Background: an optimization exercise with open tools, aiming at small area and a short achievable clock period. Do not read the settings as production practice. Only simulation tests tie the RTL to the original design; equivalence was not proved. Not every run is shown, and edits may drop behaviour that the tests do not exercise.

[flow/run.sh]
#!/bin/bash
# synth_recipe.tcl (not shown) runs the flow's synth.tcl, then flattens the netlist and writes it again
# the make line also repeats each setting of config.mk as NAME=value (left out here)
make -C /OpenROAD-flow-scripts/flow DESIGN_CONFIG=/design/flow/config.mk WORK_HOME=/design/flow/orfs CLKGATE_MAP_FILE= SYNTH_SCRIPT=/design/flow/synth_recipe.tcl finish
[flow/config.mk]
export PLATFORM = sky130hd
export DESIGN_NAME = MedianFilter
export DESIGN_NICKNAME = MedianFilter
export VERILOG_FILES = /design/flow/design.v
export SDC_FILE = /design/flow/constraint.sdc
export NUM_CORES = 4
export LEC_CHECK = 0
export CAP_MARGIN = 20
export CORE_MARGIN = 2
export CORE_UTILIZATION = 40
export SLEW_MARGIN = 20
[flow/constraint.sdc]
create_clock -name core_clock -period 33.0 [get_ports {clk}]
set_input_delay 6.6000 -clock core_clock [delete_from_list [all_inputs] [get_ports {clk}]]
set_output_delay 6.6000 -clock core_clock [all_outputs]
set_load 0.01 [all_outputs]
[flow/design.v]
module MedianFilter#
  (parameter row = 430, col = 554)
  (input            clk,
  input signed[31:0]pixel,
  input       [7:0] data_in_0, data_in_1, data_in_2,
  input       [7:0] data_in_3, data_in_4, data_in_5,
  input       [7:0] data_in_6, data_in_7, data_in_8,
  output            done,
  output reg  [7:0]data_filtered);
  parameter angle0=0, angle1=1, angle2=2, angle3=3, 
            top_edge=4, bot_edge=5, left_edge=6, right_edge=7, 
            full_area=8;
  reg         [3:0]area;
  function [7:0] filter_3;
    input  [7:0]e_0;
    input  [7:0]e_1;
    input  [7:0]e_2;
    begin
      filter_3 = e_2;
      if(e_0 >= e_2 && e_0 <= e_1)
		    filter_3 = e_0;
		  else if(e_0 >= e_1 && e_0 <= e_2)
		    filter_3 = e_0;
	    else if(e_1 >= e_0 && e_1 <= e_2)
		    filter_3 = e_1;
	    else if(e_1 >= e_2 && e_1 <= e_0)
		    filter_3 = e_1;
	    else if(e_2 >= e_0 && e_2 <= e_1)
		    filter_3 = e_2;
	    else if(e_2 >= e_1 && e_2 <= e_0)
		    filter_3 = e_2;
    end
  endfunction
  function  [7:0] filter_9;
    input	  [7:0] e0_0;
    input	  [7:0] e0_1;
    input	  [7:0] e0_2;
    input	  [7:0] e1_0;
    input	  [7:0] e1_1;
    input	  [7:0] e1_2;
    input	  [7:0] e2_0;
    input	  [7:0] e2_1;
    input	  [7:0] e2_2;
    reg   	 [7:0] median_1;
    reg     [7:0] median_2;
    reg     [7:0] median_3;
    begin
      median_1 = filter_3(e0_0, e0_1, e0_2);
      median_2 = filter_3(e1_0, e1_1, e1_2);
      median_3 = filter_3(e2_0, e2_1, e2_2);
      filter_9 = filter_3(median_1, median_2, median_3);
    end
  endfunction 
  always@(posedge clk)
  begin
    if( pixel==0 ) 
      begin
        area = angle0;
      end
    else begin
      if( pixel==(row-1) )
        begin
          area = angle1;
        end
      else begin
        if( pixel==(row*(col-1)) )
          begin
            area = angle2;
          end
        else begin
          if( pixel==(row*col-1) )
            begin
              area = angle3;
            end
          else begin
            if( (pixel%row)==0 && pixel>0 && pixel<(row*(col-1)) )
              begin
                area = top_edge;
              end
            else begin
              if( ((pixel+1)%row)==0 && pixel>(row-1) && pixel<(row*col-1) )
                begin
                  area = bot_edge;
                end
              else begin
                if( pixel>=1 && pixel<=(row-2) )
                  begin
                   	area = left_edge;
                 	end
                else begin
                  if( pixel>=(row*(col-1)+1) && pixel<=(row*col-2) )
                    begin
                      area = right_edge;
                    end
                  else begin
                      area = full_area;
                    end
                end
              end
            end
          end
        end
      end
    end
    case (area)
      angle0:
      begin
        data_filtered = filter_9(data_in_4, data_in_4, data_in_5,
                                 data_in_4, data_in_4, data_in_5,
                                 data_in_7, data_in_7, data_in_8);
      end
      angle1:
      begin
        data_filtered = filter_9(data_in_1, data_in_1, data_in_2,
                                 data_in_4, data_in_4, data_in_5,
                                 data_in_4, data_in_4, data_in_5);
      end
      angle2:
      begin
        data_filtered = filter_9(data_in_3, data_in_4, data_in_4,
                                 data_in_3, data_in_4, data_in_4,
                                 data_in_6, data_in_7, data_in_7);
      end
      angle3:
      begin
        data_filtered = filter_9(data_in_0, data_in_1, data_in_1,
                                 data_in_3, data_in_4, data_in_4,
                                 data_in_3, data_in_4, data_in_4);
      end
      top_edge:
      begin
        data_filtered = filter_9(data_in_3, data_in_4, data_in_5,
                                 data_in_3, data_in_4, data_in_5,
                                 data_in_6, data_in_7, data_in_8);
      end
      bot_edge:
      begin
        data_filtered = filter_9(data_in_0, data_in_1, data_in_2,
                                 data_in_3, data_in_4, data_in_5,
                                 data_in_3, data_in_4, data_in_5);
      end
      left_edge:
      begin
        data_filtered = filter_9(data_in_1, data_in_1, data_in_2,
                                 data_in_4, data_in_4, data_in_5,
                                 data_in_7, data_in_7, data_in_8);
      end
      right_edge:
      begin
        data_filtered = filter_9(data_in_0, data_in_1, data_in_1,
                                 data_in_3, data_in_4, data_in_4,
                                 data_in_6, data_in_7, data_in_7);
      end
      full_area:
      begin
        data_filtered = filter_9(data_in_0, data_in_1, data_in_2,
                                 data_in_3, data_in_4, data_in_5,
                                 data_in_6, data_in_7, data_in_8);
      end
    endcase 
  end
    assign done = (pixel>=row*col-1) ? 1 : 0;           
endmodule
==> flow_summary.rst, run 1 <==
.. list-table::
   :header-rows: 1

   * - Metric
     - Value
   * - Top-count cell post-synth
     - sky130_fd_sc_hd__nand2_1
   * - WL per Instance
     - 18.5 um
   * - Number of warning messages in the yosys log
     - 1
   * - Largest cells by area after synthesis
     - sky130_fd_sc_hd__ha_1, sky130_fd_sc_hd__xnor2_1, sky130_fd_sc_hd__a21oi_1, sky130_fd_sc_hd__nand2_1, sky130_fd_sc_hd__nor2_1
   * - Die footprint
     - 71000 um2
   * - Number of input and output port buffers inserted
     - 113
   * - WL final
     - 93300 um
   * - Drt first-iter violations
     - 2603
   * - TritonCTS clock tree
     - done
   * - Number of enable-type register cells in the synthesized netlist
     - 8
   * - Maxcap violations
     - 0
   * - Setup Viol. Count Final
     - 0
   * - Top cells by count, synth
     - sky130_fd_sc_hd__nand2_1, sky130_fd_sc_hd__nor2_1, sky130_fd_sc_hd__a21oi_1, sky130_fd_sc_hd__o21ai_0, sky130_fd_sc_hd__xnor2_1
   * - Clock-pin transition on the worst setup and hold timing paths
     - 0.04 ns
   * - Detailed Routing Iterations Pass 1
     - 6
   * - Routed vias
     - 31800
   * - Post-Route Hold Slack
     - 7.31 ns
   * - Crit path max-delay family
     - compound AO/OA/AOI/OAI gates
   * - Cell at the root of the clock tree
     - sky130_fd_sc_hd__clkbuf_16
   * - H-tree depth reported by CTS
     - 1
   * - Sequential share of the synthesized area
     - 0.871%
   * - Core Footprint
     - 68500 um2
   * - Highest attainable clock frequency
     - 31.6 MHz
   * - Max-slew violation count
     - 0
   * - Cell area after synthesis
     - 27600 um2
   * - Vias in the first global route
     - 28600
   * - Cell seen most often among critical-path stages
     - sky130_fd_sc_hd__o21ai_2
   * - Count of cell types in the netlist
     - 178
   * - Total routing resource utilization after global routing
     - 24.8%
   * - Post-detailed-route DRC marker count
     - 0
   * - Area share of the leading cell type in the synthesized netlist
     - 6.99%
   * - Top FF cell, synth
     - sky130_fd_sc_hd__edfxtp_1
   * - Status
     - timing/DRC/antenna clean
   * - Count of final hold-check violations
     - 0
   * - Actual slew at the worst max-slew pin
     - 1.07 ns
   * - Average instance area after synthesis
     - 6.90 um2
   * - Layout cells sized above 1
     - 16.1%
   * - Cell Rows
     - 96
==> run 1: repair_timing <==
item                       in CTS  in global routing
setup endpoints to repair       0                  8
buffers inserted                0                 31
gates resized for setup         0                100
hold endpoints to repair        0                  0
==> run 1: stage by stage <==
step | cells | setup WS [ns] | area (um2)
floorplan | 4004 | 4.47 | 27600
global placement | 4993 | 0.594 | 29800
detailed placement | 4993 | 0.0688 | 29800
CTS | 4996 | 0.228 | 29900
global route | 5030 | -0.110 | 30700
finish | 5032 | 1.39 | 30700
==> run 1: final cells by class <==
class | instances | area, um2 | share of cell area [%]
Tap cell | 882 | 1100 | 3.59
Antenna cell | 4 | 10.0 | 0.0326
Multi-Input combinational cell | 3692 | 26200 | 85.3
Sequential cell | 8 | 240 | 0.782
Timing Repair Buffer | 298 | 2540 | 8.28
Inverter | 145 | 544 | 1.77
Clock buffer | 3 | 75.1 | 0.244
==> run 1: routing by layer <==
| metal | part of all wire [%] | wire length (um) | global-route usage [%] |
|---|---|---|---|
| met1 | 46 | 43100 | 34.4 |
| met4 | 3.0 | 2790 | 6.51 |
| met2 | 46 | 42500 | 41.4 |
| met5 | 0.068 | 63 | 0 |
| met3 | 5.1 | 4760 | 1.80 |
==> run 1: worst paths after layout <==
path	slack, ns	depth (start not counted)	to	from
min	7.31	4	data_filtered[2]$_DFFE_PP_	data_in_4[2]
max	1.39	89	data_filtered[0]$_DFFE_PP_	pixel[1]
==> run 1: cells by family (layout without fill, tap and decap cells) <==
logic type / after synthesis / count (layout) / share of synthesized area, %
simple gates: 1553 / 1553 / 29.3
compound gates: 1546 / 1546 / 41.7
buf+inv: 304 / 446 / 6.22
xor+xnor: 285 / 285 / 9.33
fa+ha+maj: 179 / 179 / 7.92
mux: 121 / 121 / 4.62
flops: 8 / 8 / 0.871
other cells: 1 / 12 / 0.0136
==> run 1: layout by cell type, fill, tap and decap left out, types with 66 or more instances in the layout <==
cell type and n:
sky130_fd_sc_hd__xor2_1 83, sky130_fd_sc_hd__nor3_1 115, sky130_fd_sc_hd__mux2i_1 80, sky130_fd_sc_hd__a21oi_1 289
sky130_fd_sc_hd__xnor2_1 179, sky130_fd_sc_hd__ha_1 153, sky130_fd_sc_hd__nand4_1 108, sky130_fd_sc_hd__o21ai_0 246
sky130_fd_sc_hd__nand3_1 128, sky130_fd_sc_hd__clkdlybuf4s50_1 110, sky130_fd_sc_hd__inv_1 142, sky130_fd_sc_hd__o31ai_1 66
sky130_fd_sc_hd__o211ai_1 77, sky130_fd_sc_hd__buf_4 182, sky130_fd_sc_hd__nand2_1 354, sky130_fd_sc_hd__nor2_1 352
### Ports around the boundary, run 1

(1.5 px per um) Pins as bars across the die edge, other pins in grey.
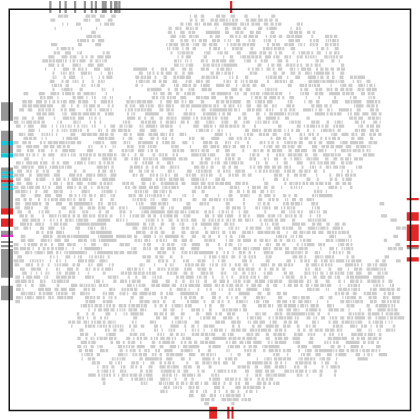
| colour | port | pins | direction | edge |
|---|---|---|---|---|
| cyan | data_in_7 | 8 | input | left |
| magenta | clk | 1 | input | left |
| red | pixel | 32 | input | 16 right, 8 left, 7 bottom, 1 top |
all pins by edge: 75 left, 17 right, 15 top, 7 bottom

### Cells coloured by class, run 1

(1.5 px per um) Fill, decap, tap and diode cells in grey.
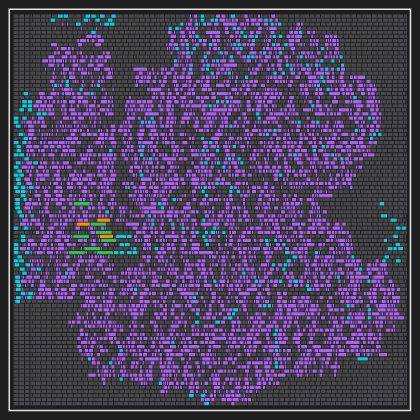
| colour | class | cells | share of their area |
|---|---|---|---|
| green | flip-flops | 8 | 0.81% |
| cyan | other buffers and delay cells | 298 | 8.6% |
| purple | all other logic | 3837 | 90% |
| orange | cells driving clock nets | 3 | 0.25% |

### Critical path on the layout, run 1

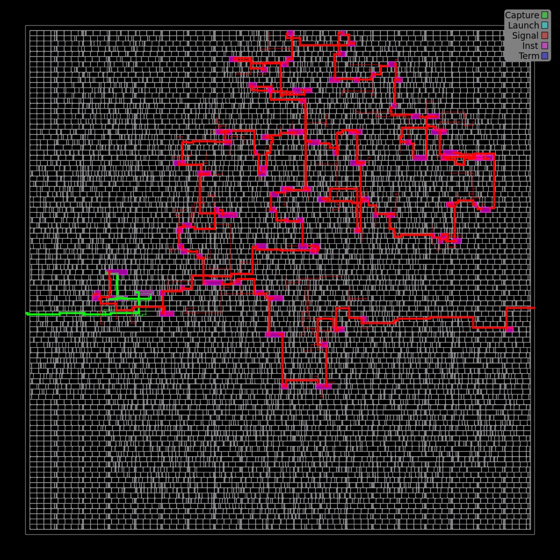
post-layout utilization of the core: 44.9%
crit path time final: 31.61 ns
final setup margin: 1.39 ns
number of standard cells in the final layout excluding fillers: 5032

==> run 1 -> run 2 <==
==> flow/design.v (replaced) <==
module MedianFilter#
  (parameter row = 430, col = 554)
  (input            clk,
  input signed[31:0]pixel,
  input       [7:0] data_in_0, data_in_1, data_in_2,
  input       [7:0] data_in_3, data_in_4, data_in_5,
  input       [7:0] data_in_6, data_in_7, data_in_8,
  output            done,
  output reg  [7:0]data_filtered);
  function ge8;
    input [7:0] a, b;
    integer i;
    reg g;
    begin
      g = 1'b1;
      for (i = 0; i < 8; i = i + 1)
        g = (a[i] & ~b[i]) | (a[i] & g) | (~b[i] & g);
      ge8 = g;
    end
  endfunction
  function [7:0] med3;
    input [7:0] a, b, c;
    input       mid;
    reg gab, gbc, gac, sa, sb, sc;
    begin
      gab = ge8(a, b);
      gbc = ge8(b, c);
      gac = ge8(a, c);
      sa  = ~mid & (gab ^ gac);
      sb  = mid | ~(gab ^ gbc);
      sc  = ~mid & (gac ^ gbc);
      med3 = ({8{sa}} & a) | ({8{sb}} & b) | ({8{sc}} & c);
    end
  endfunction
  wire [17:0] s = pixel[17:0];
  wire lo18 = ~pixel[31] & ~|pixel[30:18];    
  wire inimg = lo18 & (s <= 18'd238219);      
  wire fl = ~pixel[31] & ~|pixel[30:9] & (pixel[8:0] < 9'd430);
  wire fr = inimg & (s >= 18'd237790);
  wire lr = fl | fr;
  wire [8:0] w = s[7:1] + {2'b0, ~s[14:8]} + s[17:15] + s[0];
  wire z43 = (w == 9'd41) | (w == 9'd84) | (w == 9'd127) |
             (w == 9'd170) | (w == 9'd213) | (w == 9'd256);
  wire [5:0] h = s[4:1] + s[8:5] + s[12:9] + s[16:13] + s[17] + s[0];
  wire z5 = (h == 6'd0) | (h == 6'd5) | (h == 6'd10) | (h == 6'd15) |
            (h == 6'd20) | (h == 6'd25) | (h == 6'd30) | (h == 6'd35) |
            (h == 6'd40) | (h == 6'd45) | (h == 6'd50) | (h == 6'd55) |
            (h == 6'd60);
  wire tb = inimg & z43 & z5;
  wire [7:0] m0 = med3(data_in_0, data_in_1, data_in_2, lr);
  wire [7:0] m1 = med3(data_in_3, data_in_4, data_in_5, lr);
  wire [7:0] m2 = med3(data_in_6, data_in_7, data_in_8, lr);
  always @(posedge clk)
    data_filtered <= med3(m0, m1, m2, tb);
  assign done = (pixel >= row*col-1) ? 1'b1 : 1'b0;
endmodule
### Signal wires by layer, run 2

(6 px per um)
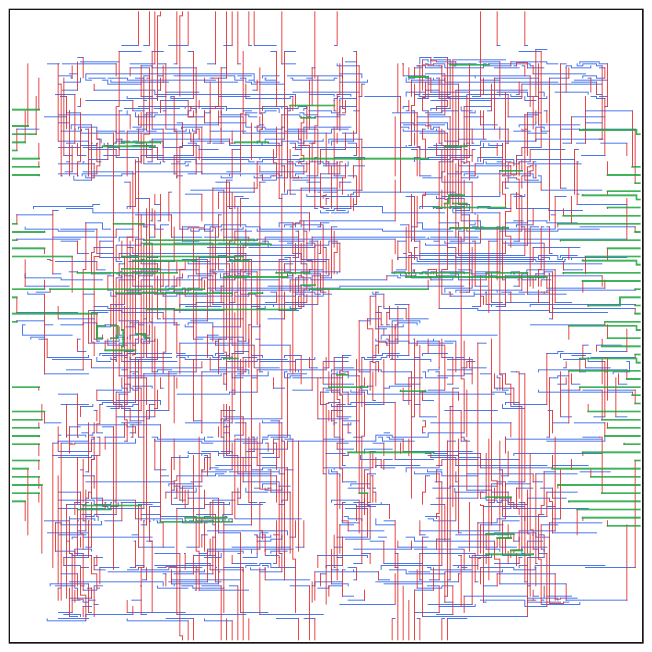
| colour | layer | wire length |
|---|---|---|
| red | met2 | 6110 um |
| green | met3 | 901 um |
| blue | met1 | 6200 um |

### Critical path on the layout, run 2

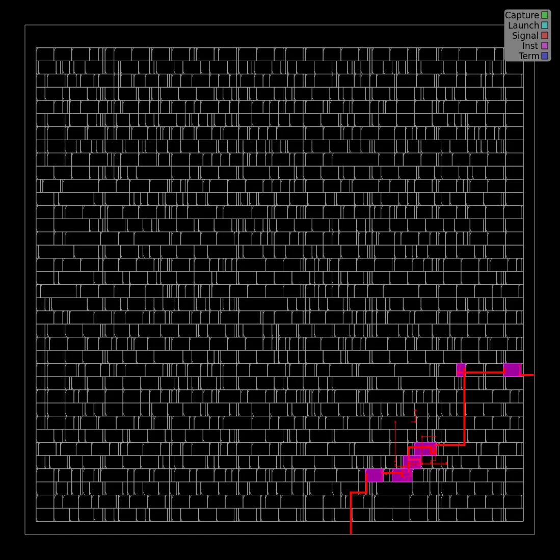
number of standard cells in the final layout excluding fillers: 785
post-layout utilization of the core: 54.6%
final setup margin: 17.76 ns

==> flow_summary.rst, run 2 <==
.. list-table::
   :header-rows: 1

   * - Metric
     - Value
   * - Number of input and output port buffers inserted
     - 113 (unchanged)
   * - Largest cells by area after synthesis
     - sky130_fd_sc_hd__fa_1, sky130_fd_sc_hd__inv_1, sky130_fd_sc_hd__ha_1, sky130_fd_sc_hd__a21oi_1, sky130_fd_sc_hd__dfxtp_1 (was sky130_fd_sc_hd__ha_1, sky130_fd_sc_hd__xnor2_1, sky130_fd_sc_hd__a21oi_1, sky130_fd_sc_hd__nand2_1, sky130_fd_sc_hd__nor2_1)
   * - Die footprint
     - 11100 um2 (was 71000 um2)
   * - Layout cells sized above 1
     - 8.28% (was 16.1%)
   * - Clock-pin transition on the worst setup and hold timing paths
     - 0.04 ns (about the same)
   * - Count of final hold-check violations
     - 0 (unchanged)
   * - Routed vias
     - 4836 (was 31800)
   * - Placed cells
     - 782 (was 4993)
   * - Vias in the first global route
     - 4528 (was 28600)
   * - Sequential cell area
     - 160 um2 (was 240 um2)
   * - Count of cell types in the netlist
     - 105 (was 178)
   * - Core Footprint
     - 9860 um2 (was 68500 um2)
   * - Number of enable-type register cells in the synthesized netlist
     - 0 (was 8)
   * - Post-cts sizing count
     - 0 (unchanged)
   * - Area taken by multi-input logic gates
     - 3660 um2 (was 26200 um2)
   * - Highest attainable clock frequency
     - 65.6 MHz (was 31.6 MHz)
   * - WL final
     - 13200 um (was 93300 um)
   * - Cell at the root of the clock tree
     - sky130_fd_sc_hd__clkbuf_8 (was sky130_fd_sc_hd__clkbuf_16)
   * - Number of buffers added for setup after CTS
     - 0 (unchanged)
   * - Count of antenna diodes in the layout
     - 0 (was 4)
   * - H-tree depth reported by CTS
     - 1 (unchanged)
   * - Cell area after synthesis
     - 4110 um2 (was 27600 um2)
   * - Total routing resource utilization after global routing
     - 22.8% (was 24.8%)
   * - Area share of the leading cell type in the synthesized netlist
     - 6.33% (was 6.99%)
   * - WL per Instance
     - 16.8 um (was 18.5 um)
   * - Top-count cell post-synth
     - sky130_fd_sc_hd__inv_1 (was sky130_fd_sc_hd__nand2_1)
   * - Commonest non-fill, non-tap cells in the layout
     - sky130_fd_sc_hd__clkdlybuf4s50_1, sky130_fd_sc_hd__inv_1, sky130_fd_sc_hd__a21oi_1, sky130_fd_sc_hd__nand2_1, sky130_fd_sc_hd__nor2_1 (was sky130_fd_sc_hd__nand2_1, sky130_fd_sc_hd__nor2_1, sky130_fd_sc_hd__a21oi_1, sky130_fd_sc_hd__o21ai_0, sky130_fd_sc_hd__buf_4)
   * - TritonCTS clock tree
     - done (unchanged)
   * - Number of warning messages in the yosys log
     - 1 (unchanged)
   * - Most common cell after layout, fill and taps aside
     - sky130_fd_sc_hd__clkdlybuf4s50_1 (was sky130_fd_sc_hd__nand2_1)
   * - Status
     - timing/DRC/antenna clean (unchanged)
   * - Maxcap violations
     - 0 (unchanged)
   * - Top cells by count, synth
     - sky130_fd_sc_hd__inv_1, sky130_fd_sc_hd__a21oi_1, sky130_fd_sc_hd__nand2_1, sky130_fd_sc_hd__nor2_1, sky130_fd_sc_hd__o21ai_0 (was sky130_fd_sc_hd__nand2_1, sky130_fd_sc_hd__nor2_1, sky130_fd_sc_hd__a21oi_1, sky130_fd_sc_hd__o21ai_0, sky130_fd_sc_hd__xnor2_1)
   * - Crit path time final
     - 15.24 ns (was 31.61 ns)
   * - Drt first-iter violations
     - 303 (was 2603)
   * - Setup Viol. Count Final
     - 0 (unchanged)
   * - Detailed Routing Iterations Pass 1
     - 6 (unchanged)
==> run 2: changes by cell type after synthesis, moves of 106 or more <==
cell                      delta
sky130_fd_sc_hd__nand2_1   -317
sky130_fd_sc_hd__nand3_1   -117
sky130_fd_sc_hd__o21ai_0   -228
sky130_fd_sc_hd__nor3_1    -114
sky130_fd_sc_hd__a21oi_1   -256
sky130_fd_sc_hd__nand4_1   -106
sky130_fd_sc_hd__xnor2_1   -176
sky130_fd_sc_hd__ha_1      -137
sky130_fd_sc_hd__nor2_1    -322
==> run 2: metrics by stage <==
step	hold slack [ns]	utilization, %	instance area [um2]
after floorplan	6.82	-	4110
after global placement	7.35	54.2	5350
after detailed placement	7.33	54.2	5350
after CTS	7.30	54.6	5390
after global routing	7.34	54.6	5390
final	7.33	54.6	5390
==> run 2: final timing paths <==
| path | from | cells past startpoint | slack, ns | endpoint |
|---|---|---|---|---|
| worst max-delay path | pixel[14] | 6 | 17.76 | done |
| worst min-delay path | data_in_5[2] | 3 | 7.33 | data_filtered[2]$_DFF_P_ |
==> run 2: logic make-up (layout without fill, tap and decap cells) <==
| group | count (synthesis) | in the layout | share of synthesized area [%] |
|---|---|---|---|
| AOI/OAI and AO/OA | 235 | 235 | 46.6 |
| xor gates and xnor gates | 16 | 16 | 3.59 |
| adders and majority gates | 48 | 48 | 16.1 |
| buffers and inverters | 67 | 176 | 7.03 |
| DFF | 8 | 8 | 3.90 |
| muxes | 4 | 4 | 1.00 |
| and+or+nand+nor | 165 | 165 | 21.8 |
==> run 2: final cells by class <==
type	count	share of cell area, %
clock buffers	3	0.766
flip-flops and latches	8	2.97
multi-input cells	468	67.9
inverters	59	4.11
well taps	133	3.09
repair buffers	114	21.1
==> run 2: routing by layer <==
layer  up-vias  GRT usage [%]  share of wire [%]
met3         0           2.10                6.8
met2       191           37.7                 46
met4         0           2.48                  0
li1       2374              -                  -
met1      2271           33.1                 47
met5         -              0                  0
==> run 2: worst max-delay path: stages <==
cell and delay (ns):
sky130_fd_sc_hd__clkdlybuf4s50_1 0.52, sky130_fd_sc_hd__or4_4 0.59, sky130_fd_sc_hd__o211a_2 0.16, sky130_fd_sc_hd__a31oi_2 0.19, sky130_fd_sc_hd__a21oi_1 0.10, sky130_fd_sc_hd__clkdlybuf4s50_1 0.48
==> run 2 -> run 3 <==
==> flow/flow/run.sh (new file) <==
#!/bin/bash
# Layout flow: the standard flow, except that
#  - synthesis maps the logic with an area-oriented ABC script (flow/area.abc);
#    everything else in synthesis, registers included, is as standard.sh synth does it;
#  - the port buffers are the smallest buffer, sky130_fd_sc_hd__buf_1.
# Each tool's output goes to a log file of its own in this folder.
set -euo pipefail
W=$PWD
R=$W/orfs/results/$FLOW_PLATFORM/MedianFilter/base

# 1. The standard synthesis, kept for reference.
bash standard.sh synth > 1_standard_synth.log 2>&1
cp $R/1_2_yosys.v $W/standard_1_2_yosys.v

# 2. The same synthesis with the area ABC script; it replaces 1_2_yosys.v.
MY_ABC_SCRIPT=$W/flow/area.abc make -C $FLOW_HOME DESIGN_CONFIG=$W/config.mk \
  WORK_HOME=$W/orfs CLKGATE_MAP_FILE= SYNTH_SCRIPT=$W/flow/my_synth.tcl \
  do-yosys > 2_area_synth.log 2>&1
cp $W/orfs/logs/$FLOW_PLATFORM/MedianFilter/base/1_2_yosys.log $W/2_area_synth_yosys.log

regs() { grep -E '^\s*sky130_fd_sc_hd__(df|ed|sd)[a-z0-9_]*\s' "$1" | awk '{print $1, $2}' | sort; }
if ! diff <(regs $W/standard_1_2_yosys.v) <(regs $R/1_2_yosys.v) > 3_register_check.log 2>&1; then
  echo "register mismatch" >> 3_register_check.log
  exit 1
fi

# 3. The rest of the standard flow, from 1_synth.odb to the final DEF.
BUFFER_PORTS_ARGS="-buffer_cell sky130_fd_sc_hd__buf_1" bash standard.sh finish > 4_layout.log 2>&1
==> flow/flow/area.abc (new file) <==
strash
&get -n
&fraig -x
&put
scorr
dc2
dretime
strash
&get -n
&dch -f
&nf -a
&put
==> flow/flow/my_synth.tcl (new file) <==
# The standard synthesis (synth_recipe.tcl), with ABC run on this flow's own
# script in place of ORFS's abc_speed/abc_area script.
proc synth {args} { yosys synth -nofsm -noshare {*}$args }
proc abc {args} {
  set i [lsearch -exact $args -script]
  if {$i >= 0} { lset args [expr {$i + 1}] $::env(MY_ABC_SCRIPT) }
  set j [lsearch -exact $args -D]
  if {$j >= 0} { set args [lreplace $args $j [expr {$j + 1}]] }
  yosys abc {*}$args
}
source $::env(SCRIPTS_DIR)/synth.tcl
# left out here: clear keep_hierarchy, flatten, clean up, hide names made inside functions, write 1_2_yosys.v
==> flow/standard.sh (new file) <==
#!/bin/bash
# synth_recipe.tcl (not shown) runs the flow's synth.tcl, then flattens the netlist and writes it again
# the make line also repeats each setting of config.mk as NAME=value (left out here)
make -C /OpenROAD-flow-scripts/flow DESIGN_CONFIG=/design/flow/config.mk WORK_HOME=/design/flow/orfs CLKGATE_MAP_FILE= SYNTH_SCRIPT=/design/flow/synth_recipe.tcl "${@:-finish}"
removed: flow/run.sh
### Signal wires by layer, run 3

(8 px per um)
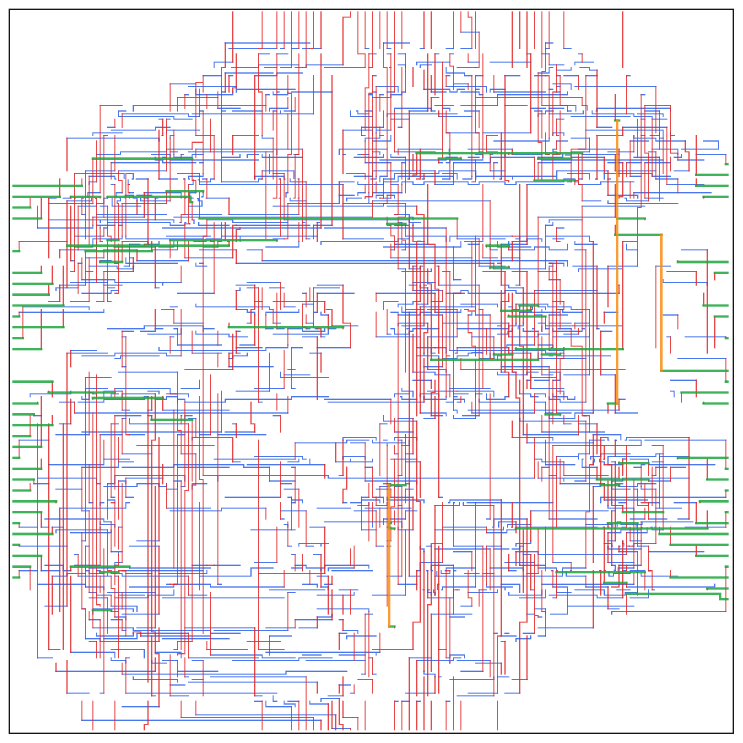
| colour | layer | wire length |
|---|---|---|
| orange | met4 | 70.0 um |
| green | met3 | 518 um |
| red | met2 | 4310 um |
| blue | met1 | 4390 um |
total routing resource utilization after global routing: 22.8%
WL per Instance: 14.8 um
WL final: 9300 um

### Critical path on the layout, run 3

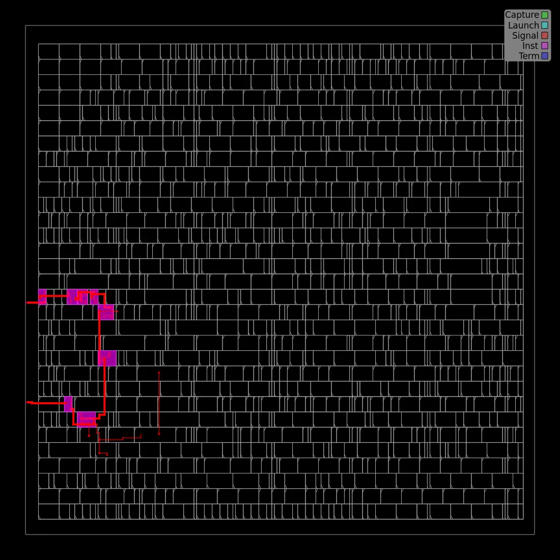
final setup margin: 18.32 ns
number of standard cells in the final layout excluding fillers: 628
crit path time final: 14.68 ns

==> flow_summary.rst, run 3 <==
.. list-table::
   :header-rows: 1

   * - Metric
     - Value
   * - Cell at the root of the clock tree
     - sky130_fd_sc_hd__clkbuf_8 (unchanged)
   * - Max-slew violation count
     - 0 (unchanged)
   * - Number of warning messages in the yosys log
     - 1 (unchanged)
   * - Number of synthesized register bits
     - 8 (unchanged)
   * - Worst hold endpoint
     - data_filtered[0]$_DFF_P_ (was data_filtered[2]$_DFF_P_)
   * - Core Footprint
     - 7250 um2 (was 9860 um2)
   * - Status
     - timing/DRC/antenna clean (unchanged)
   * - Critical path launch point type
     - input pin (unchanged)
   * - Drt first-iter violations
     - 252 (was 303)
   * - TritonCTS clock tree
     - done (unchanged)
   * - Layout cells sized above 1
     - 0.756% (was 8.28%)
   * - Top-count cell post-synth
     - sky130_fd_sc_hd__clkinv_1 (was sky130_fd_sc_hd__inv_1)
   * - Area taken by multi-input logic gates
     - 2580 um2 (was 3660 um2)
   * - Top FF cell, synth
     - sky130_fd_sc_hd__dfxtp_1 (unchanged)
   * - Number of input and output port buffers inserted
     - 113 (unchanged)
   * - Count of antenna diodes in the layout
     - 0 (unchanged)
   * - Most common cell after layout, fill and taps aside
     - sky130_fd_sc_hd__buf_1 (was sky130_fd_sc_hd__clkdlybuf4s50_1)
   * - Actual slew at the worst max-slew pin
     - 0.810 ns (was 0.992 ns)
   * - Post-cts sizing count
     - 0 (unchanged)
   * - Detailed Routing Iterations Pass 1
     - 5 (was 6)
   * - Cell area after layout
     - 3580 um2 (was 5390 um2)
   * - Launch point of the worst hold path
     - data_in_6[0] (was data_in_5[2])
   * - Highest attainable clock frequency
     - 68.1 MHz (was 65.6 MHz)
   * - Area share of the leading cell type in the synthesized netlist
     - 8.73% (was 6.33%)
   * - Largest cells by area after synthesis
     - sky130_fd_sc_hd__fa_1, sky130_fd_sc_hd__clkinv_1, sky130_fd_sc_hd__o22ai_1, sky130_fd_sc_hd__ha_1, sky130_fd_sc_hd__a222oi_1 (was sky130_fd_sc_hd__fa_1, sky130_fd_sc_hd__inv_1, sky130_fd_sc_hd__ha_1, sky130_fd_sc_hd__a21oi_1, sky130_fd_sc_hd__dfxtp_1)
   * - Clock-pin transition on the worst setup and hold timing paths
     - 0.04 ns (about the same)
   * - Average instance area after synthesis
     - 7.23 um2 (was 7.57 um2)
   * - Worst Path Arrival
     - 8.08 ns (was 8.64 ns)
   * - Detailed-route vias per instance
     - 6.03 (was 6.16)
   * - Vias in the first global route
     - 3374 (was 4528)
   * - Number of sinks handled by clock tree synthesis
     - 8 (unchanged)
   * - Inserted Clock Buffers
     - 3 (unchanged)
   * - Sequential share of the synthesized area
     - 5.37% (was 3.90%)
   * - Number of buffers added for setup after CTS
     - 0 (unchanged)
   * - Routed vias
     - 3785 (was 4836)
   * - Post-layout utilization of the core
     - 49.3% (was 54.6%)
   * - Cell area after synthesis
     - 2980 um2 (was 4110 um2)
   * - Die footprint
     - 8160 um2 (was 11100 um2)
   * - Cell Rows
     - 31 (was 36)
   * - Number of enable-type register cells in the synthesized netlist
     - 0 (unchanged)
   * - Depth of the worst hold-timing path
     - 4 (was 3)
   * - Sequential cell area
     - 160 um2 (unchanged)
   * - Setup Viol. Count Final
     - 0 (unchanged)
   * - Commonest non-fill, non-tap cells in the layout
     - sky130_fd_sc_hd__buf_1, sky130_fd_sc_hd__clkinv_1, sky130_fd_sc_hd__o22ai_1, sky130_fd_sc_hd__a21oi_1, sky130_fd_sc_hd__nand2b_1 (was sky130_fd_sc_hd__clkdlybuf4s50_1, sky130_fd_sc_hd__inv_1, sky130_fd_sc_hd__a21oi_1, sky130_fd_sc_hd__nand2_1, sky130_fd_sc_hd__nor2_1)
   * - H-tree depth reported by CTS
     - 1 (unchanged)
   * - Maxcap violations
     - 0 (unchanged)
   * - Count of final hold-check violations
     - 0 (unchanged)
   * - Placed standard-cell area
     - 3540 um2 (was 5350 um2)
   * - Post-detailed-route DRC marker count
     - 0 (unchanged)
   * - Initial antenna violation count
     - 0 (unchanged)
   * - Top cells by count, synth
     - sky130_fd_sc_hd__clkinv_1, sky130_fd_sc_hd__o22ai_1, sky130_fd_sc_hd__a21oi_1, sky130_fd_sc_hd__nand2b_1 (was sky130_fd_sc_hd__inv_1, sky130_fd_sc_hd__a21oi_1, sky130_fd_sc_hd__nand2_1, sky130_fd_sc_hd__nor2_1, sky130_fd_sc_hd__o21ai_0)
   * - Initial standard-cell utilization of the core
     - 41.1% (was 41.7%)
   * - Count of cell types in the netlist
     - 41 (was 105)
   * - Count of hold-fix buffers inserted at cts
     - 0 (unchanged)
   * - Die boundary width
     - 90.3 um (was 105 um)
   * - Critical Path Sink Type
     - output port (unchanged)
[run 3: how the worst max path moves through the flow]
stage,from,to,slack (ns),depth (start not counted)
3_5_place_dp,pixel[2],done,18.33,8
3_3_place_gp,pixel[2],done,18.31,8
6_report,pixel[2],done,18.32,8
5_1_grt,pixel[2],done,18.07,8
4_1_cts,pixel[2],done,18.31,8
2_1_floorplan,pixel[2],done,18.83,6
[run 3: worst max-delay path, cell delays in order]
cell and delay [ns]:
sky130_fd_sc_hd__buf_1 0.17, sky130_fd_sc_hd__a2111oi_0 0.51, sky130_fd_sc_hd__o221ai_1 0.24, sky130_fd_sc_hd__o211ai_1 0.22
sky130_fd_sc_hd__nand2_1 0.07, sky130_fd_sc_hd__nand3_1 0.08, sky130_fd_sc_hd__a21oi_1 0.07, sky130_fd_sc_hd__buf_1 0.13
[run 3: final cells by class]
| cell class | instances | share of cell area [%] |
|---|---|---|
| well taps | 99 | 3.46 |
| repair buffers | 114 | 12.1 |
| clock buffers | 3 | 1.15 |
| multi-input cells | 341 | 72.2 |
| flip-flops and latches | 8 | 4.48 |
| inverters | 63 | 6.61 |
[run 3: through the flow]
stage                     instances  setup slack, ns  hold slack [ns]
after floorplan                 412            18.83             6.87
after global placement          625            18.31             6.99
after detailed placement        625            18.33             6.99
after CTS                       628            18.31             6.91
after global routing            628            18.07             6.96
final                           628            18.32             6.92
[run 3: cells by family (layout without fill, tap and decap cells)]
| group | count (synthesis) | count (layout) | share of synthesized area [%] |
|---|---|---|---|
| AO/OA/AOI/OAI | 188 | 188 | 46.2 |
| XOR/XNOR | 20 | 20 | 5.88 |
| adder cells (fa/ha/maj) | 30 | 30 | 15.9 |
| buffers and inverters | 63 | 180 | 7.93 |
| flip-flops | 8 | 8 | 5.37 |
| AND/OR/NAND/NOR | 103 | 103 | 18.7 |
[run 3: metal layers]
layer  up-vias  track usage [%]  share of wire (%)
met3         7             1.59                5.6
li1       1889                -                  -
met1      1733             32.6                 47
met4         0             3.97               0.75
met2       156             38.2                 46
met5         -                0                  0
--- run 4 (changed files replaced; the others as in run 3) ---
==> flow/design.v <==
module MedianFilter#
  (parameter row = 430, col = 554)
  (input            clk,
  input signed[31:0]pixel,
  input       [7:0] data_in_0, data_in_1, data_in_2,
  input       [7:0] data_in_3, data_in_4, data_in_5,
  input       [7:0] data_in_6, data_in_7, data_in_8,
  output            done,
  output reg  [7:0]data_filtered);
  function [1:0] fa;
    input a, b, c;
    fa = {~((~a & ~b) | (~a & ~c) | (~b & ~c)), ~(~a ^ b ^ c)};
  endfunction
  function gek;
    input [17:0] x;
    input [17:0] k;
    integer i;
    reg g;
    begin
      g = 1'b1;
      for (i = 0; i < 18; i = i + 1)
        g = k[i] ? (x[i] & g) : (x[i] | g);
      gek = g;
    end
  endfunction
  function ge8;
    input [7:0] a, b;
    integer i;
    reg g;
    begin
      g = 1'b1;
      for (i = 0; i < 8; i = i + 1)
        g = (a[i] & ~b[i]) | (a[i] & g) | (~b[i] & g);
      ge8 = g;
    end
  endfunction
  function [7:0] med3;
    input [7:0] a, b, c;
    input       mid;
    reg gab, gbc, gac, sa, sb, sc;
    begin
      gab = ge8(a, b);
      gbc = ge8(b, c);
      gac = ge8(a, c);
      sa  = ~mid & (gab ^ gac);
      sb  = mid | ~(gab ^ gbc);
      sc  = ~mid & (gac ^ gbc);
      med3 = ({8{sa}} & a) | ({8{sb}} & b) | ({8{sc}} & c);
    end
  endfunction
  wire [17:0] s = pixel[17:0];
  wire lo18 = ~pixel[31] & ~|pixel[30:18];      
  wire inimg = lo18 & ~gek(s, 18'd238220);      
  wire fl = ~pixel[31] & ~|pixel[30:9] & ~gek({9'd0, pixel[8:0]}, 18'd430);
  wire fr = inimg & gek(s, 18'd237790);
  wire lr = fl | fr;
  wire [1:0] l0 = fa(s[1], s[5], s[9]);
  wire [1:0] l1 = fa(s[13], s[17], s[0]);
  wire [1:0] l2 = fa(s[2], s[6], s[10]);
  wire [1:0] l3 = fa(s[3], s[7], s[11]);
  wire [1:0] l4 = fa(s[4], s[8], s[12]);
  wire [1:0] m0 = fa(l0[0], l1[0], l4[1]);
  wire [1:0] m1 = fa(l2[0], s[14], l0[1]);
  wire [1:0] m2 = fa(l3[0], s[15], l2[1]);
  wire [1:0] m3 = fa(l4[0], s[16], l3[1]);
  wire [1:0] r0 = fa(m0[0], m3[1], 1'b0);
  wire [1:0] r1 = fa(m1[0], m0[1], l1[1]);
  wire [1:0] r2 = fa(m2[0], m1[1], r1[1]);
  wire [1:0] r3 = fa(m3[0], m2[1], r2[1]);
  wire [1:0] u1 = fa(r1[0], r0[1], 1'b0);
  wire [1:0] u2 = fa(r2[0], u1[1], 1'b0);
  wire [1:0] u3 = fa(r3[0], u2[1], 1'b0);
  wire [1:0] u4 = fa(r3[1], u3[1], 1'b0);
  wire [5:0] t5 = {u4[1], u4[0], u3[0], u2[0], u1[0], r0[0]};
  wire z5 = (t5 == 6'd0) | (t5 == 6'd5) | (t5 == 6'd10) | (t5 == 6'd15) |
            (t5 == 6'd20) | (t5 == 6'd25) | (t5 == 6'd30);
  wire [1:0] p0 = fa(s[1], s[15], s[0]);
  wire [1:0] p1 = fa(s[2], s[16], p0[1]);
  wire [1:0] p2 = fa(s[3], s[17], p1[1]);
  wire [1:0] p3 = fa(s[4], 1'b0, p2[1]);
  wire [1:0] p4 = fa(s[5], 1'b0, p3[1]);
  wire [1:0] p5 = fa(s[6], 1'b0, p4[1]);
  wire [1:0] p6 = fa(s[7], 1'b0, p5[1]);
  wire [7:0] x43 = {p6[1], p6[0], p5[0], p4[0], p3[0], p2[0], p1[0], p0[0]};
  wire [1:0] q0 = fa(x43[0], ~s[8], 1'b0);
  wire [1:0] q1 = fa(x43[1], ~s[9], q0[1]);
  wire [1:0] q2 = fa(x43[2], ~s[10], q1[1]);
  wire [1:0] q3 = fa(x43[3], ~s[11], q2[1]);
  wire [1:0] q4 = fa(x43[4], ~s[12], q3[1]);
  wire [1:0] q5 = fa(x43[5], ~s[13], q4[1]);
  wire [1:0] q6 = fa(x43[6], ~s[14], q5[1]);
  wire [1:0] q7 = fa(x43[7], 1'b0, q6[1]);
  wire [8:0] w43 = {q7[1], q7[0], q6[0], q5[0], q4[0], q3[0], q2[0], q1[0], q0[0]};
  wire z43 = (w43 == 9'd41) | (w43 == 9'd84) | (w43 == 9'd127) |
             (w43 == 9'd170) | (w43 == 9'd213) | (w43 == 9'd256);
  wire tb = inimg & z43 & z5;
  wire [7:0] m0r = med3(data_in_0, data_in_1, data_in_2, lr);
  wire [7:0] m1r = med3(data_in_3, data_in_4, data_in_5, lr);
  wire [7:0] m2r = med3(data_in_6, data_in_7, data_in_8, lr);
  always @(posedge clk)
    data_filtered <= med3(m0r, m1r, m2r, tb);
  MedianFilter_done u_done (.pixel(pixel), .done(done));
endmodule
module MedianFilter_done
  (input signed [31:0] pixel,
   output              done);
  wire ge = pixel[17] & pixel[16] & pixel[15] &
            (pixel[14] | pixel[13] & (pixel[12] | pixel[11] | pixel[10] |
             pixel[9] & (pixel[8] | pixel[7] & (pixel[6] | pixel[5] | pixel[4] |
             pixel[3] & (pixel[2] | pixel[1] & pixel[0])))));
  assign done = ~pixel[31] & (|pixel[30:18] | ge);
endmodule
==> flow/flow/run.sh <==
#!/bin/bash
# Layout flow: the standard flow, except that
#  - synthesis maps the logic with an area-oriented ABC script (flow/area.abc);
#    everything else in synthesis, registers included, is as standard.sh synth does it;
#  - the helper module MedianFilter_done (the done output) is mapped for speed
#    with ORFS's own speed script, apart from the rest;
#  - the port buffers are the smallest buffer, sky130_fd_sc_hd__buf_1.
# Each tool's output goes to a log file of its own in this folder.
set -euo pipefail
W=$PWD
R=$W/orfs/results/$FLOW_PLATFORM/MedianFilter/base

# 1. The standard synthesis, kept for reference.
bash standard.sh synth > 1_standard_synth.log 2>&1
cp $R/1_2_yosys.v $W/standard_1_2_yosys.v

# 2. The same synthesis with the area ABC script; it replaces 1_2_yosys.v.
MY_ABC_SCRIPT=$W/flow/area.abc MY_FAST_MODULE=MedianFilter_done SYNTH_KEEP_MODULES=MedianFilter_done make -C $FLOW_HOME DESIGN_CONFIG=$W/config.mk \
  WORK_HOME=$W/orfs CLKGATE_MAP_FILE= SYNTH_SCRIPT=$W/flow/my_synth.tcl \
  do-yosys > 2_area_synth.log 2>&1
cp $W/orfs/logs/$FLOW_PLATFORM/MedianFilter/base/1_2_yosys.log $W/2_area_synth_yosys.log

regs() { grep -E '^\s*sky130_fd_sc_hd__(df|ed|sd)[a-z0-9_]*\s' "$1" | awk '{print $1, $2}' | sort; }
if ! diff <(regs $W/standard_1_2_yosys.v) <(regs $R/1_2_yosys.v) > 3_register_check.log 2>&1; then
  echo "register mismatch" >> 3_register_check.log
  exit 1
fi

# 3. The rest of the standard flow, from 1_synth.odb to the final DEF.
BUFFER_PORTS_ARGS="-buffer_cell sky130_fd_sc_hd__buf_1" bash standard.sh finish > 4_layout.log 2>&1
==> flow/flow/my_synth.tcl <==
# The standard synthesis (synth_recipe.tcl), except for ABC: the top module is
# mapped with this flow's area script (MY_ABC_SCRIPT), and the module named in
# MY_FAST_MODULE, if any (kept apart by SYNTH_KEEP_MODULES), with ORFS's own
# speed script and delay target.
proc synth {args} { yosys synth -nofsm -noshare {*}$args }
proc abc {args} {
  set area $args
  set i [lsearch -exact $area -script]
  lset area [expr {$i + 1}] $::env(MY_ABC_SCRIPT)
  set j [lsearch -exact $area -D]
  if {$j >= 0} { set area [lreplace $area $j [expr {$j + 1}]] }
  if {[info exists ::env(MY_FAST_MODULE)] && $::env(MY_FAST_MODULE) ne ""} {
    yosys abc {*}$args $::env(MY_FAST_MODULE)
    yosys abc {*}$area $::env(DESIGN_NAME)
  } else {
    yosys abc {*}$area
  }
}
source $::env(SCRIPTS_DIR)/synth.tcl
# left out here: clear keep_hierarchy, flatten, clean up, hide names made inside functions, write 1_2_yosys.v
==> flow/config.mk <==
export PLATFORM = sky130hd
export DESIGN_NAME = MedianFilter
export DESIGN_NICKNAME = MedianFilter
export VERILOG_FILES = /design/flow/design.v
export SDC_FILE = /design/flow/constraint.sdc
export NUM_CORES = 4
export LEC_CHECK = 0
export CAP_MARGIN = 20
export CORE_MARGIN = 2
export CORE_UTILIZATION = 40
export CTS_BUF_LIST = sky130_fd_sc_hd__clkbuf_2
export SLEW_MARGIN = 20
### Signal wires by layer, run 4

(8 px per um)
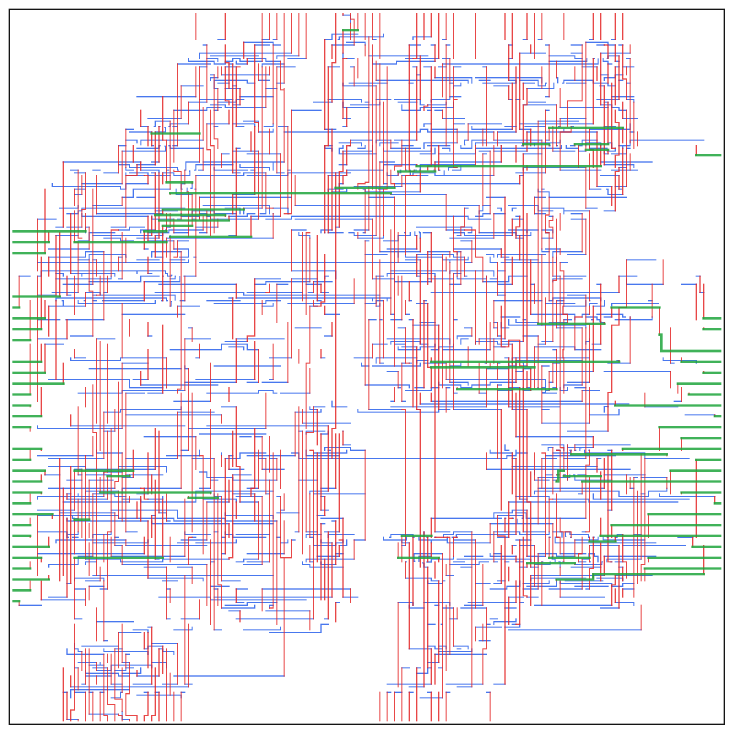
| colour | layer | wire length |
|---|---|---|
| green | met3 | 576 um |
| blue | met1 | 3920 um |
| red | met2 | 4420 um |

### Cells coloured by class, run 4

(4 px per um) Fill, decap, tap and diode cells in grey.
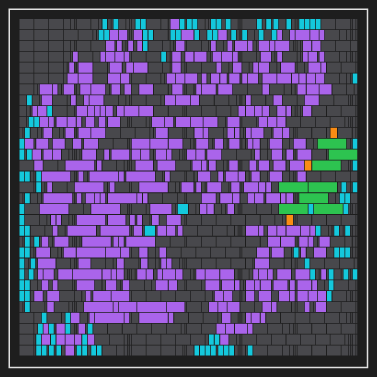
| colour | class | cells | share of their area |
|---|---|---|---|
| orange | cells driving clock nets | 3 | 0.45% |
| green | flip-flops | 8 | 4.8% |
| purple | all other logic | 377 | 82% |
| cyan | other buffers and delay cells | 115 | 13% |

==> flow_summary.rst, run 4 <==
.. list-table::
   :header-rows: 1

   * - Metric
     - Value
   * - TritonCTS clock tree
     - done (unchanged)
   * - Average instance area after synthesis
     - 7.54 um2 (was 7.23 um2)
   * - Die footprint
     - 7960 um2 (was 8160 um2)
   * - WL per Instance
     - 14.8 um (about the same)
   * - Count of hold-fix buffers inserted at cts
     - 0 (unchanged)
   * - Initial antenna violation count
     - 0 (unchanged)
   * - Core Footprint
     - 7140 um2 (was 7250 um2)
   * - Area share of and/or/nand/nor cells after synthesis
     - 18.8% (was 18.7%)
   * - Number of input and output port buffers inserted
     - 113 (unchanged)
   * - Post-detailed-route DRC marker count
     - 0 (unchanged)
   * - Count of antenna diodes in the layout
     - 0 (unchanged)
   * - Inserted Clock Buffers
     - 3 (unchanged)
   * - Post-cts sizing count
     - 0 (unchanged)
   * - Routed vias
     - 3587 (was 3785)
   * - Detailed-route vias per instance
     - 5.96 (was 6.03)
   * - Placed cells
     - 599 (was 625)
   * - Actual slew at the worst max-slew pin
     - 0.906 ns (was 0.810 ns)
   * - Cell Rows
     - 31 (unchanged)
   * - WL final
     - 8910 um (was 9300 um)
   * - Status
     - timing/DRC/antenna clean (unchanged)
   * - Commonest non-fill, non-tap cells in the layout
     - sky130_fd_sc_hd__buf_1, sky130_fd_sc_hd__clkinv_1, sky130_fd_sc_hd__o22ai_1, sky130_fd_sc_hd__nand2b_1, sky130_fd_sc_hd__a222oi_1 (was sky130_fd_sc_hd__buf_1, sky130_fd_sc_hd__clkinv_1, sky130_fd_sc_hd__o22ai_1, sky130_fd_sc_hd__a21oi_1, sky130_fd_sc_hd__nand2b_1)
   * - Count of final hold-check violations
     - 0 (unchanged)
   * - Worst Path Arrival
     - 7.67 ns (was 8.08 ns)
   * - Launch point of the worst hold path
     - data_in_0[4] (was data_in_6[0])
   * - Cell at the root of the clock tree
     - sky130_fd_sc_hd__clkbuf_2 (was sky130_fd_sc_hd__clkbuf_8)
   * - Vias in the first global route
     - 3225 (was 3374)
   * - H-tree depth reported by CTS
     - 1 (unchanged)
   * - Crit path from
     - pixel[6] (was pixel[2])
   * - Crit path time final
     - 14.27 ns (was 14.68 ns)
   * - Top FF cell, synth
     - sky130_fd_sc_hd__dfxtp_1 (unchanged)
   * - Top cells by count, synth
     - sky130_fd_sc_hd__clkinv_1, sky130_fd_sc_hd__o22ai_1, sky130_fd_sc_hd__nand2b_1, sky130_fd_sc_hd__a222oi_1, sky130_fd_sc_hd__fa_1 (was sky130_fd_sc_hd__clkinv_1, sky130_fd_sc_hd__o22ai_1, sky130_fd_sc_hd__a21oi_1, sky130_fd_sc_hd__nand2b_1)
   * - Count of cell types in the netlist
     - 47 (was 41)
   * - Cell seen most often among critical-path stages
     - sky130_fd_sc_hd__buf_1 (unchanged)
   * - Post-Route Hold Slack
     - 6.93 ns (was 6.92 ns)
   * - Cell breakdown of the critical path
     - buf_1, nor4_2, o211ai_1, a311oi_1, nor3_1, buf_1 (was buf_1, a2111oi_0, o221ai_1, o211ai_1, nand2_1, nand3_1, a21oi_1, buf_1)
   * - Area taken by multi-input logic gates
     - 2470 um2 (was 2580 um2)
   * - Number of standard cells in the final layout excluding fillers
     - 602 (was 628)
   * - Number of sinks handled by clock tree synthesis
     - 8 (unchanged)
   * - Total routing resource utilization after global routing
     - 22.0% (was 22.8%)
   * - Cell area after synthesis
     - 2900 um2 (was 2980 um2)
run 4: changes by cell type after synthesis, moves of 7 or more:
cell and change:
sky130_fd_sc_hd__a21oi_1 -19, sky130_fd_sc_hd__fa_1 +8, sky130_fd_sc_hd__nor3_1 +7, sky130_fd_sc_hd__xnor2_1 -7
sky130_fd_sc_hd__clkinv_1 +10
run 4: kinds of logic (layout without fill, tap and decap cells):
logic type,Yosys count,count (layout)
simple gates,96,96
compound gates,161,161
fa+ha+maj,32,32
xor+xnor,13,13
mux,1,1
flops,8,8
buf+inv,74,192
run 4: path summary, 6_finish.rpt:
path	end	slack [ns]	cells past startpoint
setup / recovery	done	18.73	6
hold / removal	data_filtered[4]$_DFF_P_	6.93	4
run 4: stage by stage:
stage / worst slack (ns) / area [um2] / util (%)
final: 18.73 / 3490 / 48.9
after global routing: 18.68 / 3490 / 48.9
after CTS: 18.73 / 3490 / 48.9
after detailed placement: 18.73 / 3470 / 48.7
after global placement: 18.75 / 3470 / 48.7
after floorplan: 19.09 / 2900 / -
run 4: final cells by class:
type,instances,share of cell area [%]
multi-input cells,303,70.9
well taps,99,3.55
repair buffers,115,12.6
clock buffers,3,0.430
inverters,74,7.96
flip-flops and latches,8,4.59
run 4: worst max-delay path: cells and delay by family:
family | cells | cell delay [ns]
compound gates | 2 | 0.38
simple gates | 2 | 0.36
buf+inv | 2 | 0.32
run 4: metal layers:
layer  wire length, um  global-route usage (%)
met5                 0                       0
met4                 0                    2.17
met1              3920                    30.9
met3               576                    1.20
met2              4420                    38.7
run 4: per-module statistics from Yosys, one instance, submodules excluded:
module	flip-flops and latches	cells inside	copies in the design
MedianFilter	8	370	1
MedianFilter_done	0	15	1
## Run 5: files that changed since run 4, shown whole
==> flow/design.v <==
module MedianFilter#
  (parameter row = 430, col = 554)
  (input            clk,
  input signed[31:0]pixel,
  input       [7:0] data_in_0, data_in_1, data_in_2,
  input       [7:0] data_in_3, data_in_4, data_in_5,
  input       [7:0] data_in_6, data_in_7, data_in_8,
  output            done,
  output reg  [7:0]data_filtered);
  function [1:0] fa;
    input a, b, c;
    fa = {~((~a & ~b) | (~a & ~c) | (~b & ~c)), ~(~a ^ b ^ c)};
  endfunction
  function gek;
    input [17:0] x;
    input [17:0] k;
    integer i;
    reg g;
    begin
      g = 1'b1;
      for (i = 0; i < 18; i = i + 1)
        g = k[i] ? (x[i] & g) : (x[i] | g);
      gek = g;
    end
  endfunction
  function ge8;
    input [7:0] a, b;
    integer i;
    reg g;
    begin
      g = 1'b1;
      for (i = 0; i < 8; i = i + 1)
        g = (a[i] & ~b[i]) | (a[i] & g) | (~b[i] & g);
      ge8 = g;
    end
  endfunction
  function [7:0] med3;
    input [7:0] a, b, c;
    input       mid;
    reg gab, gbc, gac, sa, sb, sc;
    begin
      gab = ge8(a, b);
      gbc = ge8(b, c);
      gac = ge8(a, c);
      sa  = ~mid & (gab ^ gac);
      sb  = mid | ~(gab ^ gbc);
      sc  = ~mid & (gac ^ gbc);
      med3 = ({8{sa}} & a) | ({8{sb}} & b) | ({8{sc}} & c);
    end
  endfunction
  wire [17:0] s = pixel[17:0];
  wire lo18 = ~pixel[31] & ~|pixel[30:18];      
  wire inimg = lo18 & ~gek(s, 18'd238220);      
  wire fl = ~pixel[31] & ~|pixel[30:9] & ~gek({9'd0, pixel[8:0]}, 18'd430);
  wire fr = inimg & gek(s, 18'd237790);
  wire lr = fl | fr;
  wire [1:0] l0 = fa(s[1], s[5], s[9]);        
  wire [1:0] l1 = fa(s[13], s[17], s[0]);      
  wire [1:0] l2 = fa(s[2], s[6], s[10]);       
  wire [1:0] l3 = fa(s[3], s[7], s[11]);       
  wire [1:0] l4 = fa(s[4], s[8], s[12]);       
  wire [1:0] m0 = fa(l0[0], l1[0], l4[1]);     
  wire [1:0] m1 = fa(l2[0], s[14], l0[1]);     
  wire [1:0] m2 = fa(l3[0], s[15], l2[1]);     
  wire [1:0] m3 = fa(l4[0], s[16], l3[1]);     
  wire [1:0] n1 = fa(m1[0], l1[1], m0[1]);     
  wire [1:0] n2 = fa(m2[0], m1[1], n1[1]);     
  wire [1:0] n3 = fa(m3[0], m2[1], n2[1]);     
  wire [1:0] n0 = fa(m0[0], m3[1], n3[1]);     
  wire z5 = (~n3[0] & ~n2[0] & ~n1[0] & ~n0[1] & ~n0[0]) |
             (~n3[0] & ~n2[0] & n1[0] & n0[1] & n0[0]) |
             (~n3[0] & n2[0] & ~n1[0] & ~n0[1] & n0[0]) |
             (n3[0] & ~n2[0] & ~n1[0] & n0[1] & ~n0[0]) |
             (n3[0] & ~n2[0] & n1[0] & ~n0[1] & ~n0[0]) |
             (n3[0] & n2[0] & ~n1[0] & n0[1] & n0[0]) |
             (n3[0] & n2[0] & n1[0] & ~n0[1] & n0[0]);
  wire [1:0] f0 = fa(s[1], ~s[8], s[15]);      
  wire [1:0] f1 = fa(s[2], ~s[9], s[16]);      
  wire [1:0] f2 = fa(s[3], ~s[10], s[17]);     
  wire [1:0] g3 = fa(s[4], ~s[11], f2[1]);     
  wire [1:0] g4 = fa(s[5], ~s[12], g3[1]);     
  wire [1:0] g5 = fa(s[6], ~s[13], g4[1]);     
  wire [1:0] g6 = fa(s[7], ~s[14], g5[1]);     
  wire [1:0] h0 = fa(f0[0], s[0], ~g6[1]);     
  wire [1:0] h1 = fa(f1[0], f0[1], h0[1]);     
  wire [1:0] h2 = fa(f2[0], f1[1], h1[1]);     
  wire z43 = (~g6[0] & g5[0] & ~g4[0] & ~g3[0] & h2[1] & ~h2[0] & h1[0] & ~h0[0]) |
              (~g6[0] & g5[0] & ~g4[0] & g3[0] & ~h2[1] & ~h2[0] & h1[0] & ~h0[0]) |
              (g6[0] & ~g5[0] & ~g4[0] & g3[0] & h2[1] & h2[0] & ~h1[0] & h0[0]) |
              (g6[0] & ~g5[0] & g4[0] & ~g3[0] & ~h2[1] & h2[0] & ~h1[0] & h0[0]) |
              (g6[0] & g5[0] & g4[0] & g3[0] & h2[1] & ~h2[0] & ~h1[0] & ~h0[0]);
  wire tb = inimg & z43 & z5;
  wire [7:0] m0r = med3(data_in_0, data_in_1, data_in_2, lr);
  wire [7:0] m1r = med3(data_in_3, data_in_4, data_in_5, lr);
  wire [7:0] m2r = med3(data_in_6, data_in_7, data_in_8, lr);
  always @(posedge clk)
    data_filtered <= med3(m0r, m1r, m2r, tb);
  MedianFilter_done u_done (.pixel(pixel), .done(done));
endmodule
module MedianFilter_done
  (input signed [31:0] pixel,
   output              done);
  wire ge = pixel[17] & pixel[16] & pixel[15] &
            (pixel[14] | pixel[13] & (pixel[12] | pixel[11] | pixel[10] |
             pixel[9] & (pixel[8] | pixel[7] & (pixel[6] | pixel[5] | pixel[4] |
             pixel[3] & (pixel[2] | pixel[1] & pixel[0])))));
  assign done = ~pixel[31] & (|pixel[30:18] | ge);
endmodule
==> flow/flow/area.abc <==
strash
&get -n
&fraig -x
&put
scorr
dc2
dretime
strash
&get -n
&st
&syn3
&dch -f
&nf -a -R 1000 -E 100
&put
### Critical path on the layout, run 5

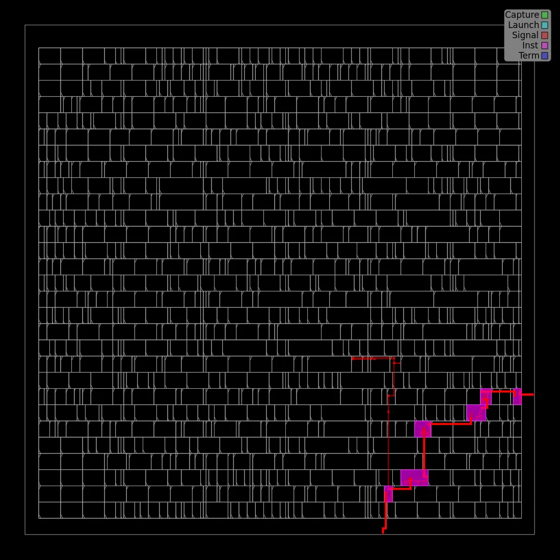
post-layout utilization of the core: 50.0%
total negative slack: 0 ns
crit path time final: 14.25 ns
final setup margin: 18.75 ns

### Ports around the boundary, run 5

(4 px per um) Pins as bars across the die edge, other pins in grey.
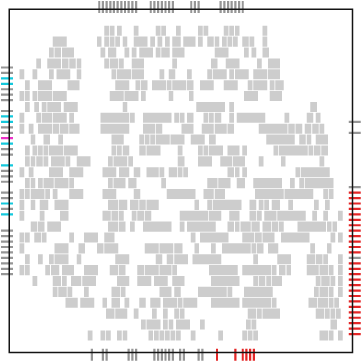
| colour | port | pins | direction | edge |
|---|---|---|---|---|
| red | pixel | 32 | input | 26 right, 6 bottom |
| magenta | clk | 1 | input | left |
| cyan | data_in_7 | 8 | input | left |
all pins by edge: 34 left, 30 right, 28 top, 22 bottom
number of input and output port buffers inserted: 113
die boundary width: 85.4 um
vertical die dimension: 85.4 um

==> flow_summary.rst, run 5 <==
.. list-table::
   :header-rows: 1

   * - Metric
     - Value
   * - Detailed-route vias per instance
     - 5.81 (was 5.96)
   * - Number of buffers added for setup after CTS
     - 0 (unchanged)
   * - Cell seen most often among critical-path stages
     - sky130_fd_sc_hd__buf_1 (unchanged)
   * - Number of warning messages in the yosys log
     - 1 (unchanged)
   * - Launch point of the worst hold path
     - data_in_7[0] (was data_in_0[4])
   * - Cell area after synthesis
     - 2650 um2 (was 2900 um2)
   * - Largest cells by area after synthesis
     - sky130_fd_sc_hd__fa_1, sky130_fd_sc_hd__maj3_1, sky130_fd_sc_hd__a222oi_1, sky130_fd_sc_hd__clkinv_1, sky130_fd_sc_hd__dfxtp_1 (was sky130_fd_sc_hd__fa_1, sky130_fd_sc_hd__clkinv_1, sky130_fd_sc_hd__a222oi_1, sky130_fd_sc_hd__o22ai_1, sky130_fd_sc_hd__a221o_1)
   * - Cell breakdown of the critical path
     - buf_1, nor4_2, o211ai_1, a311oi_1, nor3_1, buf_1 (unchanged)
   * - Total routing resource utilization after global routing
     - 21.4% (was 22.0%)
   * - WL per Instance
     - 14.1 um (was 14.8 um)
   * - Actual slew at the worst max-slew pin
     - 0.849 ns (was 0.906 ns)
   * - TritonCTS clock tree
     - done (unchanged)
   * - Setup Viol. Count Final
     - 0 (unchanged)
   * - Placed cells
     - 549 (was 599)
   * - Maxcap violations
     - 0 (unchanged)
   * - Sequential share of the synthesized area
     - 6.04% (was 5.51%)
   * - Status
     - timing/DRC/antenna clean (unchanged)
   * - Number of enable-type register cells in the synthesized netlist
     - 0 (unchanged)
   * - Routed vias
     - 3209 (was 3587)
   * - Initial standard-cell utilization of the core
     - 41.5% (was 40.7%)
   * - Clock-pin transition on the worst setup and hold timing paths
     - 0.09 ns (was 0.07 ns)
   * - Count of antenna diodes in the layout
     - 0 (unchanged)
   * - Critical Path Sink Type
     - output port (unchanged)
   * - Vias in the first global route
     - 2978 (was 3225)
   * - Placed standard-cell area
     - 3180 um2 (was 3470 um2)
   * - Detailed Routing Iterations Pass 1
     - 6 (unchanged)
   * - Post-cts sizing count
     - 0 (unchanged)
   * - Initial antenna violation count
     - 0 (unchanged)
   * - H-tree depth reported by CTS
     - 1 (unchanged)
   * - Highest attainable clock frequency
     - 70.2 MHz (was 70.1 MHz)
==> run 5: changes by cell type in the layout (fill, tap and decap cells not counted), sizes merged, moves of 15 or more <==
cell	delta
maj3	+33
o22ai	-19
nand2b	-18
nand2	+17
nor2	+17
nor2b	-15
==> run 5: worst max-delay path by stage <==
stage,startpoint,endpoint,slack [ns],depth (start not counted)
2_1_floorplan,pixel[5],done,19.09,4
3_3_place_gp,pixel[6],done,18.77,6
3_5_place_dp,pixel[6],done,18.75,6
4_1_cts,pixel[6],done,18.75,6
5_1_grt,pixel[6],done,18.64,6
6_report,pixel[6],done,18.75,6
==> run 5: Yosys stat by module (local to each module, per instance) <==
module / cell area (um2) / cells / times used / flops+latches
MedianFilter_done: 95.1 / 15 / 1 / 0
MedianFilter: 2560 / 343 / 1 / 8
==> run 5: metal layers <==
metal	GRT usage, %	wire length [um]
met1	25.9	3290
met2	40.8	3930
met3	3.31	520
met4	2.16	45
met5	0	0
==> run 5: metrics by stage <==
stage / setup slack [ns] / utilization, % / hold slack (ns)
5_1_grt: 18.64 / 50.0 / 6.86
2_1_floorplan: 19.09 / - / 6.85
3_5_place_dp: 18.75 / 49.8 / 7.00
4_1_cts: 18.75 / 50.0 / 6.79
3_3_place_gp: 18.77 / 49.8 / 7.00
6_report: 18.75 / 50.0 / 6.79
==> run 5: cells by family (layout without fill, tap and decap cells) <==
| logic type | Yosys count | after routing | share of synthesized area (%) |
|---|---|---|---|
| simple gates | 87 | 87 | 15.4 |
| fa+ha+maj | 56 | 56 | 29.8 |
| buf+inv | 67 | 184 | 9.48 |
| compound gates | 128 | 128 | 35.3 |
| flops | 8 | 8 | 6.04 |
| xor+xnor | 12 | 12 | 3.96 |
==> run 5: layout make-up <==
class / count / area (um2) / share of cell area [%]
well taps: 77 / 96.3 / 3.01
inverters: 67 / 251 / 7.87
repair buffers: 114 / 432 / 13.5
flip-flops and latches: 8 / 160 / 5.01
clock buffers: 3 / 15.0 / 0.470
multi-input cells: 283 / 2240 / 70.1
==> run 5: critical path, delay by kind of cell <==
| kind | cells | cell delay (ns) |
|---|---|---|
| AO/OA/AOI/OAI | 2 | 0.40 |
| AND/OR/NAND/NOR | 2 | 0.36 |
| buffers and inverters | 2 | 0.29 |
==> run 5 -> run 6 <==
--- a/flow/config.mk
+++ b/flow/config.mk
@@ -7,6 +7,6 @@
 export LEC_CHECK = 0
 export CAP_MARGIN = 20
 export CORE_MARGIN = 2
-export CORE_UTILIZATION = 40
+export CORE_UTILIZATION = 65
 export CTS_BUF_LIST = sky130_fd_sc_hd__clkbuf_2
 export SLEW_MARGIN = 20
### Ports around the boundary, run 6

(6 px per um) Pins as bars across the die edge, other pins in grey.
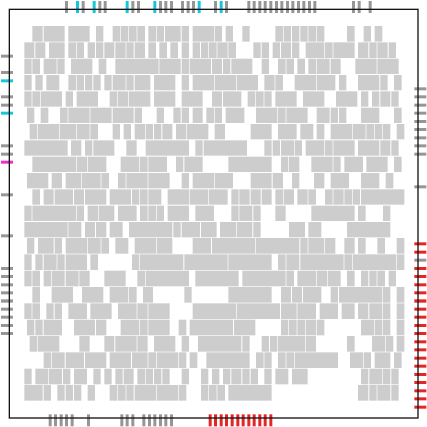
vertical die dimension: 67.9 um
die boundary width: 67.9 um

### Cells coloured by class, run 6

(6 px per um) Fill, decap, tap and diode cells in grey.
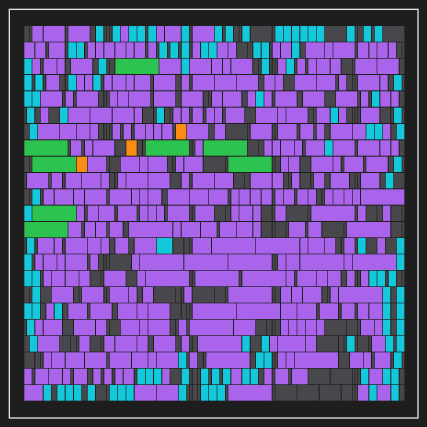
cell area after layout: 3160 um2
Cell Rows: 23
post-layout utilization of the core: 79.6%
register fraction of the total cell area: 5.07%
Core Footprint: 3970 um2

==> flow_summary.rst, run 6 <==
.. list-table::
   :header-rows: 1

   * - Metric
     - Value
   * - Delay of the slowest cell on the worst path
     - 0.28 ns (about the same)
   * - Count of antenna diodes in the layout
     - 0 (unchanged)
   * - Proportion of register bits with asynchronous set or reset after synthesis
     - 0% (unchanged)
   * - Highest attainable clock frequency
     - 70.1 MHz (was 70.2 MHz)
   * - Top cells by count, synth
     - sky130_fd_sc_hd__clkinv_1, sky130_fd_sc_hd__maj3_1, sky130_fd_sc_hd__nand2_1, sky130_fd_sc_hd__a222oi_1, sky130_fd_sc_hd__nor2_1 (unchanged)
   * - Layout cells sized above 1
     - 1.26% (unchanged)
   * - Total routing resource utilization after global routing
     - 33.4% (was 21.4%)
   * - Total negative slack
     - 0 ns (unchanged)
   * - Critical-path cell with the highest stage delay
     - sky130_fd_sc_hd__a311oi_1 (was sky130_fd_sc_hd__nor4_2)
   * - Cell breakdown of the critical path
     - buf_1, nor4_2, o211ai_1, a311oi_1, nor3_1, buf_1 (unchanged)
   * - Count of cell types in the netlist
     - 36 (unchanged)
   * - Status
     - timing/DRC/antenna clean (unchanged)
   * - Setup Viol. Count Final
     - 0 (unchanged)
   * - Number of synthesized register bits
     - 8 (unchanged)
   * - Number of enable-type register cells in the synthesized netlist
     - 0 (unchanged)
   * - Crit path time final
     - 14.26 ns (was 14.25 ns)
   * - Worst Path Arrival
     - 7.66 ns (was 7.65 ns)
   * - Max-slew violation count
     - 0 (unchanged)
   * - H-tree depth reported by CTS
     - 1 (unchanged)
   * - Cell seen most often among critical-path stages
     - sky130_fd_sc_hd__buf_1 (unchanged)
   * - Detailed Routing Iterations Pass 1
     - 8 (was 6)
   * - Critical Path Sink Type
     - output port (unchanged)
   * - Launch point of the worst hold path
     - data_in_7[5] (was data_in_7[0])
   * - Post-Route Hold Slack
     - 6.81 ns (was 6.79 ns)
   * - Number of input and output port buffers inserted
     - 113 (unchanged)
   * - Worst setup endpoint
     - done (unchanged)
   * - WL final
     - 7810 um (was 7790 um)
   * - Number of warning messages in the yosys log
     - 1 (unchanged)
   * - Most common cell after layout, fill and taps aside
     - sky130_fd_sc_hd__buf_1 (unchanged)
   * - Initial standard-cell utilization of the core
     - 66.8% (was 41.5%)
   * - Count of final hold-check violations
     - 0 (unchanged)
   * - WL per Instance
     - 14.9 um (was 14.1 um)
   * - Commonest non-fill, non-tap cells in the layout
     - sky130_fd_sc_hd__buf_1, sky130_fd_sc_hd__clkinv_1, sky130_fd_sc_hd__maj3_1, sky130_fd_sc_hd__nand2_1, sky130_fd_sc_hd__a222oi_1 (unchanged)
   * - Placed standard-cell area
     - 3150 um2 (was 3180 um2)
   * - Depth of the worst hold-timing path
     - 3 (unchanged)
   * - Area share of the leading cell type in the synthesized netlist
     - 17.4% (unchanged)
   * - Average instance area after synthesis
     - 7.41 um2 (unchanged)
   * - Count of hold-fix buffers inserted at cts
     - 0 (unchanged)
   * - Routed vias
     - 3346 (was 3209)
   * - TritonCTS clock tree
     - done (unchanged)
   * - Sequential share of the synthesized area
     - 6.04% (unchanged)
   * - Maxcap violations
     - 0 (unchanged)
   * - Post-detailed-route DRC marker count
     - 0 (unchanged)
   * - Critical path launch point type
     - input pin (unchanged)
   * - Crit path from
     - pixel[6] (unchanged)
   * - Largest cells by area after synthesis
     - sky130_fd_sc_hd__fa_1, sky130_fd_sc_hd__maj3_1, sky130_fd_sc_hd__a222oi_1, sky130_fd_sc_hd__clkinv_1, sky130_fd_sc_hd__dfxtp_1 (unchanged)
   * - Clock-pin transition on the worst setup and hold timing paths
     - 0.09 ns (about the same)
   * - Placed cells
     - 522 (was 549)
   * - Number of buffers added for setup after CTS
     - 0 (unchanged)
   * - Cell area after synthesis
     - 2650 um2 (unchanged)
==> run 6: cell counts after synthesis <==
No cell type changed its count.
==> run 6: final cells by class <==
class	instances	share of cell area, %
well taps	50	1.98
flip-flops and latches	8	5.07
repair buffers	114	13.7
clock buffers	3	0.475
inverters	67	7.95
multi-input cells	283	70.9
==> run 6: how the worst min path moves through the flow <==
| stage | endpoint | slack [ns] |
|---|---|---|
| after global routing | data_filtered[6]$_DFF_P_ | 6.84 |
| after detailed placement | data_filtered[0] | 6.99 |
| after floorplan | data_filtered[0]$_DFF_P_ | 6.85 |
| final | data_filtered[5]$_DFF_P_ | 6.81 |
| after global placement | data_filtered[0] | 6.99 |
| after CTS | data_filtered[5]$_DFF_P_ | 6.81 |
==> run 6: layer usage <==
layer / up-vias / part of all wire (%) / GRT usage, %
li1: 1620 / - / -
met1: 1526 / 40 / 41.8
met2: 180 / 50 / 60.2
met3: 20 / 8.3 / 5.59
met4: 0 / 1.4 / 7.00
met5: - / 0 / 0
==> run 6: kinds of logic after synthesis <==
logic type | synth area share (%)
compound gates | 35.3
xor+xnor | 3.96
fa+ha+maj | 29.8
buf+inv | 9.48
flops | 6.04
simple gates | 15.4
==> run 6: critical path: cells and delay by family <==
family	cells	cell delay (ns)
AO/OA/AOI/OAI	2	0.41
buffers and inverters	2	0.29
AND/OR/NAND/NOR	2	0.36
==> run 6: through the flow <==
| stage | utilization [%] | setup WS [ns] |
|---|---|---|
| 2_1_floorplan | - | 19.09 |
| 3_3_place_gp | 79.2 | 18.77 |
| 3_5_place_dp | 79.2 | 18.73 |
| 4_1_cts | 79.6 | 18.73 |
| 5_1_grt | 79.6 | 18.61 |
| 6_report | 79.6 | 18.74 |
==> run 6: Yosys stat by module (local to each module, per instance) <==
module             cells inside  times used
MedianFilter_done            15           1
MedianFilter                343           1
==> run 6 -> run 7 <==
--- a/flow/flow/run.sh
+++ b/flow/flow/run.sh
@@ -4,6 +4,8 @@
 #    everything else in synthesis, registers included, is as standard.sh synth does it;
 #  - the helper module MedianFilter_done (the done output) is mapped for speed
 #    with ORFS's own speed script, apart from the rest;
+#  - after synthesis, full adders are flipped where that saves inverters
+#    (flow/fa_polarity.py), kept only if Yosys proves the result equivalent;
 #  - the port buffers are the smallest buffer, sky130_fd_sc_hd__buf_1.
 # Each tool's output goes to a log file of its own in this folder.
 set -euo pipefail
@@ -26,5 +28,21 @@
   exit 1
 fi
 
+# 2b. Full-adder polarity (a full adder is self-dual), checked by a SAT proof.
+YOSYS=$FLOW_HOME/../tools/install/yosys/bin/yosys
+[[ -x $YOSYS ]] || YOSYS=yosys
+cp $R/1_2_yosys.v $W/area_1_2_yosys.v
+if python3 $W/flow/fa_polarity.py $W/area_1_2_yosys.v $W/pol_1_2_yosys.v > 4_fa_polarity.log 2>&1; then
+  sed -e "s#@LIB@#$FLOW_HOME/platforms/$FLOW_PLATFORM/lib/sky130_fd_sc_hd__tt_025C_1v80.lib#" \
+      -e "s#@GOLD@#$W/area_1_2_yosys.v#" -e "s#@GATE@#$W/pol_1_2_yosys.v#" \
+      $W/flow/equiv.ys.in > $W/equiv.ys
+  if $YOSYS -s $W/equiv.ys > 5_fa_polarity_equiv.log 2>&1; then
+    cp $W/pol_1_2_yosys.v $R/1_2_yosys.v
+    echo "fa_polarity: netlist replaced" >> 4_fa_polarity.log
+  else
+    echo "fa_polarity: not proven, netlist kept" >> 4_fa_polarity.log
+  fi
+fi
+
 # 3. The rest of the standard flow, from 1_synth.odb to the final DEF.
-BUFFER_PORTS_ARGS="-buffer_cell sky130_fd_sc_hd__buf_1" bash standard.sh finish > 4_layout.log 2>&1
+SETUP_SLACK_MARGIN=19.5 BUFFER_PORTS_ARGS="-buffer_cell sky130_fd_sc_hd__buf_1" bash standard.sh finish > 6_layout.log 2>&1
==> flow/flow/area.abc (replaced) <==
strash
&get -n
&fraig -x
&put
scorr
dc2
dretime
strash
&get -n
&st
&syn3
&dch -f
&nf -a -R 1000 -E 100
&st
&syn3
&dch -f
&nf -a -R 1000 -E 100
&put
==> flow/flow/equiv.ys.in (new file) <==
read_liberty -ignore_miss_func @LIB@
read_verilog @GOLD@
rename MedianFilter gold
read_verilog @GATE@
rename MedianFilter gate
flatten
proc
miter -equiv -flatten -make_assert -ignore_gold_x gold gate miter
hierarchy -top miter
flatten
opt -fast
sat -verify -prove-asserts -tempinduct -set-init-undef -seq 1 miter
==> flow/flow/fa_polarity.py (new file) <==
"""Flip full adders in a mapped netlist to save inverters.

A full adder is self-dual: fa(~a, ~b, ~c) = ~fa(a, b, c). So an adder cell
may be given the complements of its inputs if its outputs' consumers are
given the complements of its outputs; the cell itself does not change. This
script picks, for the sky130 fa cells of a flat Yosys netlist, the set to
treat that way that needs the fewest inverters, rewires the nets around
them and their inverters accordingly, and writes the netlist back. Nets that
reach a port through inverters are left alone.
usage: fa_polarity.py in.v out.v
"""
import re, sys, random

INV_NEW = "sky130_fd_sc_hd__clkinv_1"
OUT_PINS = {"X", "Y", "Q", "Q_N", "COUT", "SUM", "HI", "LO"}


def is_inv(t):
    return "__inv_" in t or "__clkinv_" in t


def main(src, dst):
    text = open(src).read()
    m = re.search(r"\bmodule\b.*?;", text, re.S)
    head_end = m.end()
    end = text.rindex("endmodule")
    body = text[head_end:end]
    stmts = [s.strip() for s in body.split(";")]
    decls, cells = [], []
    oports, iports = set(), set()
    for s in stmts:
        if not s:
            continue
        mm = re.match(r"(sky130_fd_sc_hd__\w+)\s+(\\\S+|\S+)\s*\((.*)\)\s*$", s, re.S)
        if mm:
            pins = {p: n.strip() for p, n in re.findall(r"\.(\w+)\(([^()]*)\)", mm.group(3))}
            cells.append([mm.group(1), mm.group(2), pins])
            continue
        if s.startswith("assign"):
            sys.exit("fa_polarity: assign statements are not handled")
        decls.append(s)
        dm = re.match(r"(input|output|inout)\s*(\[(\d+):(\d+)\])?\s*(\S+)$", s)
        if dm:
            names = [dm.group(5)] if not dm.group(2) else [
                "%s[%d]" % (dm.group(5), i)
                for i in range(min(int(dm.group(3)), int(dm.group(4))),
                               max(int(dm.group(3)), int(dm.group(4))) + 1)]
            (oports if dm.group(1) == "output" else iports).update(names)
            if dm.group(2):
                (oports if dm.group(1) == "output" else iports).add(dm.group(5))
    drv, cons = {}, {}
    for i, (t, nm, pins) in enumerate(cells):
        for p, n in pins.items():
            if p in OUT_PINS:
                drv[n] = (i, p)
            else:
                cons.setdefault(n, []).append((i, p))
    def root(n):
        par = 0
        seen = 0
        while n in drv and is_inv(cells[drv[n][0]][0]) and seen < 50:
            n = cells[drv[n][0]][2]["A"]
            par ^= 1
            seen += 1
        return n, par
    fas = [i for i, c in enumerate(cells) if "__fa_" in c[0]]
    fidx = {c: k for k, c in enumerate(fas)}
    # every net, grouped by root
    nets = set(drv) | set(cons)
    byroot = {}
    for n in nets:
        r, par = root(n)
        byroot.setdefault(r, []).append((n, par))
    roots = []
    for r, members in byroot.items():
        touches_fa = (r in drv and drv[r][0] in fidx) or any(
            cells[i][0].find("__fa_") >= 0 for n, _ in members for i, _ in cons.get(n, []))
        if not touches_fa:
            continue
        if any(n in oports for n, _ in members) or r in oports:
            continue
        if re.match(r"1'b[01]$", r):
            continue
        reqs = []
        for n, par in members:
            for i, p in cons.get(n, []):
                if is_inv(cells[i][0]):
                    continue
                reqs.append((i, p, par, fidx.get(i)))
        prov = fidx[drv[r][0]] if r in drv and drv[r][0] in fidx else None
        invs = [drv[n][0] for n, par in members if n in drv and is_inv(cells[drv[n][0]][0])]
        roots.append((r, reqs, prov, invs))
    if not fas or not roots:
        open(dst, "w").write(text)
        print("fa_polarity: nothing to do")
        return
    def cost(f):
        c = 0
        for r, reqs, prov, invs in roots:
            pv = f[prov] if prov is not None else 0
            for i, p, par, fa in reqs:
                if par ^ pv ^ (f[fa] if fa is not None else 0):
                    c += 1
                    break
        return c
    n = len(fas)
    zero = [0] * n
    base = cost(zero)
    now = sum(len(set(x[3])) for x in roots)
    best, bestc = zero[:], base
    rnd = random.Random(7)
    for restart in range(200):
        f = zero[:] if restart == 0 else [rnd.randint(0, 1) for _ in range(n)]
        c = cost(f)
        improved = True
        while improved:
            improved = False
            for i in range(n):
                f[i] ^= 1
                c2 = cost(f)
                if c2 < c:
                    c, improved = c2, True
                else:
                    f[i] ^= 1
        if c < bestc:
            best, bestc = f[:], c
    print("fa_polarity: %d adders, inverters on adder nets %d (%d if merged), %d after flipping %d"
          % (n, now, base, bestc, sum(best)))
    if bestc >= now:
        open(dst, "w").write(text)
        return
    # rewire
    dead = set()
    newcells = []
    newwires = []
    k = 0
    for r, reqs, prov, invs in roots:
        dead.update(invs)
        pv = best[prov] if prov is not None else 0
        neg = None
        for i, p, par, fa in reqs:
            need = par ^ pv ^ (best[fa] if fa is not None else 0)
            if need:
                if neg is None:
                    neg = "_fapol%d_" % k
                    newwires.append(neg)
                    newcells.append([INV_NEW, "_fapol_inv%d_" % k, {"A": r, "Y": neg}])
                    k += 1
                cells[i][2][p] = neg
            else:
                cells[i][2][p] = r
    out = [text[:head_end], "\n"]
    for d in decls:
        out.append("  %s;\n" % d)
    for w in newwires:
        out.append("  wire %s;\n" % w)
    for i, (t, nm, pins) in enumerate(cells + newcells):
        if i in dead:
            continue
        pl = ",\n".join("    .%s(%s)" % (p, v) for p, v in pins.items())
        out.append("  %s %s (\n%s\n  );\n" % (t, nm, pl))
    out.append("endmodule\n")
    open(dst, "w").write("".join(out))

main(sys.argv[1], sys.argv[2])
--- a/flow/config.mk
+++ b/flow/config.mk
@@ -7,6 +7,6 @@
 export LEC_CHECK = 0
 export CAP_MARGIN = 20
 export CORE_MARGIN = 2
-export CORE_UTILIZATION = 65
+export CORE_UTILIZATION = 40
 export CTS_BUF_LIST = sky130_fd_sc_hd__clkbuf_2
 export SLEW_MARGIN = 20
### Cells coloured by class, run 7

(4 px per um) Fill, decap, tap and diode cells in grey.
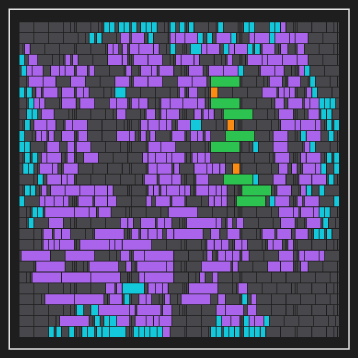
| colour | class | cells | share of their area |
|---|---|---|---|
| orange | cells driving clock nets | 3 | 0.48% |
| green | flip-flops | 8 | 5.1% |
| purple | all other logic | 332 | 79% |
| cyan | other buffers and delay cells | 116 | 15% |
post-layout utilization of the core: 50.8%
register fraction of the total cell area: 4.99%
Core Footprint: 6310 um2
Cell Rows: 29

### Ports around the boundary, run 7

(4 px per um) Pins as bars across the die edge, other pins in grey.
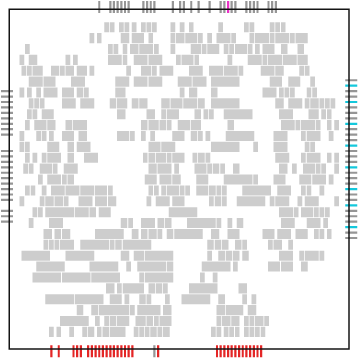
die boundary width: 84.5 um
vertical die dimension: 84.5 um

==> flow_summary.rst, run 7 <==
.. list-table::
   :header-rows: 1

   * - Metric
     - Value
   * - Status
     - timing/DRC/antenna clean (unchanged)
   * - Initial antenna violation count
     - 0 (unchanged)
   * - Cell area after synthesis
     - 2590 um2 (was 2650 um2)
   * - Total negative slack
     - 0 ns (unchanged)
   * - Clock-pin transition on the worst setup and hold timing paths
     - 0.07 ns (was 0.09 ns)
   * - Total routing resource utilization after global routing
     - 21.2% (was 33.4%)
   * - Most common cell after layout, fill and taps aside
     - sky130_fd_sc_hd__buf_1 (unchanged)
   * - Maxcap violations
     - 0 (unchanged)
   * - Routed vias
     - 3192 (was 3346)
   * - Critical path launch point type
     - input pin (unchanged)
   * - Final setup margin
     - 18.83 ns (was 18.74 ns)
   * - Post-detailed-route DRC marker count
     - 0 (unchanged)
   * - Cell area after layout
     - 3210 um2 (was 3160 um2)
   * - Post-Route Hold Slack
     - 6.89 ns (was 6.81 ns)
   * - Actual slew at the worst max-slew pin
     - 0.977 ns (was 1.02 ns)
   * - Critical Path Sink Type
     - output port (unchanged)
   * - Detailed-route vias per instance
     - 5.96 (was 6.37)
   * - Commonest non-fill, non-tap cells in the layout
     - sky130_fd_sc_hd__buf_1, sky130_fd_sc_hd__clkinv_1, sky130_fd_sc_hd__maj3_1, sky130_fd_sc_hd__a222oi_1, sky130_fd_sc_hd__fa_1 (was sky130_fd_sc_hd__buf_1, sky130_fd_sc_hd__clkinv_1, sky130_fd_sc_hd__maj3_1, sky130_fd_sc_hd__nand2_1, sky130_fd_sc_hd__a222oi_1)
   * - Worst Path Arrival
     - 7.57 ns (was 7.66 ns)
   * - Drt first-iter violations
     - 216 (was 501)
   * - Max-slew violation count
     - 0 (unchanged)
   * - Count of hold-fix buffers inserted at cts
     - 0 (unchanged)
   * - TritonCTS clock tree
     - done (unchanged)
   * - WL final
     - 7710 um (was 7810 um)
   * - Count of final hold-check violations
     - 0 (unchanged)
   * - Count of antenna diodes in the layout
     - 0 (unchanged)
   * - Layout cells sized above 1
     - 4.14% (was 1.26%)
   * - Number of standard cells in the final layout excluding fillers
     - 536 (was 525)
   * - Number of input and output port buffers inserted
     - 113 (unchanged)
   * - H-tree depth reported by CTS
     - 1 (unchanged)
   * - WL per Instance
     - 14.4 um (was 14.9 um)
[run 7: cell count changes in the layout (fill, tap and decap cells not counted), sizes merged, moves of 5 or more]
cell    delta
a221oi    +13
o21ai      -5
nand2      -7
a21oi      -8
[run 7: worst max-delay path by stage]
stage          startpoint   end
5_1_grt         pixel[19]  done
4_1_cts         pixel[18]  done
3_3_place_gp     pixel[3]  done
2_1_floorplan    pixel[5]  done
6_report        pixel[19]  done
3_5_place_dp     pixel[3]  done
[run 7: cell type report]
cell class | instances | area, um2 | area share, %
clock buffers | 3 | 15.0 | 0.468
flip-flops and latches | 8 | 160 | 4.99
multi-input cells | 269 | 2230 | 69.4
inverters | 63 | 236 | 7.37
repair buffers | 116 | 473 | 14.7
well taps | 77 | 96.3 | 3.00
[run 7: metal layers]
metal	track usage, %	vias to the layer above	share of wire (%)
li1	-	1592	-
met1	30.6	1488	48
met2	35.8	108	46
met3	1.08	4	5.2
met4	3.32	0	0.54
met5	0	-	0
[run 7: worst max-delay path: stages]
cell,delay (ns)
sky130_fd_sc_hd__buf_1,0.09
sky130_fd_sc_hd__nor4_1,0.28
sky130_fd_sc_hd__nand4_1,0.17
sky130_fd_sc_hd__a311oi_1,0.23
sky130_fd_sc_hd__nor3_1,0.07
sky130_fd_sc_hd__buf_2,0.14
[run 7: what timing repair did]
item,in CTS,in global routing
gates resized for setup,13,6
pin swaps,6,7
buffers inserted,0,2
endpoints found under the setup margin,1,9
==> run 7 -> run 8 <==
--- a/flow/flow/run.sh
+++ b/flow/flow/run.sh
@@ -45,4 +45,4 @@
 fi
 
 # 3. The rest of the standard flow, from 1_synth.odb to the final DEF.
-SETUP_SLACK_MARGIN=19.5 BUFFER_PORTS_ARGS="-buffer_cell sky130_fd_sc_hd__buf_1" bash standard.sh finish > 6_layout.log 2>&1
+BUFFER_PORTS_ARGS="-buffer_cell sky130_fd_sc_hd__buf_1" bash standard.sh finish > 6_layout.log 2>&1
==> flow/flow/area.abc (replaced) <==
strash
&get -n
&fraig -x
&put
scorr
dc2
dretime
strash
&get -n
&st
&syn3
&dch -f
&nf -a -R 1000 -E 100
&put
### Critical path on the layout, run 8

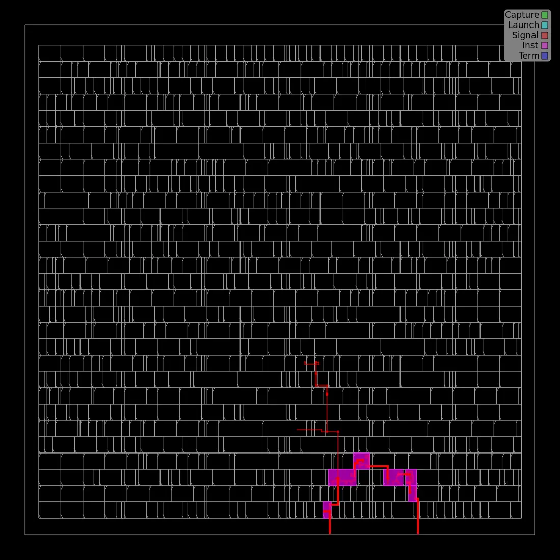
post-layout utilization of the core: 50.0%
final setup margin: 18.78 ns

### Ports around the boundary, run 8

(4 px per um) Pins as bars across the die edge, other pins in grey.
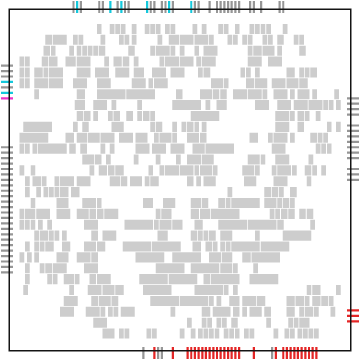
| colour | port | pins | direction | edge |
|---|---|---|---|---|
| red | pixel | 32 | input | 29 bottom, 3 right |
| magenta | clk | 1 | input | left |
| cyan | data_in_7 | 8 | input | 6 top, 2 left |
all pins by edge: 33 top, 33 bottom, 31 left, 17 right
die boundary width: 85.0 um
vertical die dimension: 85.0 um

==> flow_summary.rst, run 8 <==
.. list-table::
   :header-rows: 1

   * - Metric
     - Value
   * - Status
     - timing/DRC/antenna clean (unchanged)
   * - Number of warning messages in the yosys log
     - 1 (unchanged)
   * - Drt first-iter violations
     - 331 (was 216)
   * - Clock-pin transition on the worst setup and hold timing paths
     - 0.08 ns (was 0.07 ns)
   * - Initial standard-cell utilization of the core
     - 41.3% (was 41.1%)
   * - Number of sinks handled by clock tree synthesis
     - 8 (unchanged)
   * - Post-Route Hold Slack
     - 6.80 ns (was 6.89 ns)
   * - Pre-CTS setup slack
     - 18.76 ns (was 18.74 ns)
   * - Post-detailed-route DRC marker count
     - 0 (unchanged)
   * - Launch point of the worst hold path
     - data_in_7[0] (was data_in_5[1])
   * - Highest routed metal layer
     - met4 (unchanged)
   * - Commonest non-fill, non-tap cells in the layout
     - sky130_fd_sc_hd__buf_1, sky130_fd_sc_hd__clkinv_1, sky130_fd_sc_hd__maj3_1, sky130_fd_sc_hd__nand2_1, sky130_fd_sc_hd__a222oi_1 (was sky130_fd_sc_hd__buf_1, sky130_fd_sc_hd__clkinv_1, sky130_fd_sc_hd__maj3_1, sky130_fd_sc_hd__a222oi_1, sky130_fd_sc_hd__fa_1)
   * - Cell breakdown of the critical path
     - buf_1, nor4_2, o211ai_1, a311oi_1, nor3_1, buf_1 (was buf_1, nor4_1, nand4_1, a311oi_1, nor3_1, buf_2)
   * - Vias in the first global route
     - 2987 (was 2941)
   * - Count of final hold-check violations
     - 0 (unchanged)
   * - TritonCTS clock tree
     - done (unchanged)
   * - Cell area after synthesis
     - 2620 um2 (was 2590 um2)
   * - Initial antenna violation count
     - 0 (unchanged)
   * - Critical Path Sink Type
     - output port (unchanged)
   * - Critical-path cell with the highest stage delay
     - sky130_fd_sc_hd__nor4_2 (was sky130_fd_sc_hd__nor4_1)
   * - Total negative slack
     - 0 ns (unchanged)
   * - Max-slew violation count
     - 0 (unchanged)
   * - Setup Viol. Count Final
     - 0 (unchanged)
   * - H-tree depth reported by CTS
     - 1 (unchanged)
   * - Maxcap violations
     - 0 (unchanged)
   * - Delay of the slowest cell on the worst path
     - 0.27 ns (was 0.28 ns)
   * - WL final
     - 7710 um (about the same)
   * - Cell at the root of the clock tree
     - sky130_fd_sc_hd__clkbuf_2 (unchanged)
[run 8: cell type report]
| class | count | area [um2] |
|---|---|---|
| tap | 77 | 96.3 |
| timing repair buffer | 115 | 439 |
| inverter | 59 | 221 |
| sequential | 8 | 160 |
| clock buffer | 3 | 15.0 |
| fill | 652 | 3180 |
| multi-input combinational | 283 | 2240 |
[run 8: stage by stage]
step / util [%] / cells
floorplan: - / 350
global placement: 49.7 / 542
detailed placement: 49.7 / 542
CTS: 50.0 / 545
global route: 50.0 / 545
finish: 50.0 / 545
[run 8: routing by layer]
metal  up-vias  track usage [%]
met4         0             1.88
met3        17             3.79
met5         -                0
met1      1479             30.3
li1       1596                -
met2       129             36.9
[run 8: path summary, 6_finish.rpt]
| path | to | slack, ns | cells past startpoint |
|---|---|---|---|
| worst max-delay path | done | 18.78 | 6 |
| worst min-delay path | data_filtered[0]$_DFF_P_ | 6.80 | 3 |
[run 8: critical path, delay by kind of cell]
| kind | cells | cell delay [ns] |
|---|---|---|
| buffers and inverters | 2 | 0.29 |
| AND/OR/NAND/NOR | 2 | 0.34 |
| AO/OA/AOI/OAI | 2 | 0.38 |
==> run 8 -> run 9 <==
==> flow/flow/area.abc (replaced) <==
strash
&get -n
&fraig -x
&put
scorr
dc2
dretime
strash
&get -n
&st
&syn3
&dch -f
&nf -a -R 1000 -E 100
&st
&syn3
&dch -f
&nf -a -R 1000 -E 100
&put
### Signal wires by layer, run 9

(8 px per um)
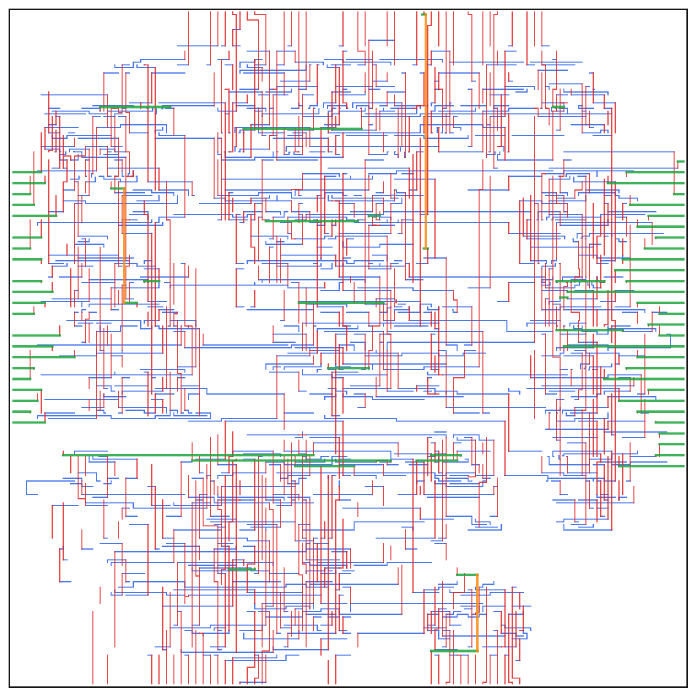
WL final: 7590 um
WL per Instance: 14.2 um
routed vias: 3182
total routing resource utilization after global routing: 21.4%

### Clock network drawn from the DEF, run 9

(10 px per um)
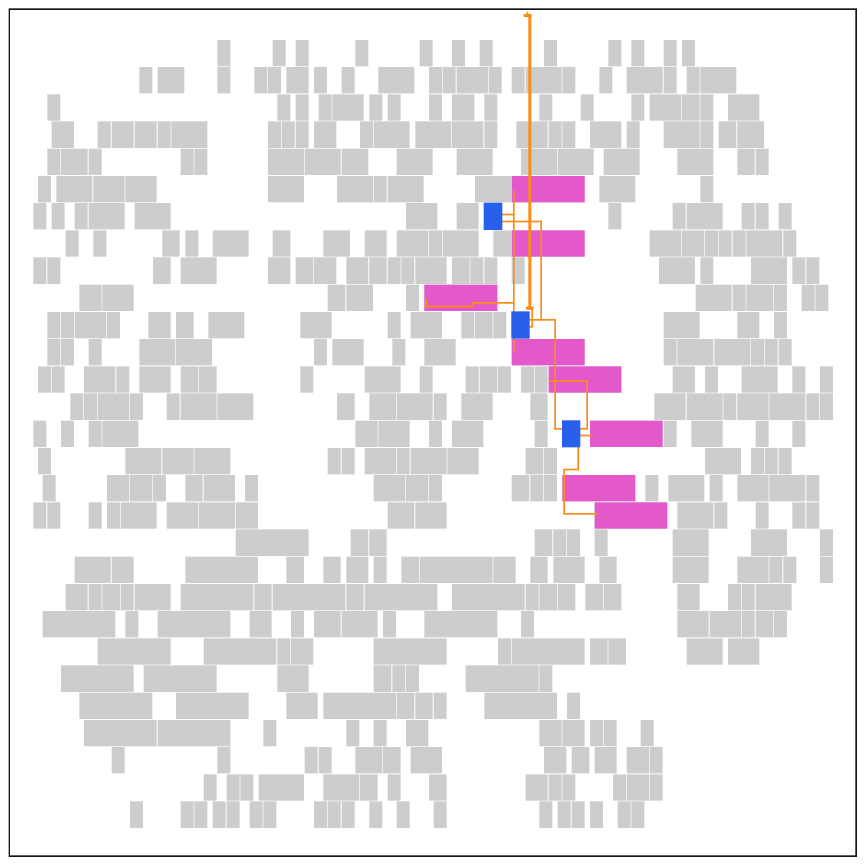
[magenta] flip-flops | count: 8
[orange] clock wires | length: 114 um
[blue] cells driving clock nets | count: 3
routed clock nets: 4

==> flow_summary.rst, run 9 <==
.. list-table::
   :header-rows: 1

   * - Metric
     - Value
   * - TritonCTS clock tree
     - done (unchanged)
   * - Vertical die dimension
     - 84.5 um (was 85.0 um)
   * - Depth of the worst hold-timing path
     - 3 (unchanged)
   * - Number of warning messages in the yosys log
     - 1 (unchanged)
   * - Count of hold-fix buffers inserted at cts
     - 0 (unchanged)
   * - Launch point of the worst hold path
     - data_in_7[0] (unchanged)
   * - Post-detailed-route DRC marker count
     - 0 (unchanged)
   * - Number of buffers added for setup after CTS
     - 0 (unchanged)
   * - Worst hold endpoint
     - data_filtered[0]$_DFF_P_ (unchanged)
   * - Maxcap violations
     - 0 (unchanged)
   * - Core Footprint
     - 6310 um2 (was 6350 um2)
   * - Inserted Clock Buffers
     - 3 (unchanged)
   * - Count of antenna diodes in the layout
     - 0 (unchanged)
   * - Critical Path Sink Type
     - output port (unchanged)
   * - Count of final hold-check violations
     - 0 (unchanged)
   * - Die boundary width
     - 84.5 um (was 85.0 um)
   * - Post-Route Hold Slack
     - 6.80 ns (about the same)
   * - Average instance area after synthesis
     - 7.63 um2 (was 7.49 um2)
   * - Number of cells on the critical path
     - 6 (unchanged)
   * - Status
     - timing/DRC/antenna clean (unchanged)
   * - Commonest non-fill, non-tap cells in the layout
     - sky130_fd_sc_hd__buf_1, sky130_fd_sc_hd__clkinv_1, sky130_fd_sc_hd__maj3_1, sky130_fd_sc_hd__a222oi_1 (was sky130_fd_sc_hd__buf_1, sky130_fd_sc_hd__clkinv_1, sky130_fd_sc_hd__maj3_1, sky130_fd_sc_hd__nand2_1, sky130_fd_sc_hd__a222oi_1)
   * - Vias in the first global route
     - 2968 (was 2987)
   * - Post-layout utilization of the core
     - 49.7% (was 50.0%)
   * - Clock-pin transition on the worst setup and hold timing paths
     - 0.07 ns (was 0.08 ns)
   * - Max-slew violation count
     - 0 (unchanged)
   * - Drt first-iter violations
     - 220 (was 331)
   * - Number of input and output port buffers inserted
     - 113 (unchanged)
   * - Post-cts sizing count
     - 0 (unchanged)
[run 9: per-stage QoR]
stage               setup WS, ns  instances  cell area (um2)
floorplan                  19.09        340             2590
CTS                        18.72        534             3140
detailed placement         18.72        531             3120
global route               18.59        534             3140
global placement           18.76        531             3120
finish                     18.71        534             3140
[run 9: area by class of cell]
cell class	count	area [um2]	area share, %
repair buffers	114	432	13.8
multi-input cells	269	2200	70.1
flip-flops and latches	8	160	5.10
clock buffers	3	15.0	0.478
well taps	77	96.3	3.07
inverters	63	236	7.54
[run 9: worst max-delay path by stage]
stage | startpoint | to
2_1_floorplan | pixel[5] | done
3_3_place_gp | pixel[3] | done
3_5_place_dp | pixel[3] | done
4_1_cts | pixel[3] | done
5_1_grt | pixel[3] | done
6_report | pixel[3] | done
[run 9: per-layer routing]
metal | track usage [%] | share of wire [%] | vias to the layer above
li1 | - | - | 1593
met2 | 34.5 | 45 | 93
met1 | 31.6 | 48 | 1490
met4 | 4.18 | 0.70 | 0
met3 | 1.57 | 5.4 | 6
met5 | 0 | 0 | -
==> run 9 -> run 10 <==
--- a/flow/config.mk
+++ b/flow/config.mk
@@ -9,4 +9,5 @@
 export CORE_MARGIN = 2
 export CORE_UTILIZATION = 40
 export CTS_BUF_LIST = sky130_fd_sc_hd__clkbuf_2
+export GPL_TIMING_DRIVEN = 0
 export SLEW_MARGIN = 20
### Signal wires by layer, run 10

(8 px per um)
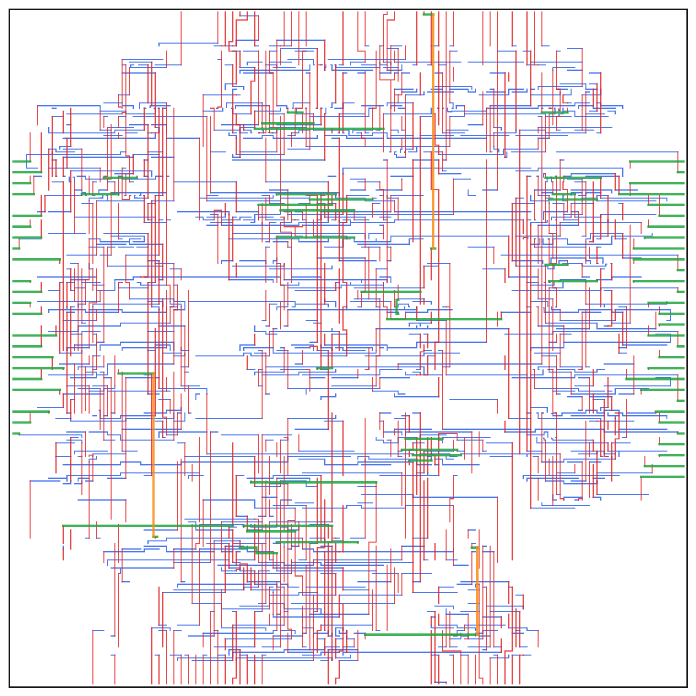
| colour | layer | wire length |
|---|---|---|
| red | met2 | 3570 um |
| green | met3 | 430 um |
| blue | met1 | 3780 um |
| orange | met4 | 60.5 um |
routed vias: 3197
total routing resource utilization after global routing: 21.4%

### Cells coloured by class, run 10

(4 px per um) Fill, decap, tap and diode cells in grey.
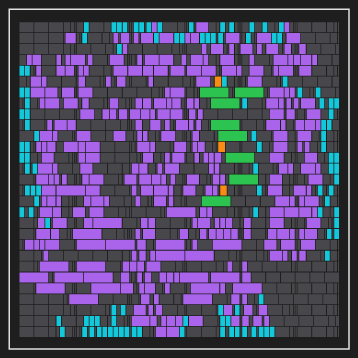
| colour | class | cells | share of their area |
|---|---|---|---|
| cyan | other buffers and delay cells | 113 | 14% |
| green | flip-flops | 8 | 5.3% |
| purple | all other logic | 332 | 80% |
| orange | cells driving clock nets | 3 | 0.49% |
cell area after layout: 3130 um2
register fraction of the total cell area: 5.11%

==> flow_summary.rst, run 10 <==
.. list-table::
   :header-rows: 1

   * - Metric
     - Value
   * - GR met3 Demand/Resource
     - 0.983% (was 1.57%)
   * - Commonest non-fill, non-tap cells in the layout
     - sky130_fd_sc_hd__buf_1, sky130_fd_sc_hd__clkinv_1, sky130_fd_sc_hd__maj3_1, sky130_fd_sc_hd__a222oi_1 (unchanged)
   * - Initial antenna violation count
     - 0 (unchanged)
   * - Status
     - timing/DRC/antenna clean (unchanged)
   * - Clock-pin transition on the worst setup and hold timing paths
     - 0.07 ns (about the same)
   * - Number of sinks handled by clock tree synthesis
     - 8 (unchanged)
   * - Number of buffers added for setup after CTS
     - 0 (unchanged)
   * - Cell at the root of the clock tree
     - sky130_fd_sc_hd__clkbuf_2 (unchanged)
   * - Die boundary width
     - 84.5 um (unchanged)
   * - Critical path launch point type
     - input pin (unchanged)
   * - Final setup margin
     - 18.67 ns (was 18.71 ns)
   * - Cell area after synthesis
     - 2590 um2 (unchanged)
   * - Core Footprint
     - 6310 um2 (unchanged)
   * - Detailed-route vias per instance
     - 6.00 (was 5.96)
   * - Initial standard-cell utilization of the core
     - 41.1% (unchanged)
   * - Total negative slack
     - 0 ns (unchanged)
   * - Layout cells sized above 1
     - 1.32% (was 1.31%)
   * - Drt first-iter violations
     - 232 (was 220)
   * - Inserted Clock Buffers
     - 3 (unchanged)
   * - Crit path time final
     - 14.33 ns (was 14.29 ns)
   * - Post-detail-place hpwl
     - 6820 um (was 6740 um)
   * - Max-slew violation count
     - 0 (unchanged)
   * - Count of antenna diodes in the layout
     - 0 (unchanged)
   * - Filler cell count
     - 692 (was 684)
   * - Critical Path Sink Type
     - output port (unchanged)
   * - Post-cts sizing count
     - 0 (unchanged)
   * - Met1 global-route usage
     - 32.0% (was 31.6%)
   * - Highest attainable clock frequency
     - 69.8 MHz (was 70.0 MHz)
   * - Number of warning messages in the yosys log
     - 1 (unchanged)
   * - Maxcap violations
     - 0 (unchanged)
   * - Post-Route Hold Slack
     - 6.81 ns (was 6.80 ns)
   * - Cell Rows
     - 29 (unchanged)
   * - Average instance area after synthesis
     - 7.63 um2 (unchanged)
   * - Setup Viol. Count Final
     - 0 (unchanged)
   * - WL final
     - 7840 um (was 7590 um)
   * - Most common cell after layout, fill and taps aside
     - sky130_fd_sc_hd__buf_1 (unchanged)
   * - Most Crowded Layer GR
     - met2 (unchanged)
   * - Die footprint
     - 7150 um2 (unchanged)
   * - WL per Instance
     - 14.7 um (was 14.2 um)
   * - Detailed Routing Iterations Pass 1
     - 5 (unchanged)
   * - Worst Path Arrival
     - 7.73 ns (was 7.69 ns)
   * - Count of hold-fix buffers inserted at cts
     - 0 (unchanged)
   * - Area taken by multi-input logic gates
     - 2200 um2 (about the same)
   * - TritonCTS clock tree
     - done (unchanged)
   * - H-tree depth reported by CTS
     - 1 (unchanged)
   * - Vertical die dimension
     - 84.5 um (unchanged)
   * - Number of input and output port buffers inserted
     - 113 (unchanged)
   * - Actual slew at the worst max-slew pin
     - 1.02 ns (was 0.992 ns)
   * - Post-layout utilization of the core
     - 49.6% (was 49.7%)
   * - Sequential cell area
     - 160 um2 (unchanged)
   * - Pre-CTS setup slack
     - 18.72 ns (about the same)
   * - Count of final hold-check violations
     - 0 (unchanged)
   * - Vias in the first global route
     - 2870 (was 2968)
   * - Depth of the worst hold-timing path
     - 3 (unchanged)
==> run 10: metal layers <==
metal | share of wire, % | up-vias | routed length, um
met5 | 0 | - | 0
met4 | 0.77 | 0 | 60
met3 | 5.5 | 6 | 430
met2 | 46 | 121 | 3570
met1 | 48 | 1488 | 3780
li1 | - | 1582 | -
==> run 10: path summary, 6_finish.rpt <==
path                                  endpoint    startpoint
worst min-delay path  data_filtered[0]$_DFF_P_  data_in_7[0]
worst max-delay path                      done      pixel[3]
==> run 10: stage by stage <==
stage,std cells,cell area (um2)
after floorplan,340,2590
after global placement,530,3120
after detailed placement,530,3120
after CTS,533,3130
after global routing,533,3130
final,533,3130
==> run 10: area by class of cell <==
| type | count | area share (%) |
|---|---|---|
| Multi-Input combinational cell | 269 | 70.3 |
| Inverter | 63 | 7.54 |
| Clock buffer | 3 | 0.479 |
| Sequential cell | 8 | 5.11 |
| Timing Repair Buffer | 113 | 13.5 |
| Tap cell | 77 | 3.07 |
==> run 10: worst max-delay path: stages <==
cell and delay (ns):
sky130_fd_sc_hd__buf_1 0.24, sky130_fd_sc_hd__clkinv_1 0.20, sky130_fd_sc_hd__o211ai_1 0.20, sky130_fd_sc_hd__a311oi_1 0.11, sky130_fd_sc_hd__nor3_1 0.20, sky130_fd_sc_hd__buf_1 0.18
==> run 10 -> run 11 <==
--- a/flow/design.v
+++ b/flow/design.v
@@ -28,9 +28,9 @@
     integer i;
     reg g;
     begin
-      g = 1'b1;
-      for (i = 0; i < 8; i = i + 1)
-        g = (a[i] & ~b[i]) | (a[i] & g) | (~b[i] & g);
+      g = a[0] | ~b[0];
+      for (i = 1; i < 8; i = i + 1)
+        g = ~((~a[i] & b[i]) | (~a[i] & ~g) | (b[i] & ~g));
       ge8 = g;
     end
   endfunction
--- a/flow/flow/fa_polarity.py
+++ b/flow/flow/fa_polarity.py
@@ -83,10 +83,15 @@
             continue
         reqs = []
         for n, par in members:
+            chain = []
+            x = n
+            while x in drv and is_inv(cells[drv[x][0]][0]):
+                chain.append(drv[x][0])
+                x = cells[drv[x][0]][2]["A"]
             for i, p in cons.get(n, []):
                 if is_inv(cells[i][0]):
                     continue
-                reqs.append((i, p, par, fidx.get(i)))
+                reqs.append((i, p, par, fidx.get(i), frozenset(chain)))
         prov = fidx[drv[r][0]] if r in drv and drv[r][0] in fidx else None
         invs = [drv[n][0] for n, par in members if n in drv and is_inv(cells[drv[n][0]][0])]
         roots.append((r, reqs, prov, invs))
@@ -94,19 +99,33 @@
         open(dst, "w").write(text)
         print("fa_polarity: nothing to do")
         return
+    # A root driven by an adder has all its consumers rewired. For any other
+    # root, only the adder pins whose adder flips are rewired (to the root or
+    # to one new inverter); the rest keep the inverters they have, so logic
+    # outside the adders (the done output's, say) keeps its own drivers.
     def cost(f):
         c = 0
         for r, reqs, prov, invs in roots:
-            pv = f[prov] if prov is not None else 0
-            for i, p, par, fa in reqs:
-                if par ^ pv ^ (f[fa] if fa is not None else 0):
-                    c += 1
-                    break
+            if prov is not None:
+                pv = f[prov]
+                for i, p, par, fa, ch in reqs:
+                    if par ^ pv ^ (f[fa] if fa is not None else 0):
+                        c += 1
+                        break
+            else:
+                kept = set()
+                new = 0
+                for i, p, par, fa, ch in reqs:
+                    if fa is not None and f[fa]:
+                        new |= par ^ 1
+                    else:
+                        kept |= ch
+                c += len(kept) + new
         return c
     n = len(fas)
     zero = [0] * n
     base = cost(zero)
-    now = sum(len(set(x[3])) for x in roots)
+    now = cost(zero)
     best, bestc = zero[:], base
     rnd = random.Random(7)
     for restart in range(200):
@@ -135,10 +154,19 @@
     newwires = []
     k = 0
     for r, reqs, prov, invs in roots:
-        dead.update(invs)
         pv = best[prov] if prov is not None else 0
+        if prov is not None:
+            dead.update(invs)
+        else:
+            kept = set()
+            for i, p, par, fa, ch in reqs:
+                if not (fa is not None and best[fa]):
+                    kept |= ch
+            dead.update(set(invs) - kept)
         neg = None
-        for i, p, par, fa in reqs:
+        for i, p, par, fa, ch in reqs:
+            if prov is None and not (fa is not None and best[fa]):
+                continue
             need = par ^ pv ^ (best[fa] if fa is not None else 0)
             if need:
                 if neg is None:
@@ -151,13 +179,15 @@
                 cells[i][2][p] = r
     out = [text[:head_end], "\n"]
     for d in decls:
-        out.append("  %s;\n" % d)
+        out.append("  %s%s;\n" % (d, " " if d.split()[-1].startswith("\\") else ""))
     for w in newwires:
         out.append("  wire %s;\n" % w)
     for i, (t, nm, pins) in enumerate(cells + newcells):
         if i in dead:
             continue
-        pl = ",\n".join("    .%s(%s)" % (p, v) for p, v in pins.items())
+        # an escaped name ends at white space
+        pl = ",\n".join("    .%s(%s%s)" % (p, v, " " if v.startswith("\\") else "")
+                        for p, v in pins.items())
         out.append("  %s %s (\n%s\n  );\n" % (t, nm, pl))
     out.append("endmodule\n")
     open(dst, "w").write("".join(out))
--- a/flow/config.mk
+++ b/flow/config.mk
@@ -9,5 +9,4 @@
 export CORE_MARGIN = 2
 export CORE_UTILIZATION = 40
 export CTS_BUF_LIST = sky130_fd_sc_hd__clkbuf_2
-export GPL_TIMING_DRIVEN = 0
 export SLEW_MARGIN = 20
### Signal wires by layer, run 11

(8 px per um)
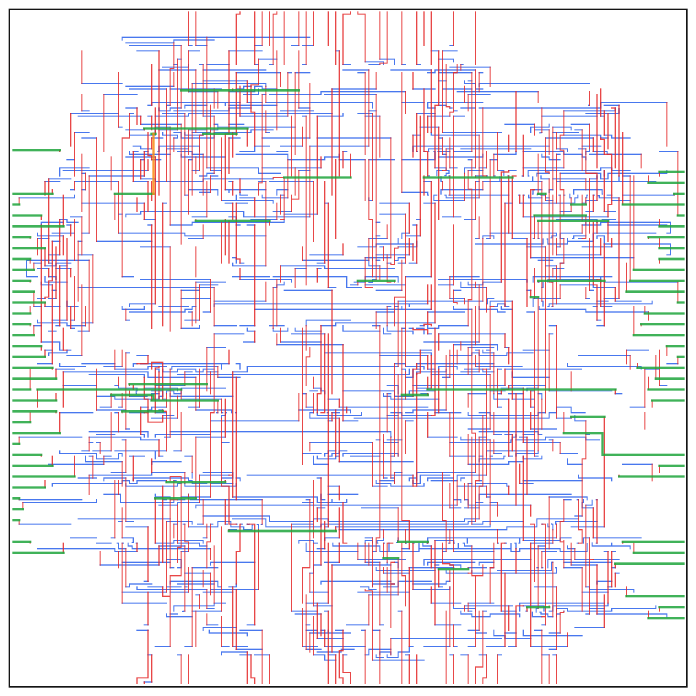
total routing resource utilization after global routing: 21.7%
routed vias: 3216
WL final: 7950 um
WL per Instance: 14.8 um

### Clock network drawn from the DEF, run 11

(10 px per um)
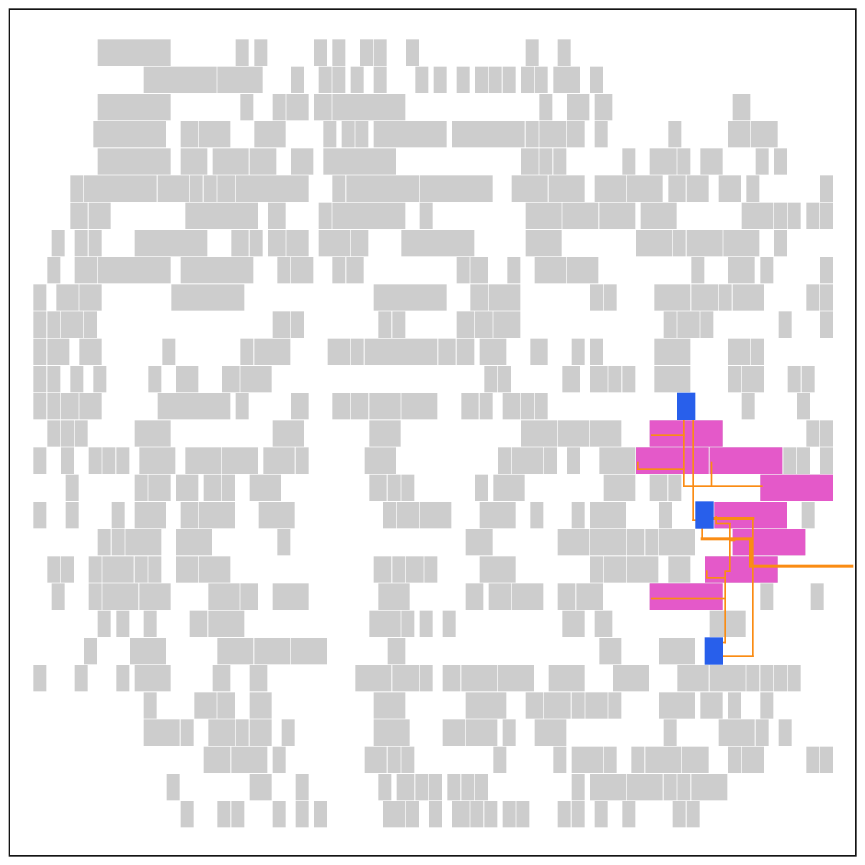
[magenta] flip-flops | count: 8
[blue] cells driving clock nets | count: 3
[orange] clock wires | length: 109 um
routed clock nets: 4

==> flow_summary.rst, run 11 <==
.. list-table::
   :header-rows: 1

   * - Metric
     - Value
   * - Status
     - timing/DRC/antenna clean (unchanged)
   * - Crit path time final
     - 14.31 ns (was 14.33 ns)
   * - Vertical die dimension
     - 84.5 um (about the same)
   * - Average instance area after synthesis
     - 7.51 um2 (was 7.63 um2)
   * - Die footprint
     - 7140 um2 (was 7150 um2)
   * - Die boundary width
     - 84.5 um (about the same)
   * - Count of final hold-check violations
     - 0 (unchanged)
   * - Number of warning messages in the yosys log
     - 1 (unchanged)
   * - Critical Path Sink Type
     - output port (unchanged)
   * - Met1 global-route usage
     - 31.6% (was 32.0%)
   * - Max-slew violation count
     - 0 (unchanged)
   * - Cell area after layout
     - 3130 um2 (about the same)
   * - Post-cts sizing count
     - 0 (unchanged)
   * - Post-detail-place hpwl
     - 6780 um (was 6820 um)
   * - Detailed Routing Iterations Pass 1
     - 7 (was 5)
   * - Vias in the first global route
     - 3016 (was 2870)
   * - Layout cells sized above 1
     - 1.08% (was 1.32%)
   * - Post-detailed-route DRC marker count
     - 0 (unchanged)
   * - Commonest non-fill, non-tap cells in the layout
     - sky130_fd_sc_hd__buf_1, sky130_fd_sc_hd__clkinv_1, sky130_fd_sc_hd__maj3_1, sky130_fd_sc_hd__nor2_1, sky130_fd_sc_hd__o21ai_0 (was sky130_fd_sc_hd__buf_1, sky130_fd_sc_hd__clkinv_1, sky130_fd_sc_hd__maj3_1, sky130_fd_sc_hd__a222oi_1)
   * - Cell Rows
     - 29 (unchanged)
   * - Drt first-iter violations
     - 256 (was 232)
   * - Maxcap violations
     - 0 (unchanged)
   * - Core Footprint
     - 6310 um2 (unchanged)
   * - Most Crowded Layer GR
     - met2 (unchanged)
   * - Worst Path Arrival
     - 7.71 ns (was 7.73 ns)
   * - Pre-CTS setup slack
     - 18.69 ns (was 18.72 ns)
   * - Post-layout utilization of the core
     - 49.5% (was 49.6%)
   * - Count of antenna diodes in the layout
     - 0 (unchanged)
   * - Cell at the root of the clock tree
     - sky130_fd_sc_hd__clkbuf_2 (unchanged)
   * - Clock-pin transition on the worst setup and hold timing paths
     - 0.07 ns (about the same)
   * - Final setup margin
     - 18.69 ns (was 18.67 ns)
   * - Number of input and output port buffers inserted
     - 113 (unchanged)
   * - Critical path launch point type
     - input pin (unchanged)
   * - Total negative slack
     - 0 ns (unchanged)
   * - Setup Viol. Count Final
     - 0 (unchanged)
   * - Most common cell after layout, fill and taps aside
     - sky130_fd_sc_hd__buf_1 (unchanged)
   * - Actual slew at the worst max-slew pin
     - 0.939 ns (was 1.02 ns)
   * - TritonCTS clock tree
     - done (unchanged)
   * - Inserted Clock Buffers
     - 3 (unchanged)
   * - Placed standard-cell area
     - 3110 um2 (was 3120 um2)
   * - Met2 GRT Util
     - 37.2% (was 33.9%)
   * - GR met3 Demand/Resource
     - 0.885% (was 0.983%)
## run 11: cell types whose count changed in the layout (fill, tap and decap cells not counted), moves of 5 or more
cell,before,now
sky130_fd_sc_hd__o22ai_1,16,22
sky130_fd_sc_hd__nand2_1,22,17
sky130_fd_sc_hd__a22oi_1,7,13
sky130_fd_sc_hd__a221oi_1,13,7
sky130_fd_sc_hd__o21ai_0,16,24
## run 11: worst max-delay path: stages
cell and delay (ns):
sky130_fd_sc_hd__buf_1 0.15, sky130_fd_sc_hd__nor4_2 0.31, sky130_fd_sc_hd__o211ai_1 0.13, sky130_fd_sc_hd__a311oi_1 0.30, sky130_fd_sc_hd__nor3_1 0.08, sky130_fd_sc_hd__buf_1 0.13
## run 11: worst paths after layout
kind / endpoint / slack, ns / depth (start not counted)
worst max-delay path: done / 18.69 / 6
worst min-delay path: data_filtered[0]$_DFF_P_ / 6.83 / 3
## run 11: cell type report
type	count	area [um2]
fill	681	3190
multi-input combinational	270	2180
timing repair buffer	113	424
inverter	67	251
sequential	8	160
tap	77	96.3
clock buffer	3	15.0
## run 11: routing by layer
metal	part of all wire [%]	up-vias	wire [um]
met3	6.0	2	481
li1	-	1599	-
met5	0	-	0
met4	0.088	0	7
met2	47	128	3740
met1	47	1487	3730
## run 11: metrics by stage
stage / cells / hold slack (ns)
after floorplan: 345 / 6.83
after global routing: 538 / 6.82
after CTS: 538 / 6.82
after detailed placement: 535 / 6.99
final: 538 / 6.83
after global placement: 535 / 6.99

## Gallery

Clock network drawn from the DEF.
image #1
(8 px per um)
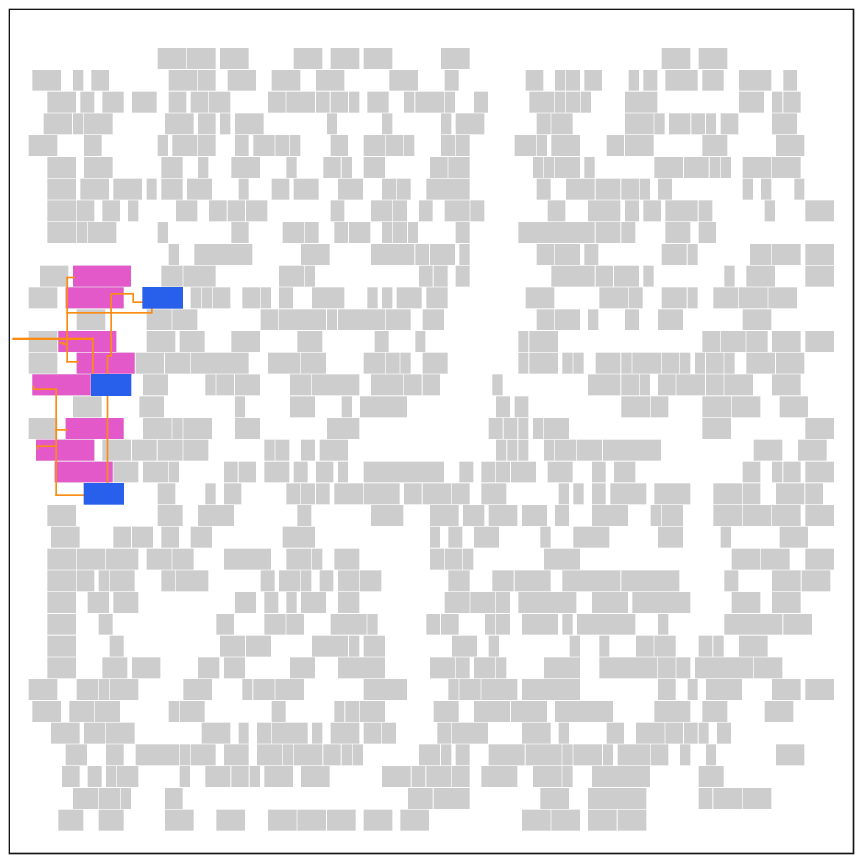
image #2
(10 px per um)
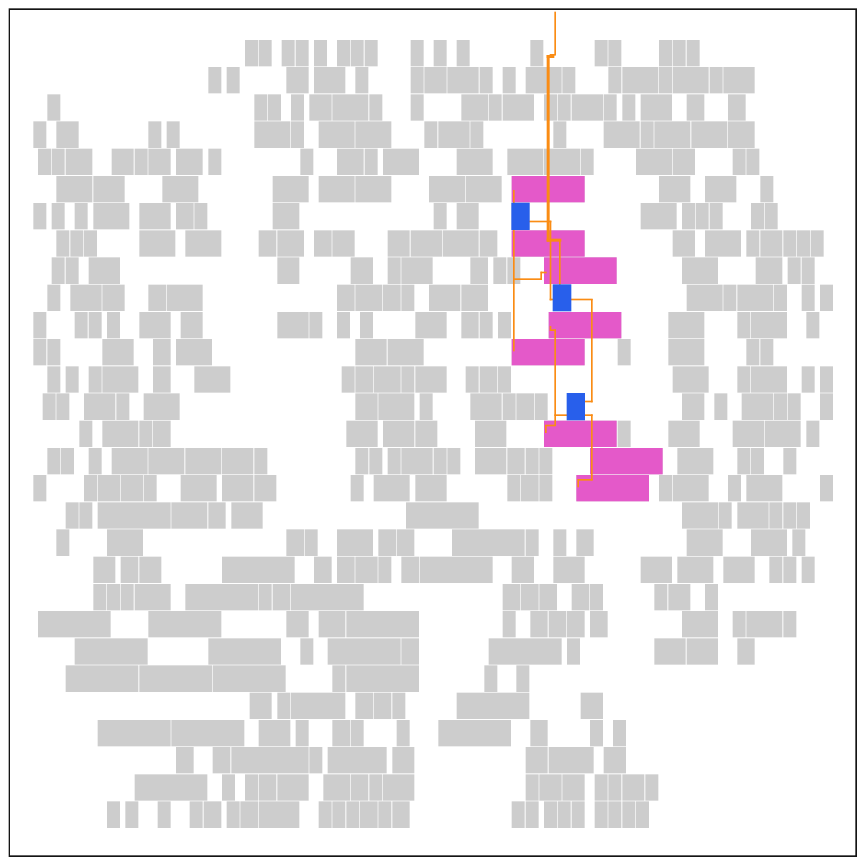
image #3
(10 px per um)
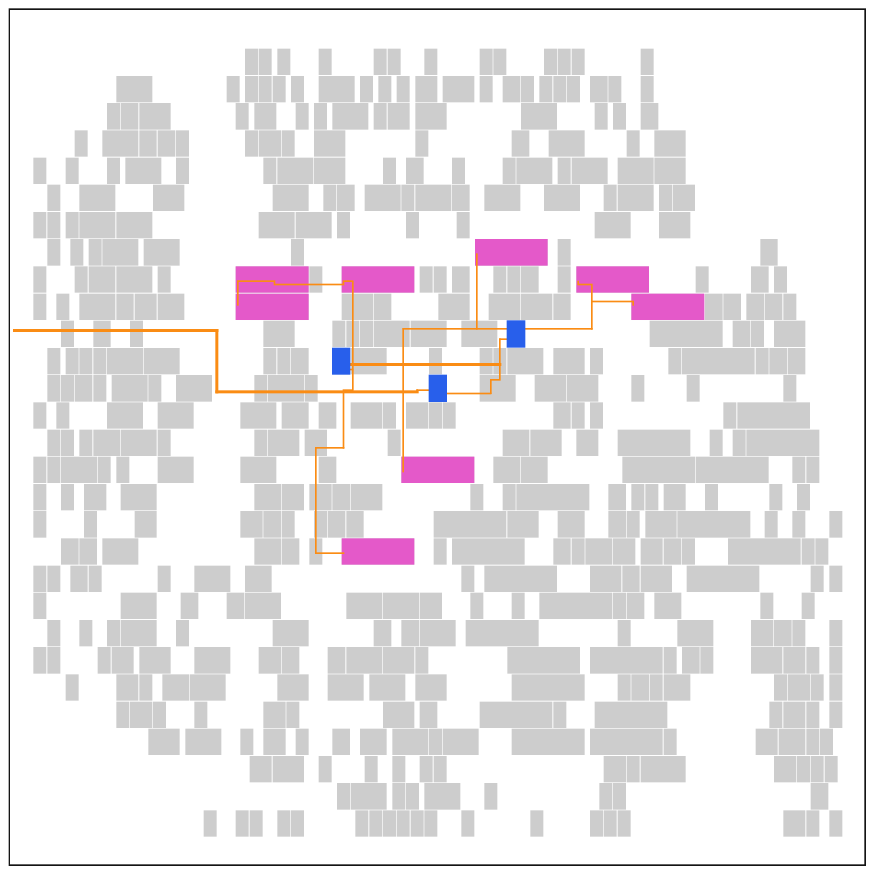
image #4
(8 px per um)
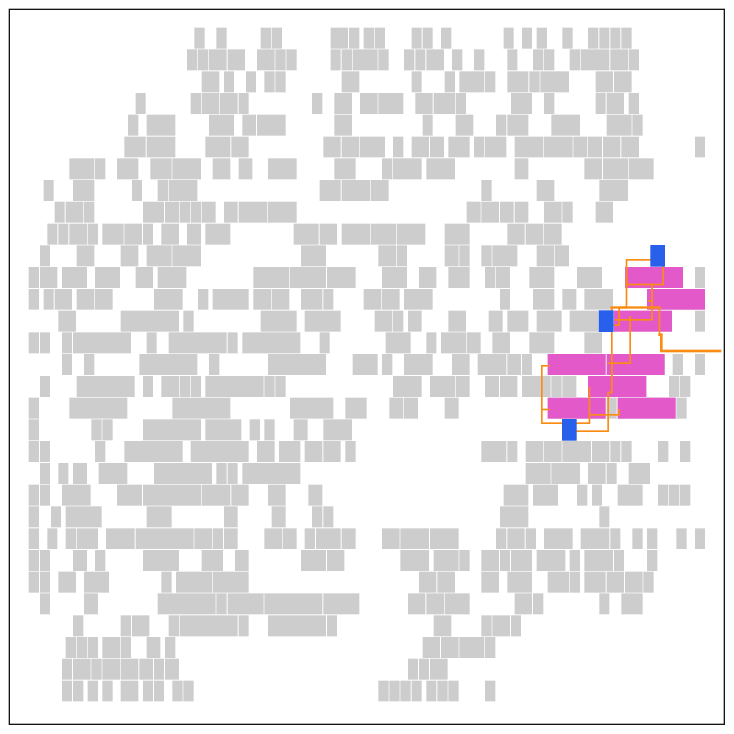
image #5
(12 px per um)
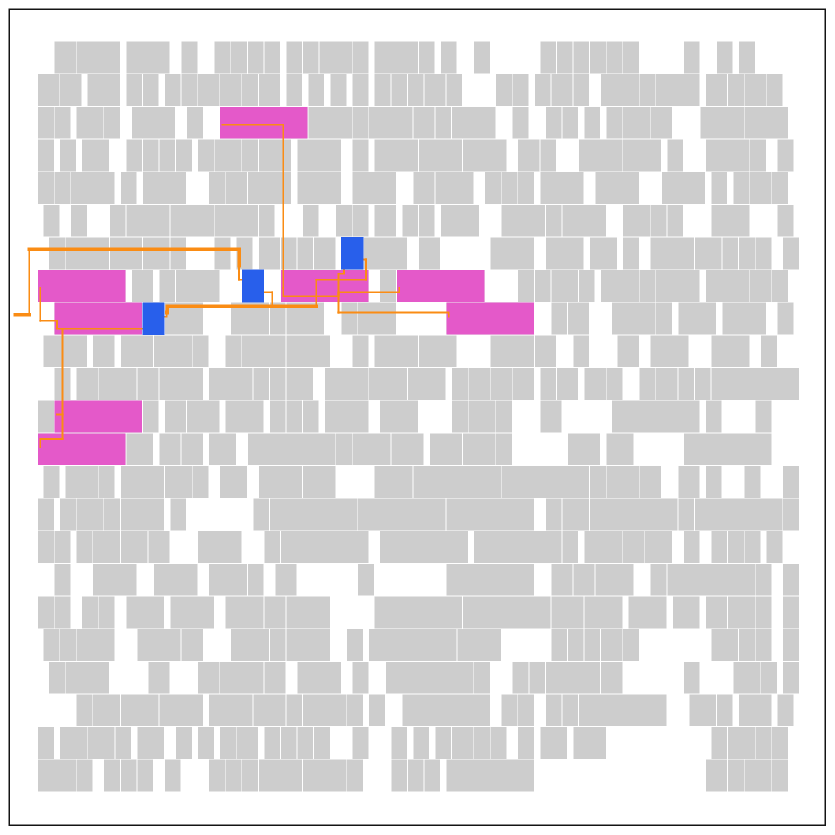
| from | picture |
|---|---|
| run 4 | image #4 |
| run 6 | image #5 |
| run 2 | image #1 |
| run 7 | image #2 |
| run 5 | image #3 |
- smallest die: image #5
- largest die: image #1

Key to image #5:
[magenta] flip-flops | count: 8
[orange] clock wires | length: 124 um
[blue] cells driving clock nets | count: 3
routed clock nets: 4

[static timing again, ports no longer ideal]
How much do the figures lean on ideal ports? The routed layouts below were timed once more, with nothing changed but the port constraints. Step 1 sets driving cells, clkbuf_16 on the clock port and buf_2 on the other inputs (assumed; they add their load-dependent delay and slew). Step 2 also shifts input and output timing later by t, the mid clock arrival at the registers, as if the neighbouring blocks saw the same clock. Slacks: no drivers / after step 1 / after step 2; pairs: no drivers / after step 1.
run | shift t [ns] | slack for setup (ns) | hold WS [ns]
run 1 | 0.269 | 1.391 / 1.387 / 1.118 | 7.308 / 7.300 / 7.506
run 2 | 0.240 | 17.761 / 17.732 / 17.732 | 7.331 / 7.344 / 7.359
run 3 | 0.249 | 18.320 / 18.298 / 18.298 | 6.919 / 6.923 / 6.997
run 4 | 0.241 | 18.734 / 18.715 / 18.715 | 6.934 / 6.939 / 7.011
run 5 | 0.262 | 18.750 / 18.728 / 18.728 | 6.794 / 6.793 / 7.029
run 6 | 0.257 | 18.740 / 18.715 / 18.715 | 6.809 / 6.813 / 7.018
run 7 | 0.239 | 18.826 / 18.804 / 18.804 | 6.894 / 6.901 / 7.016
run 8 | 0.267 | 18.784 / 18.764 / 18.764 | 6.796 / 6.799 / 7.023
run 9 | 0.244 | 18.705 / 18.684 / 18.684 | 6.796 / 6.807 / 7.022
run 10 | 0.240 | 18.672 / 18.650 / 18.650 | 6.811 / 6.821 / 7.019
run 11 | 0.246 | 18.694 / 18.674 / 18.674 | 6.830 / 6.838 / 7.011
After both steps every run listed still meets setup and hold. For run 1, which loses most, drivers alone change the setup slack by -0.004 ns; drivers and shift together by -0.273 ns.
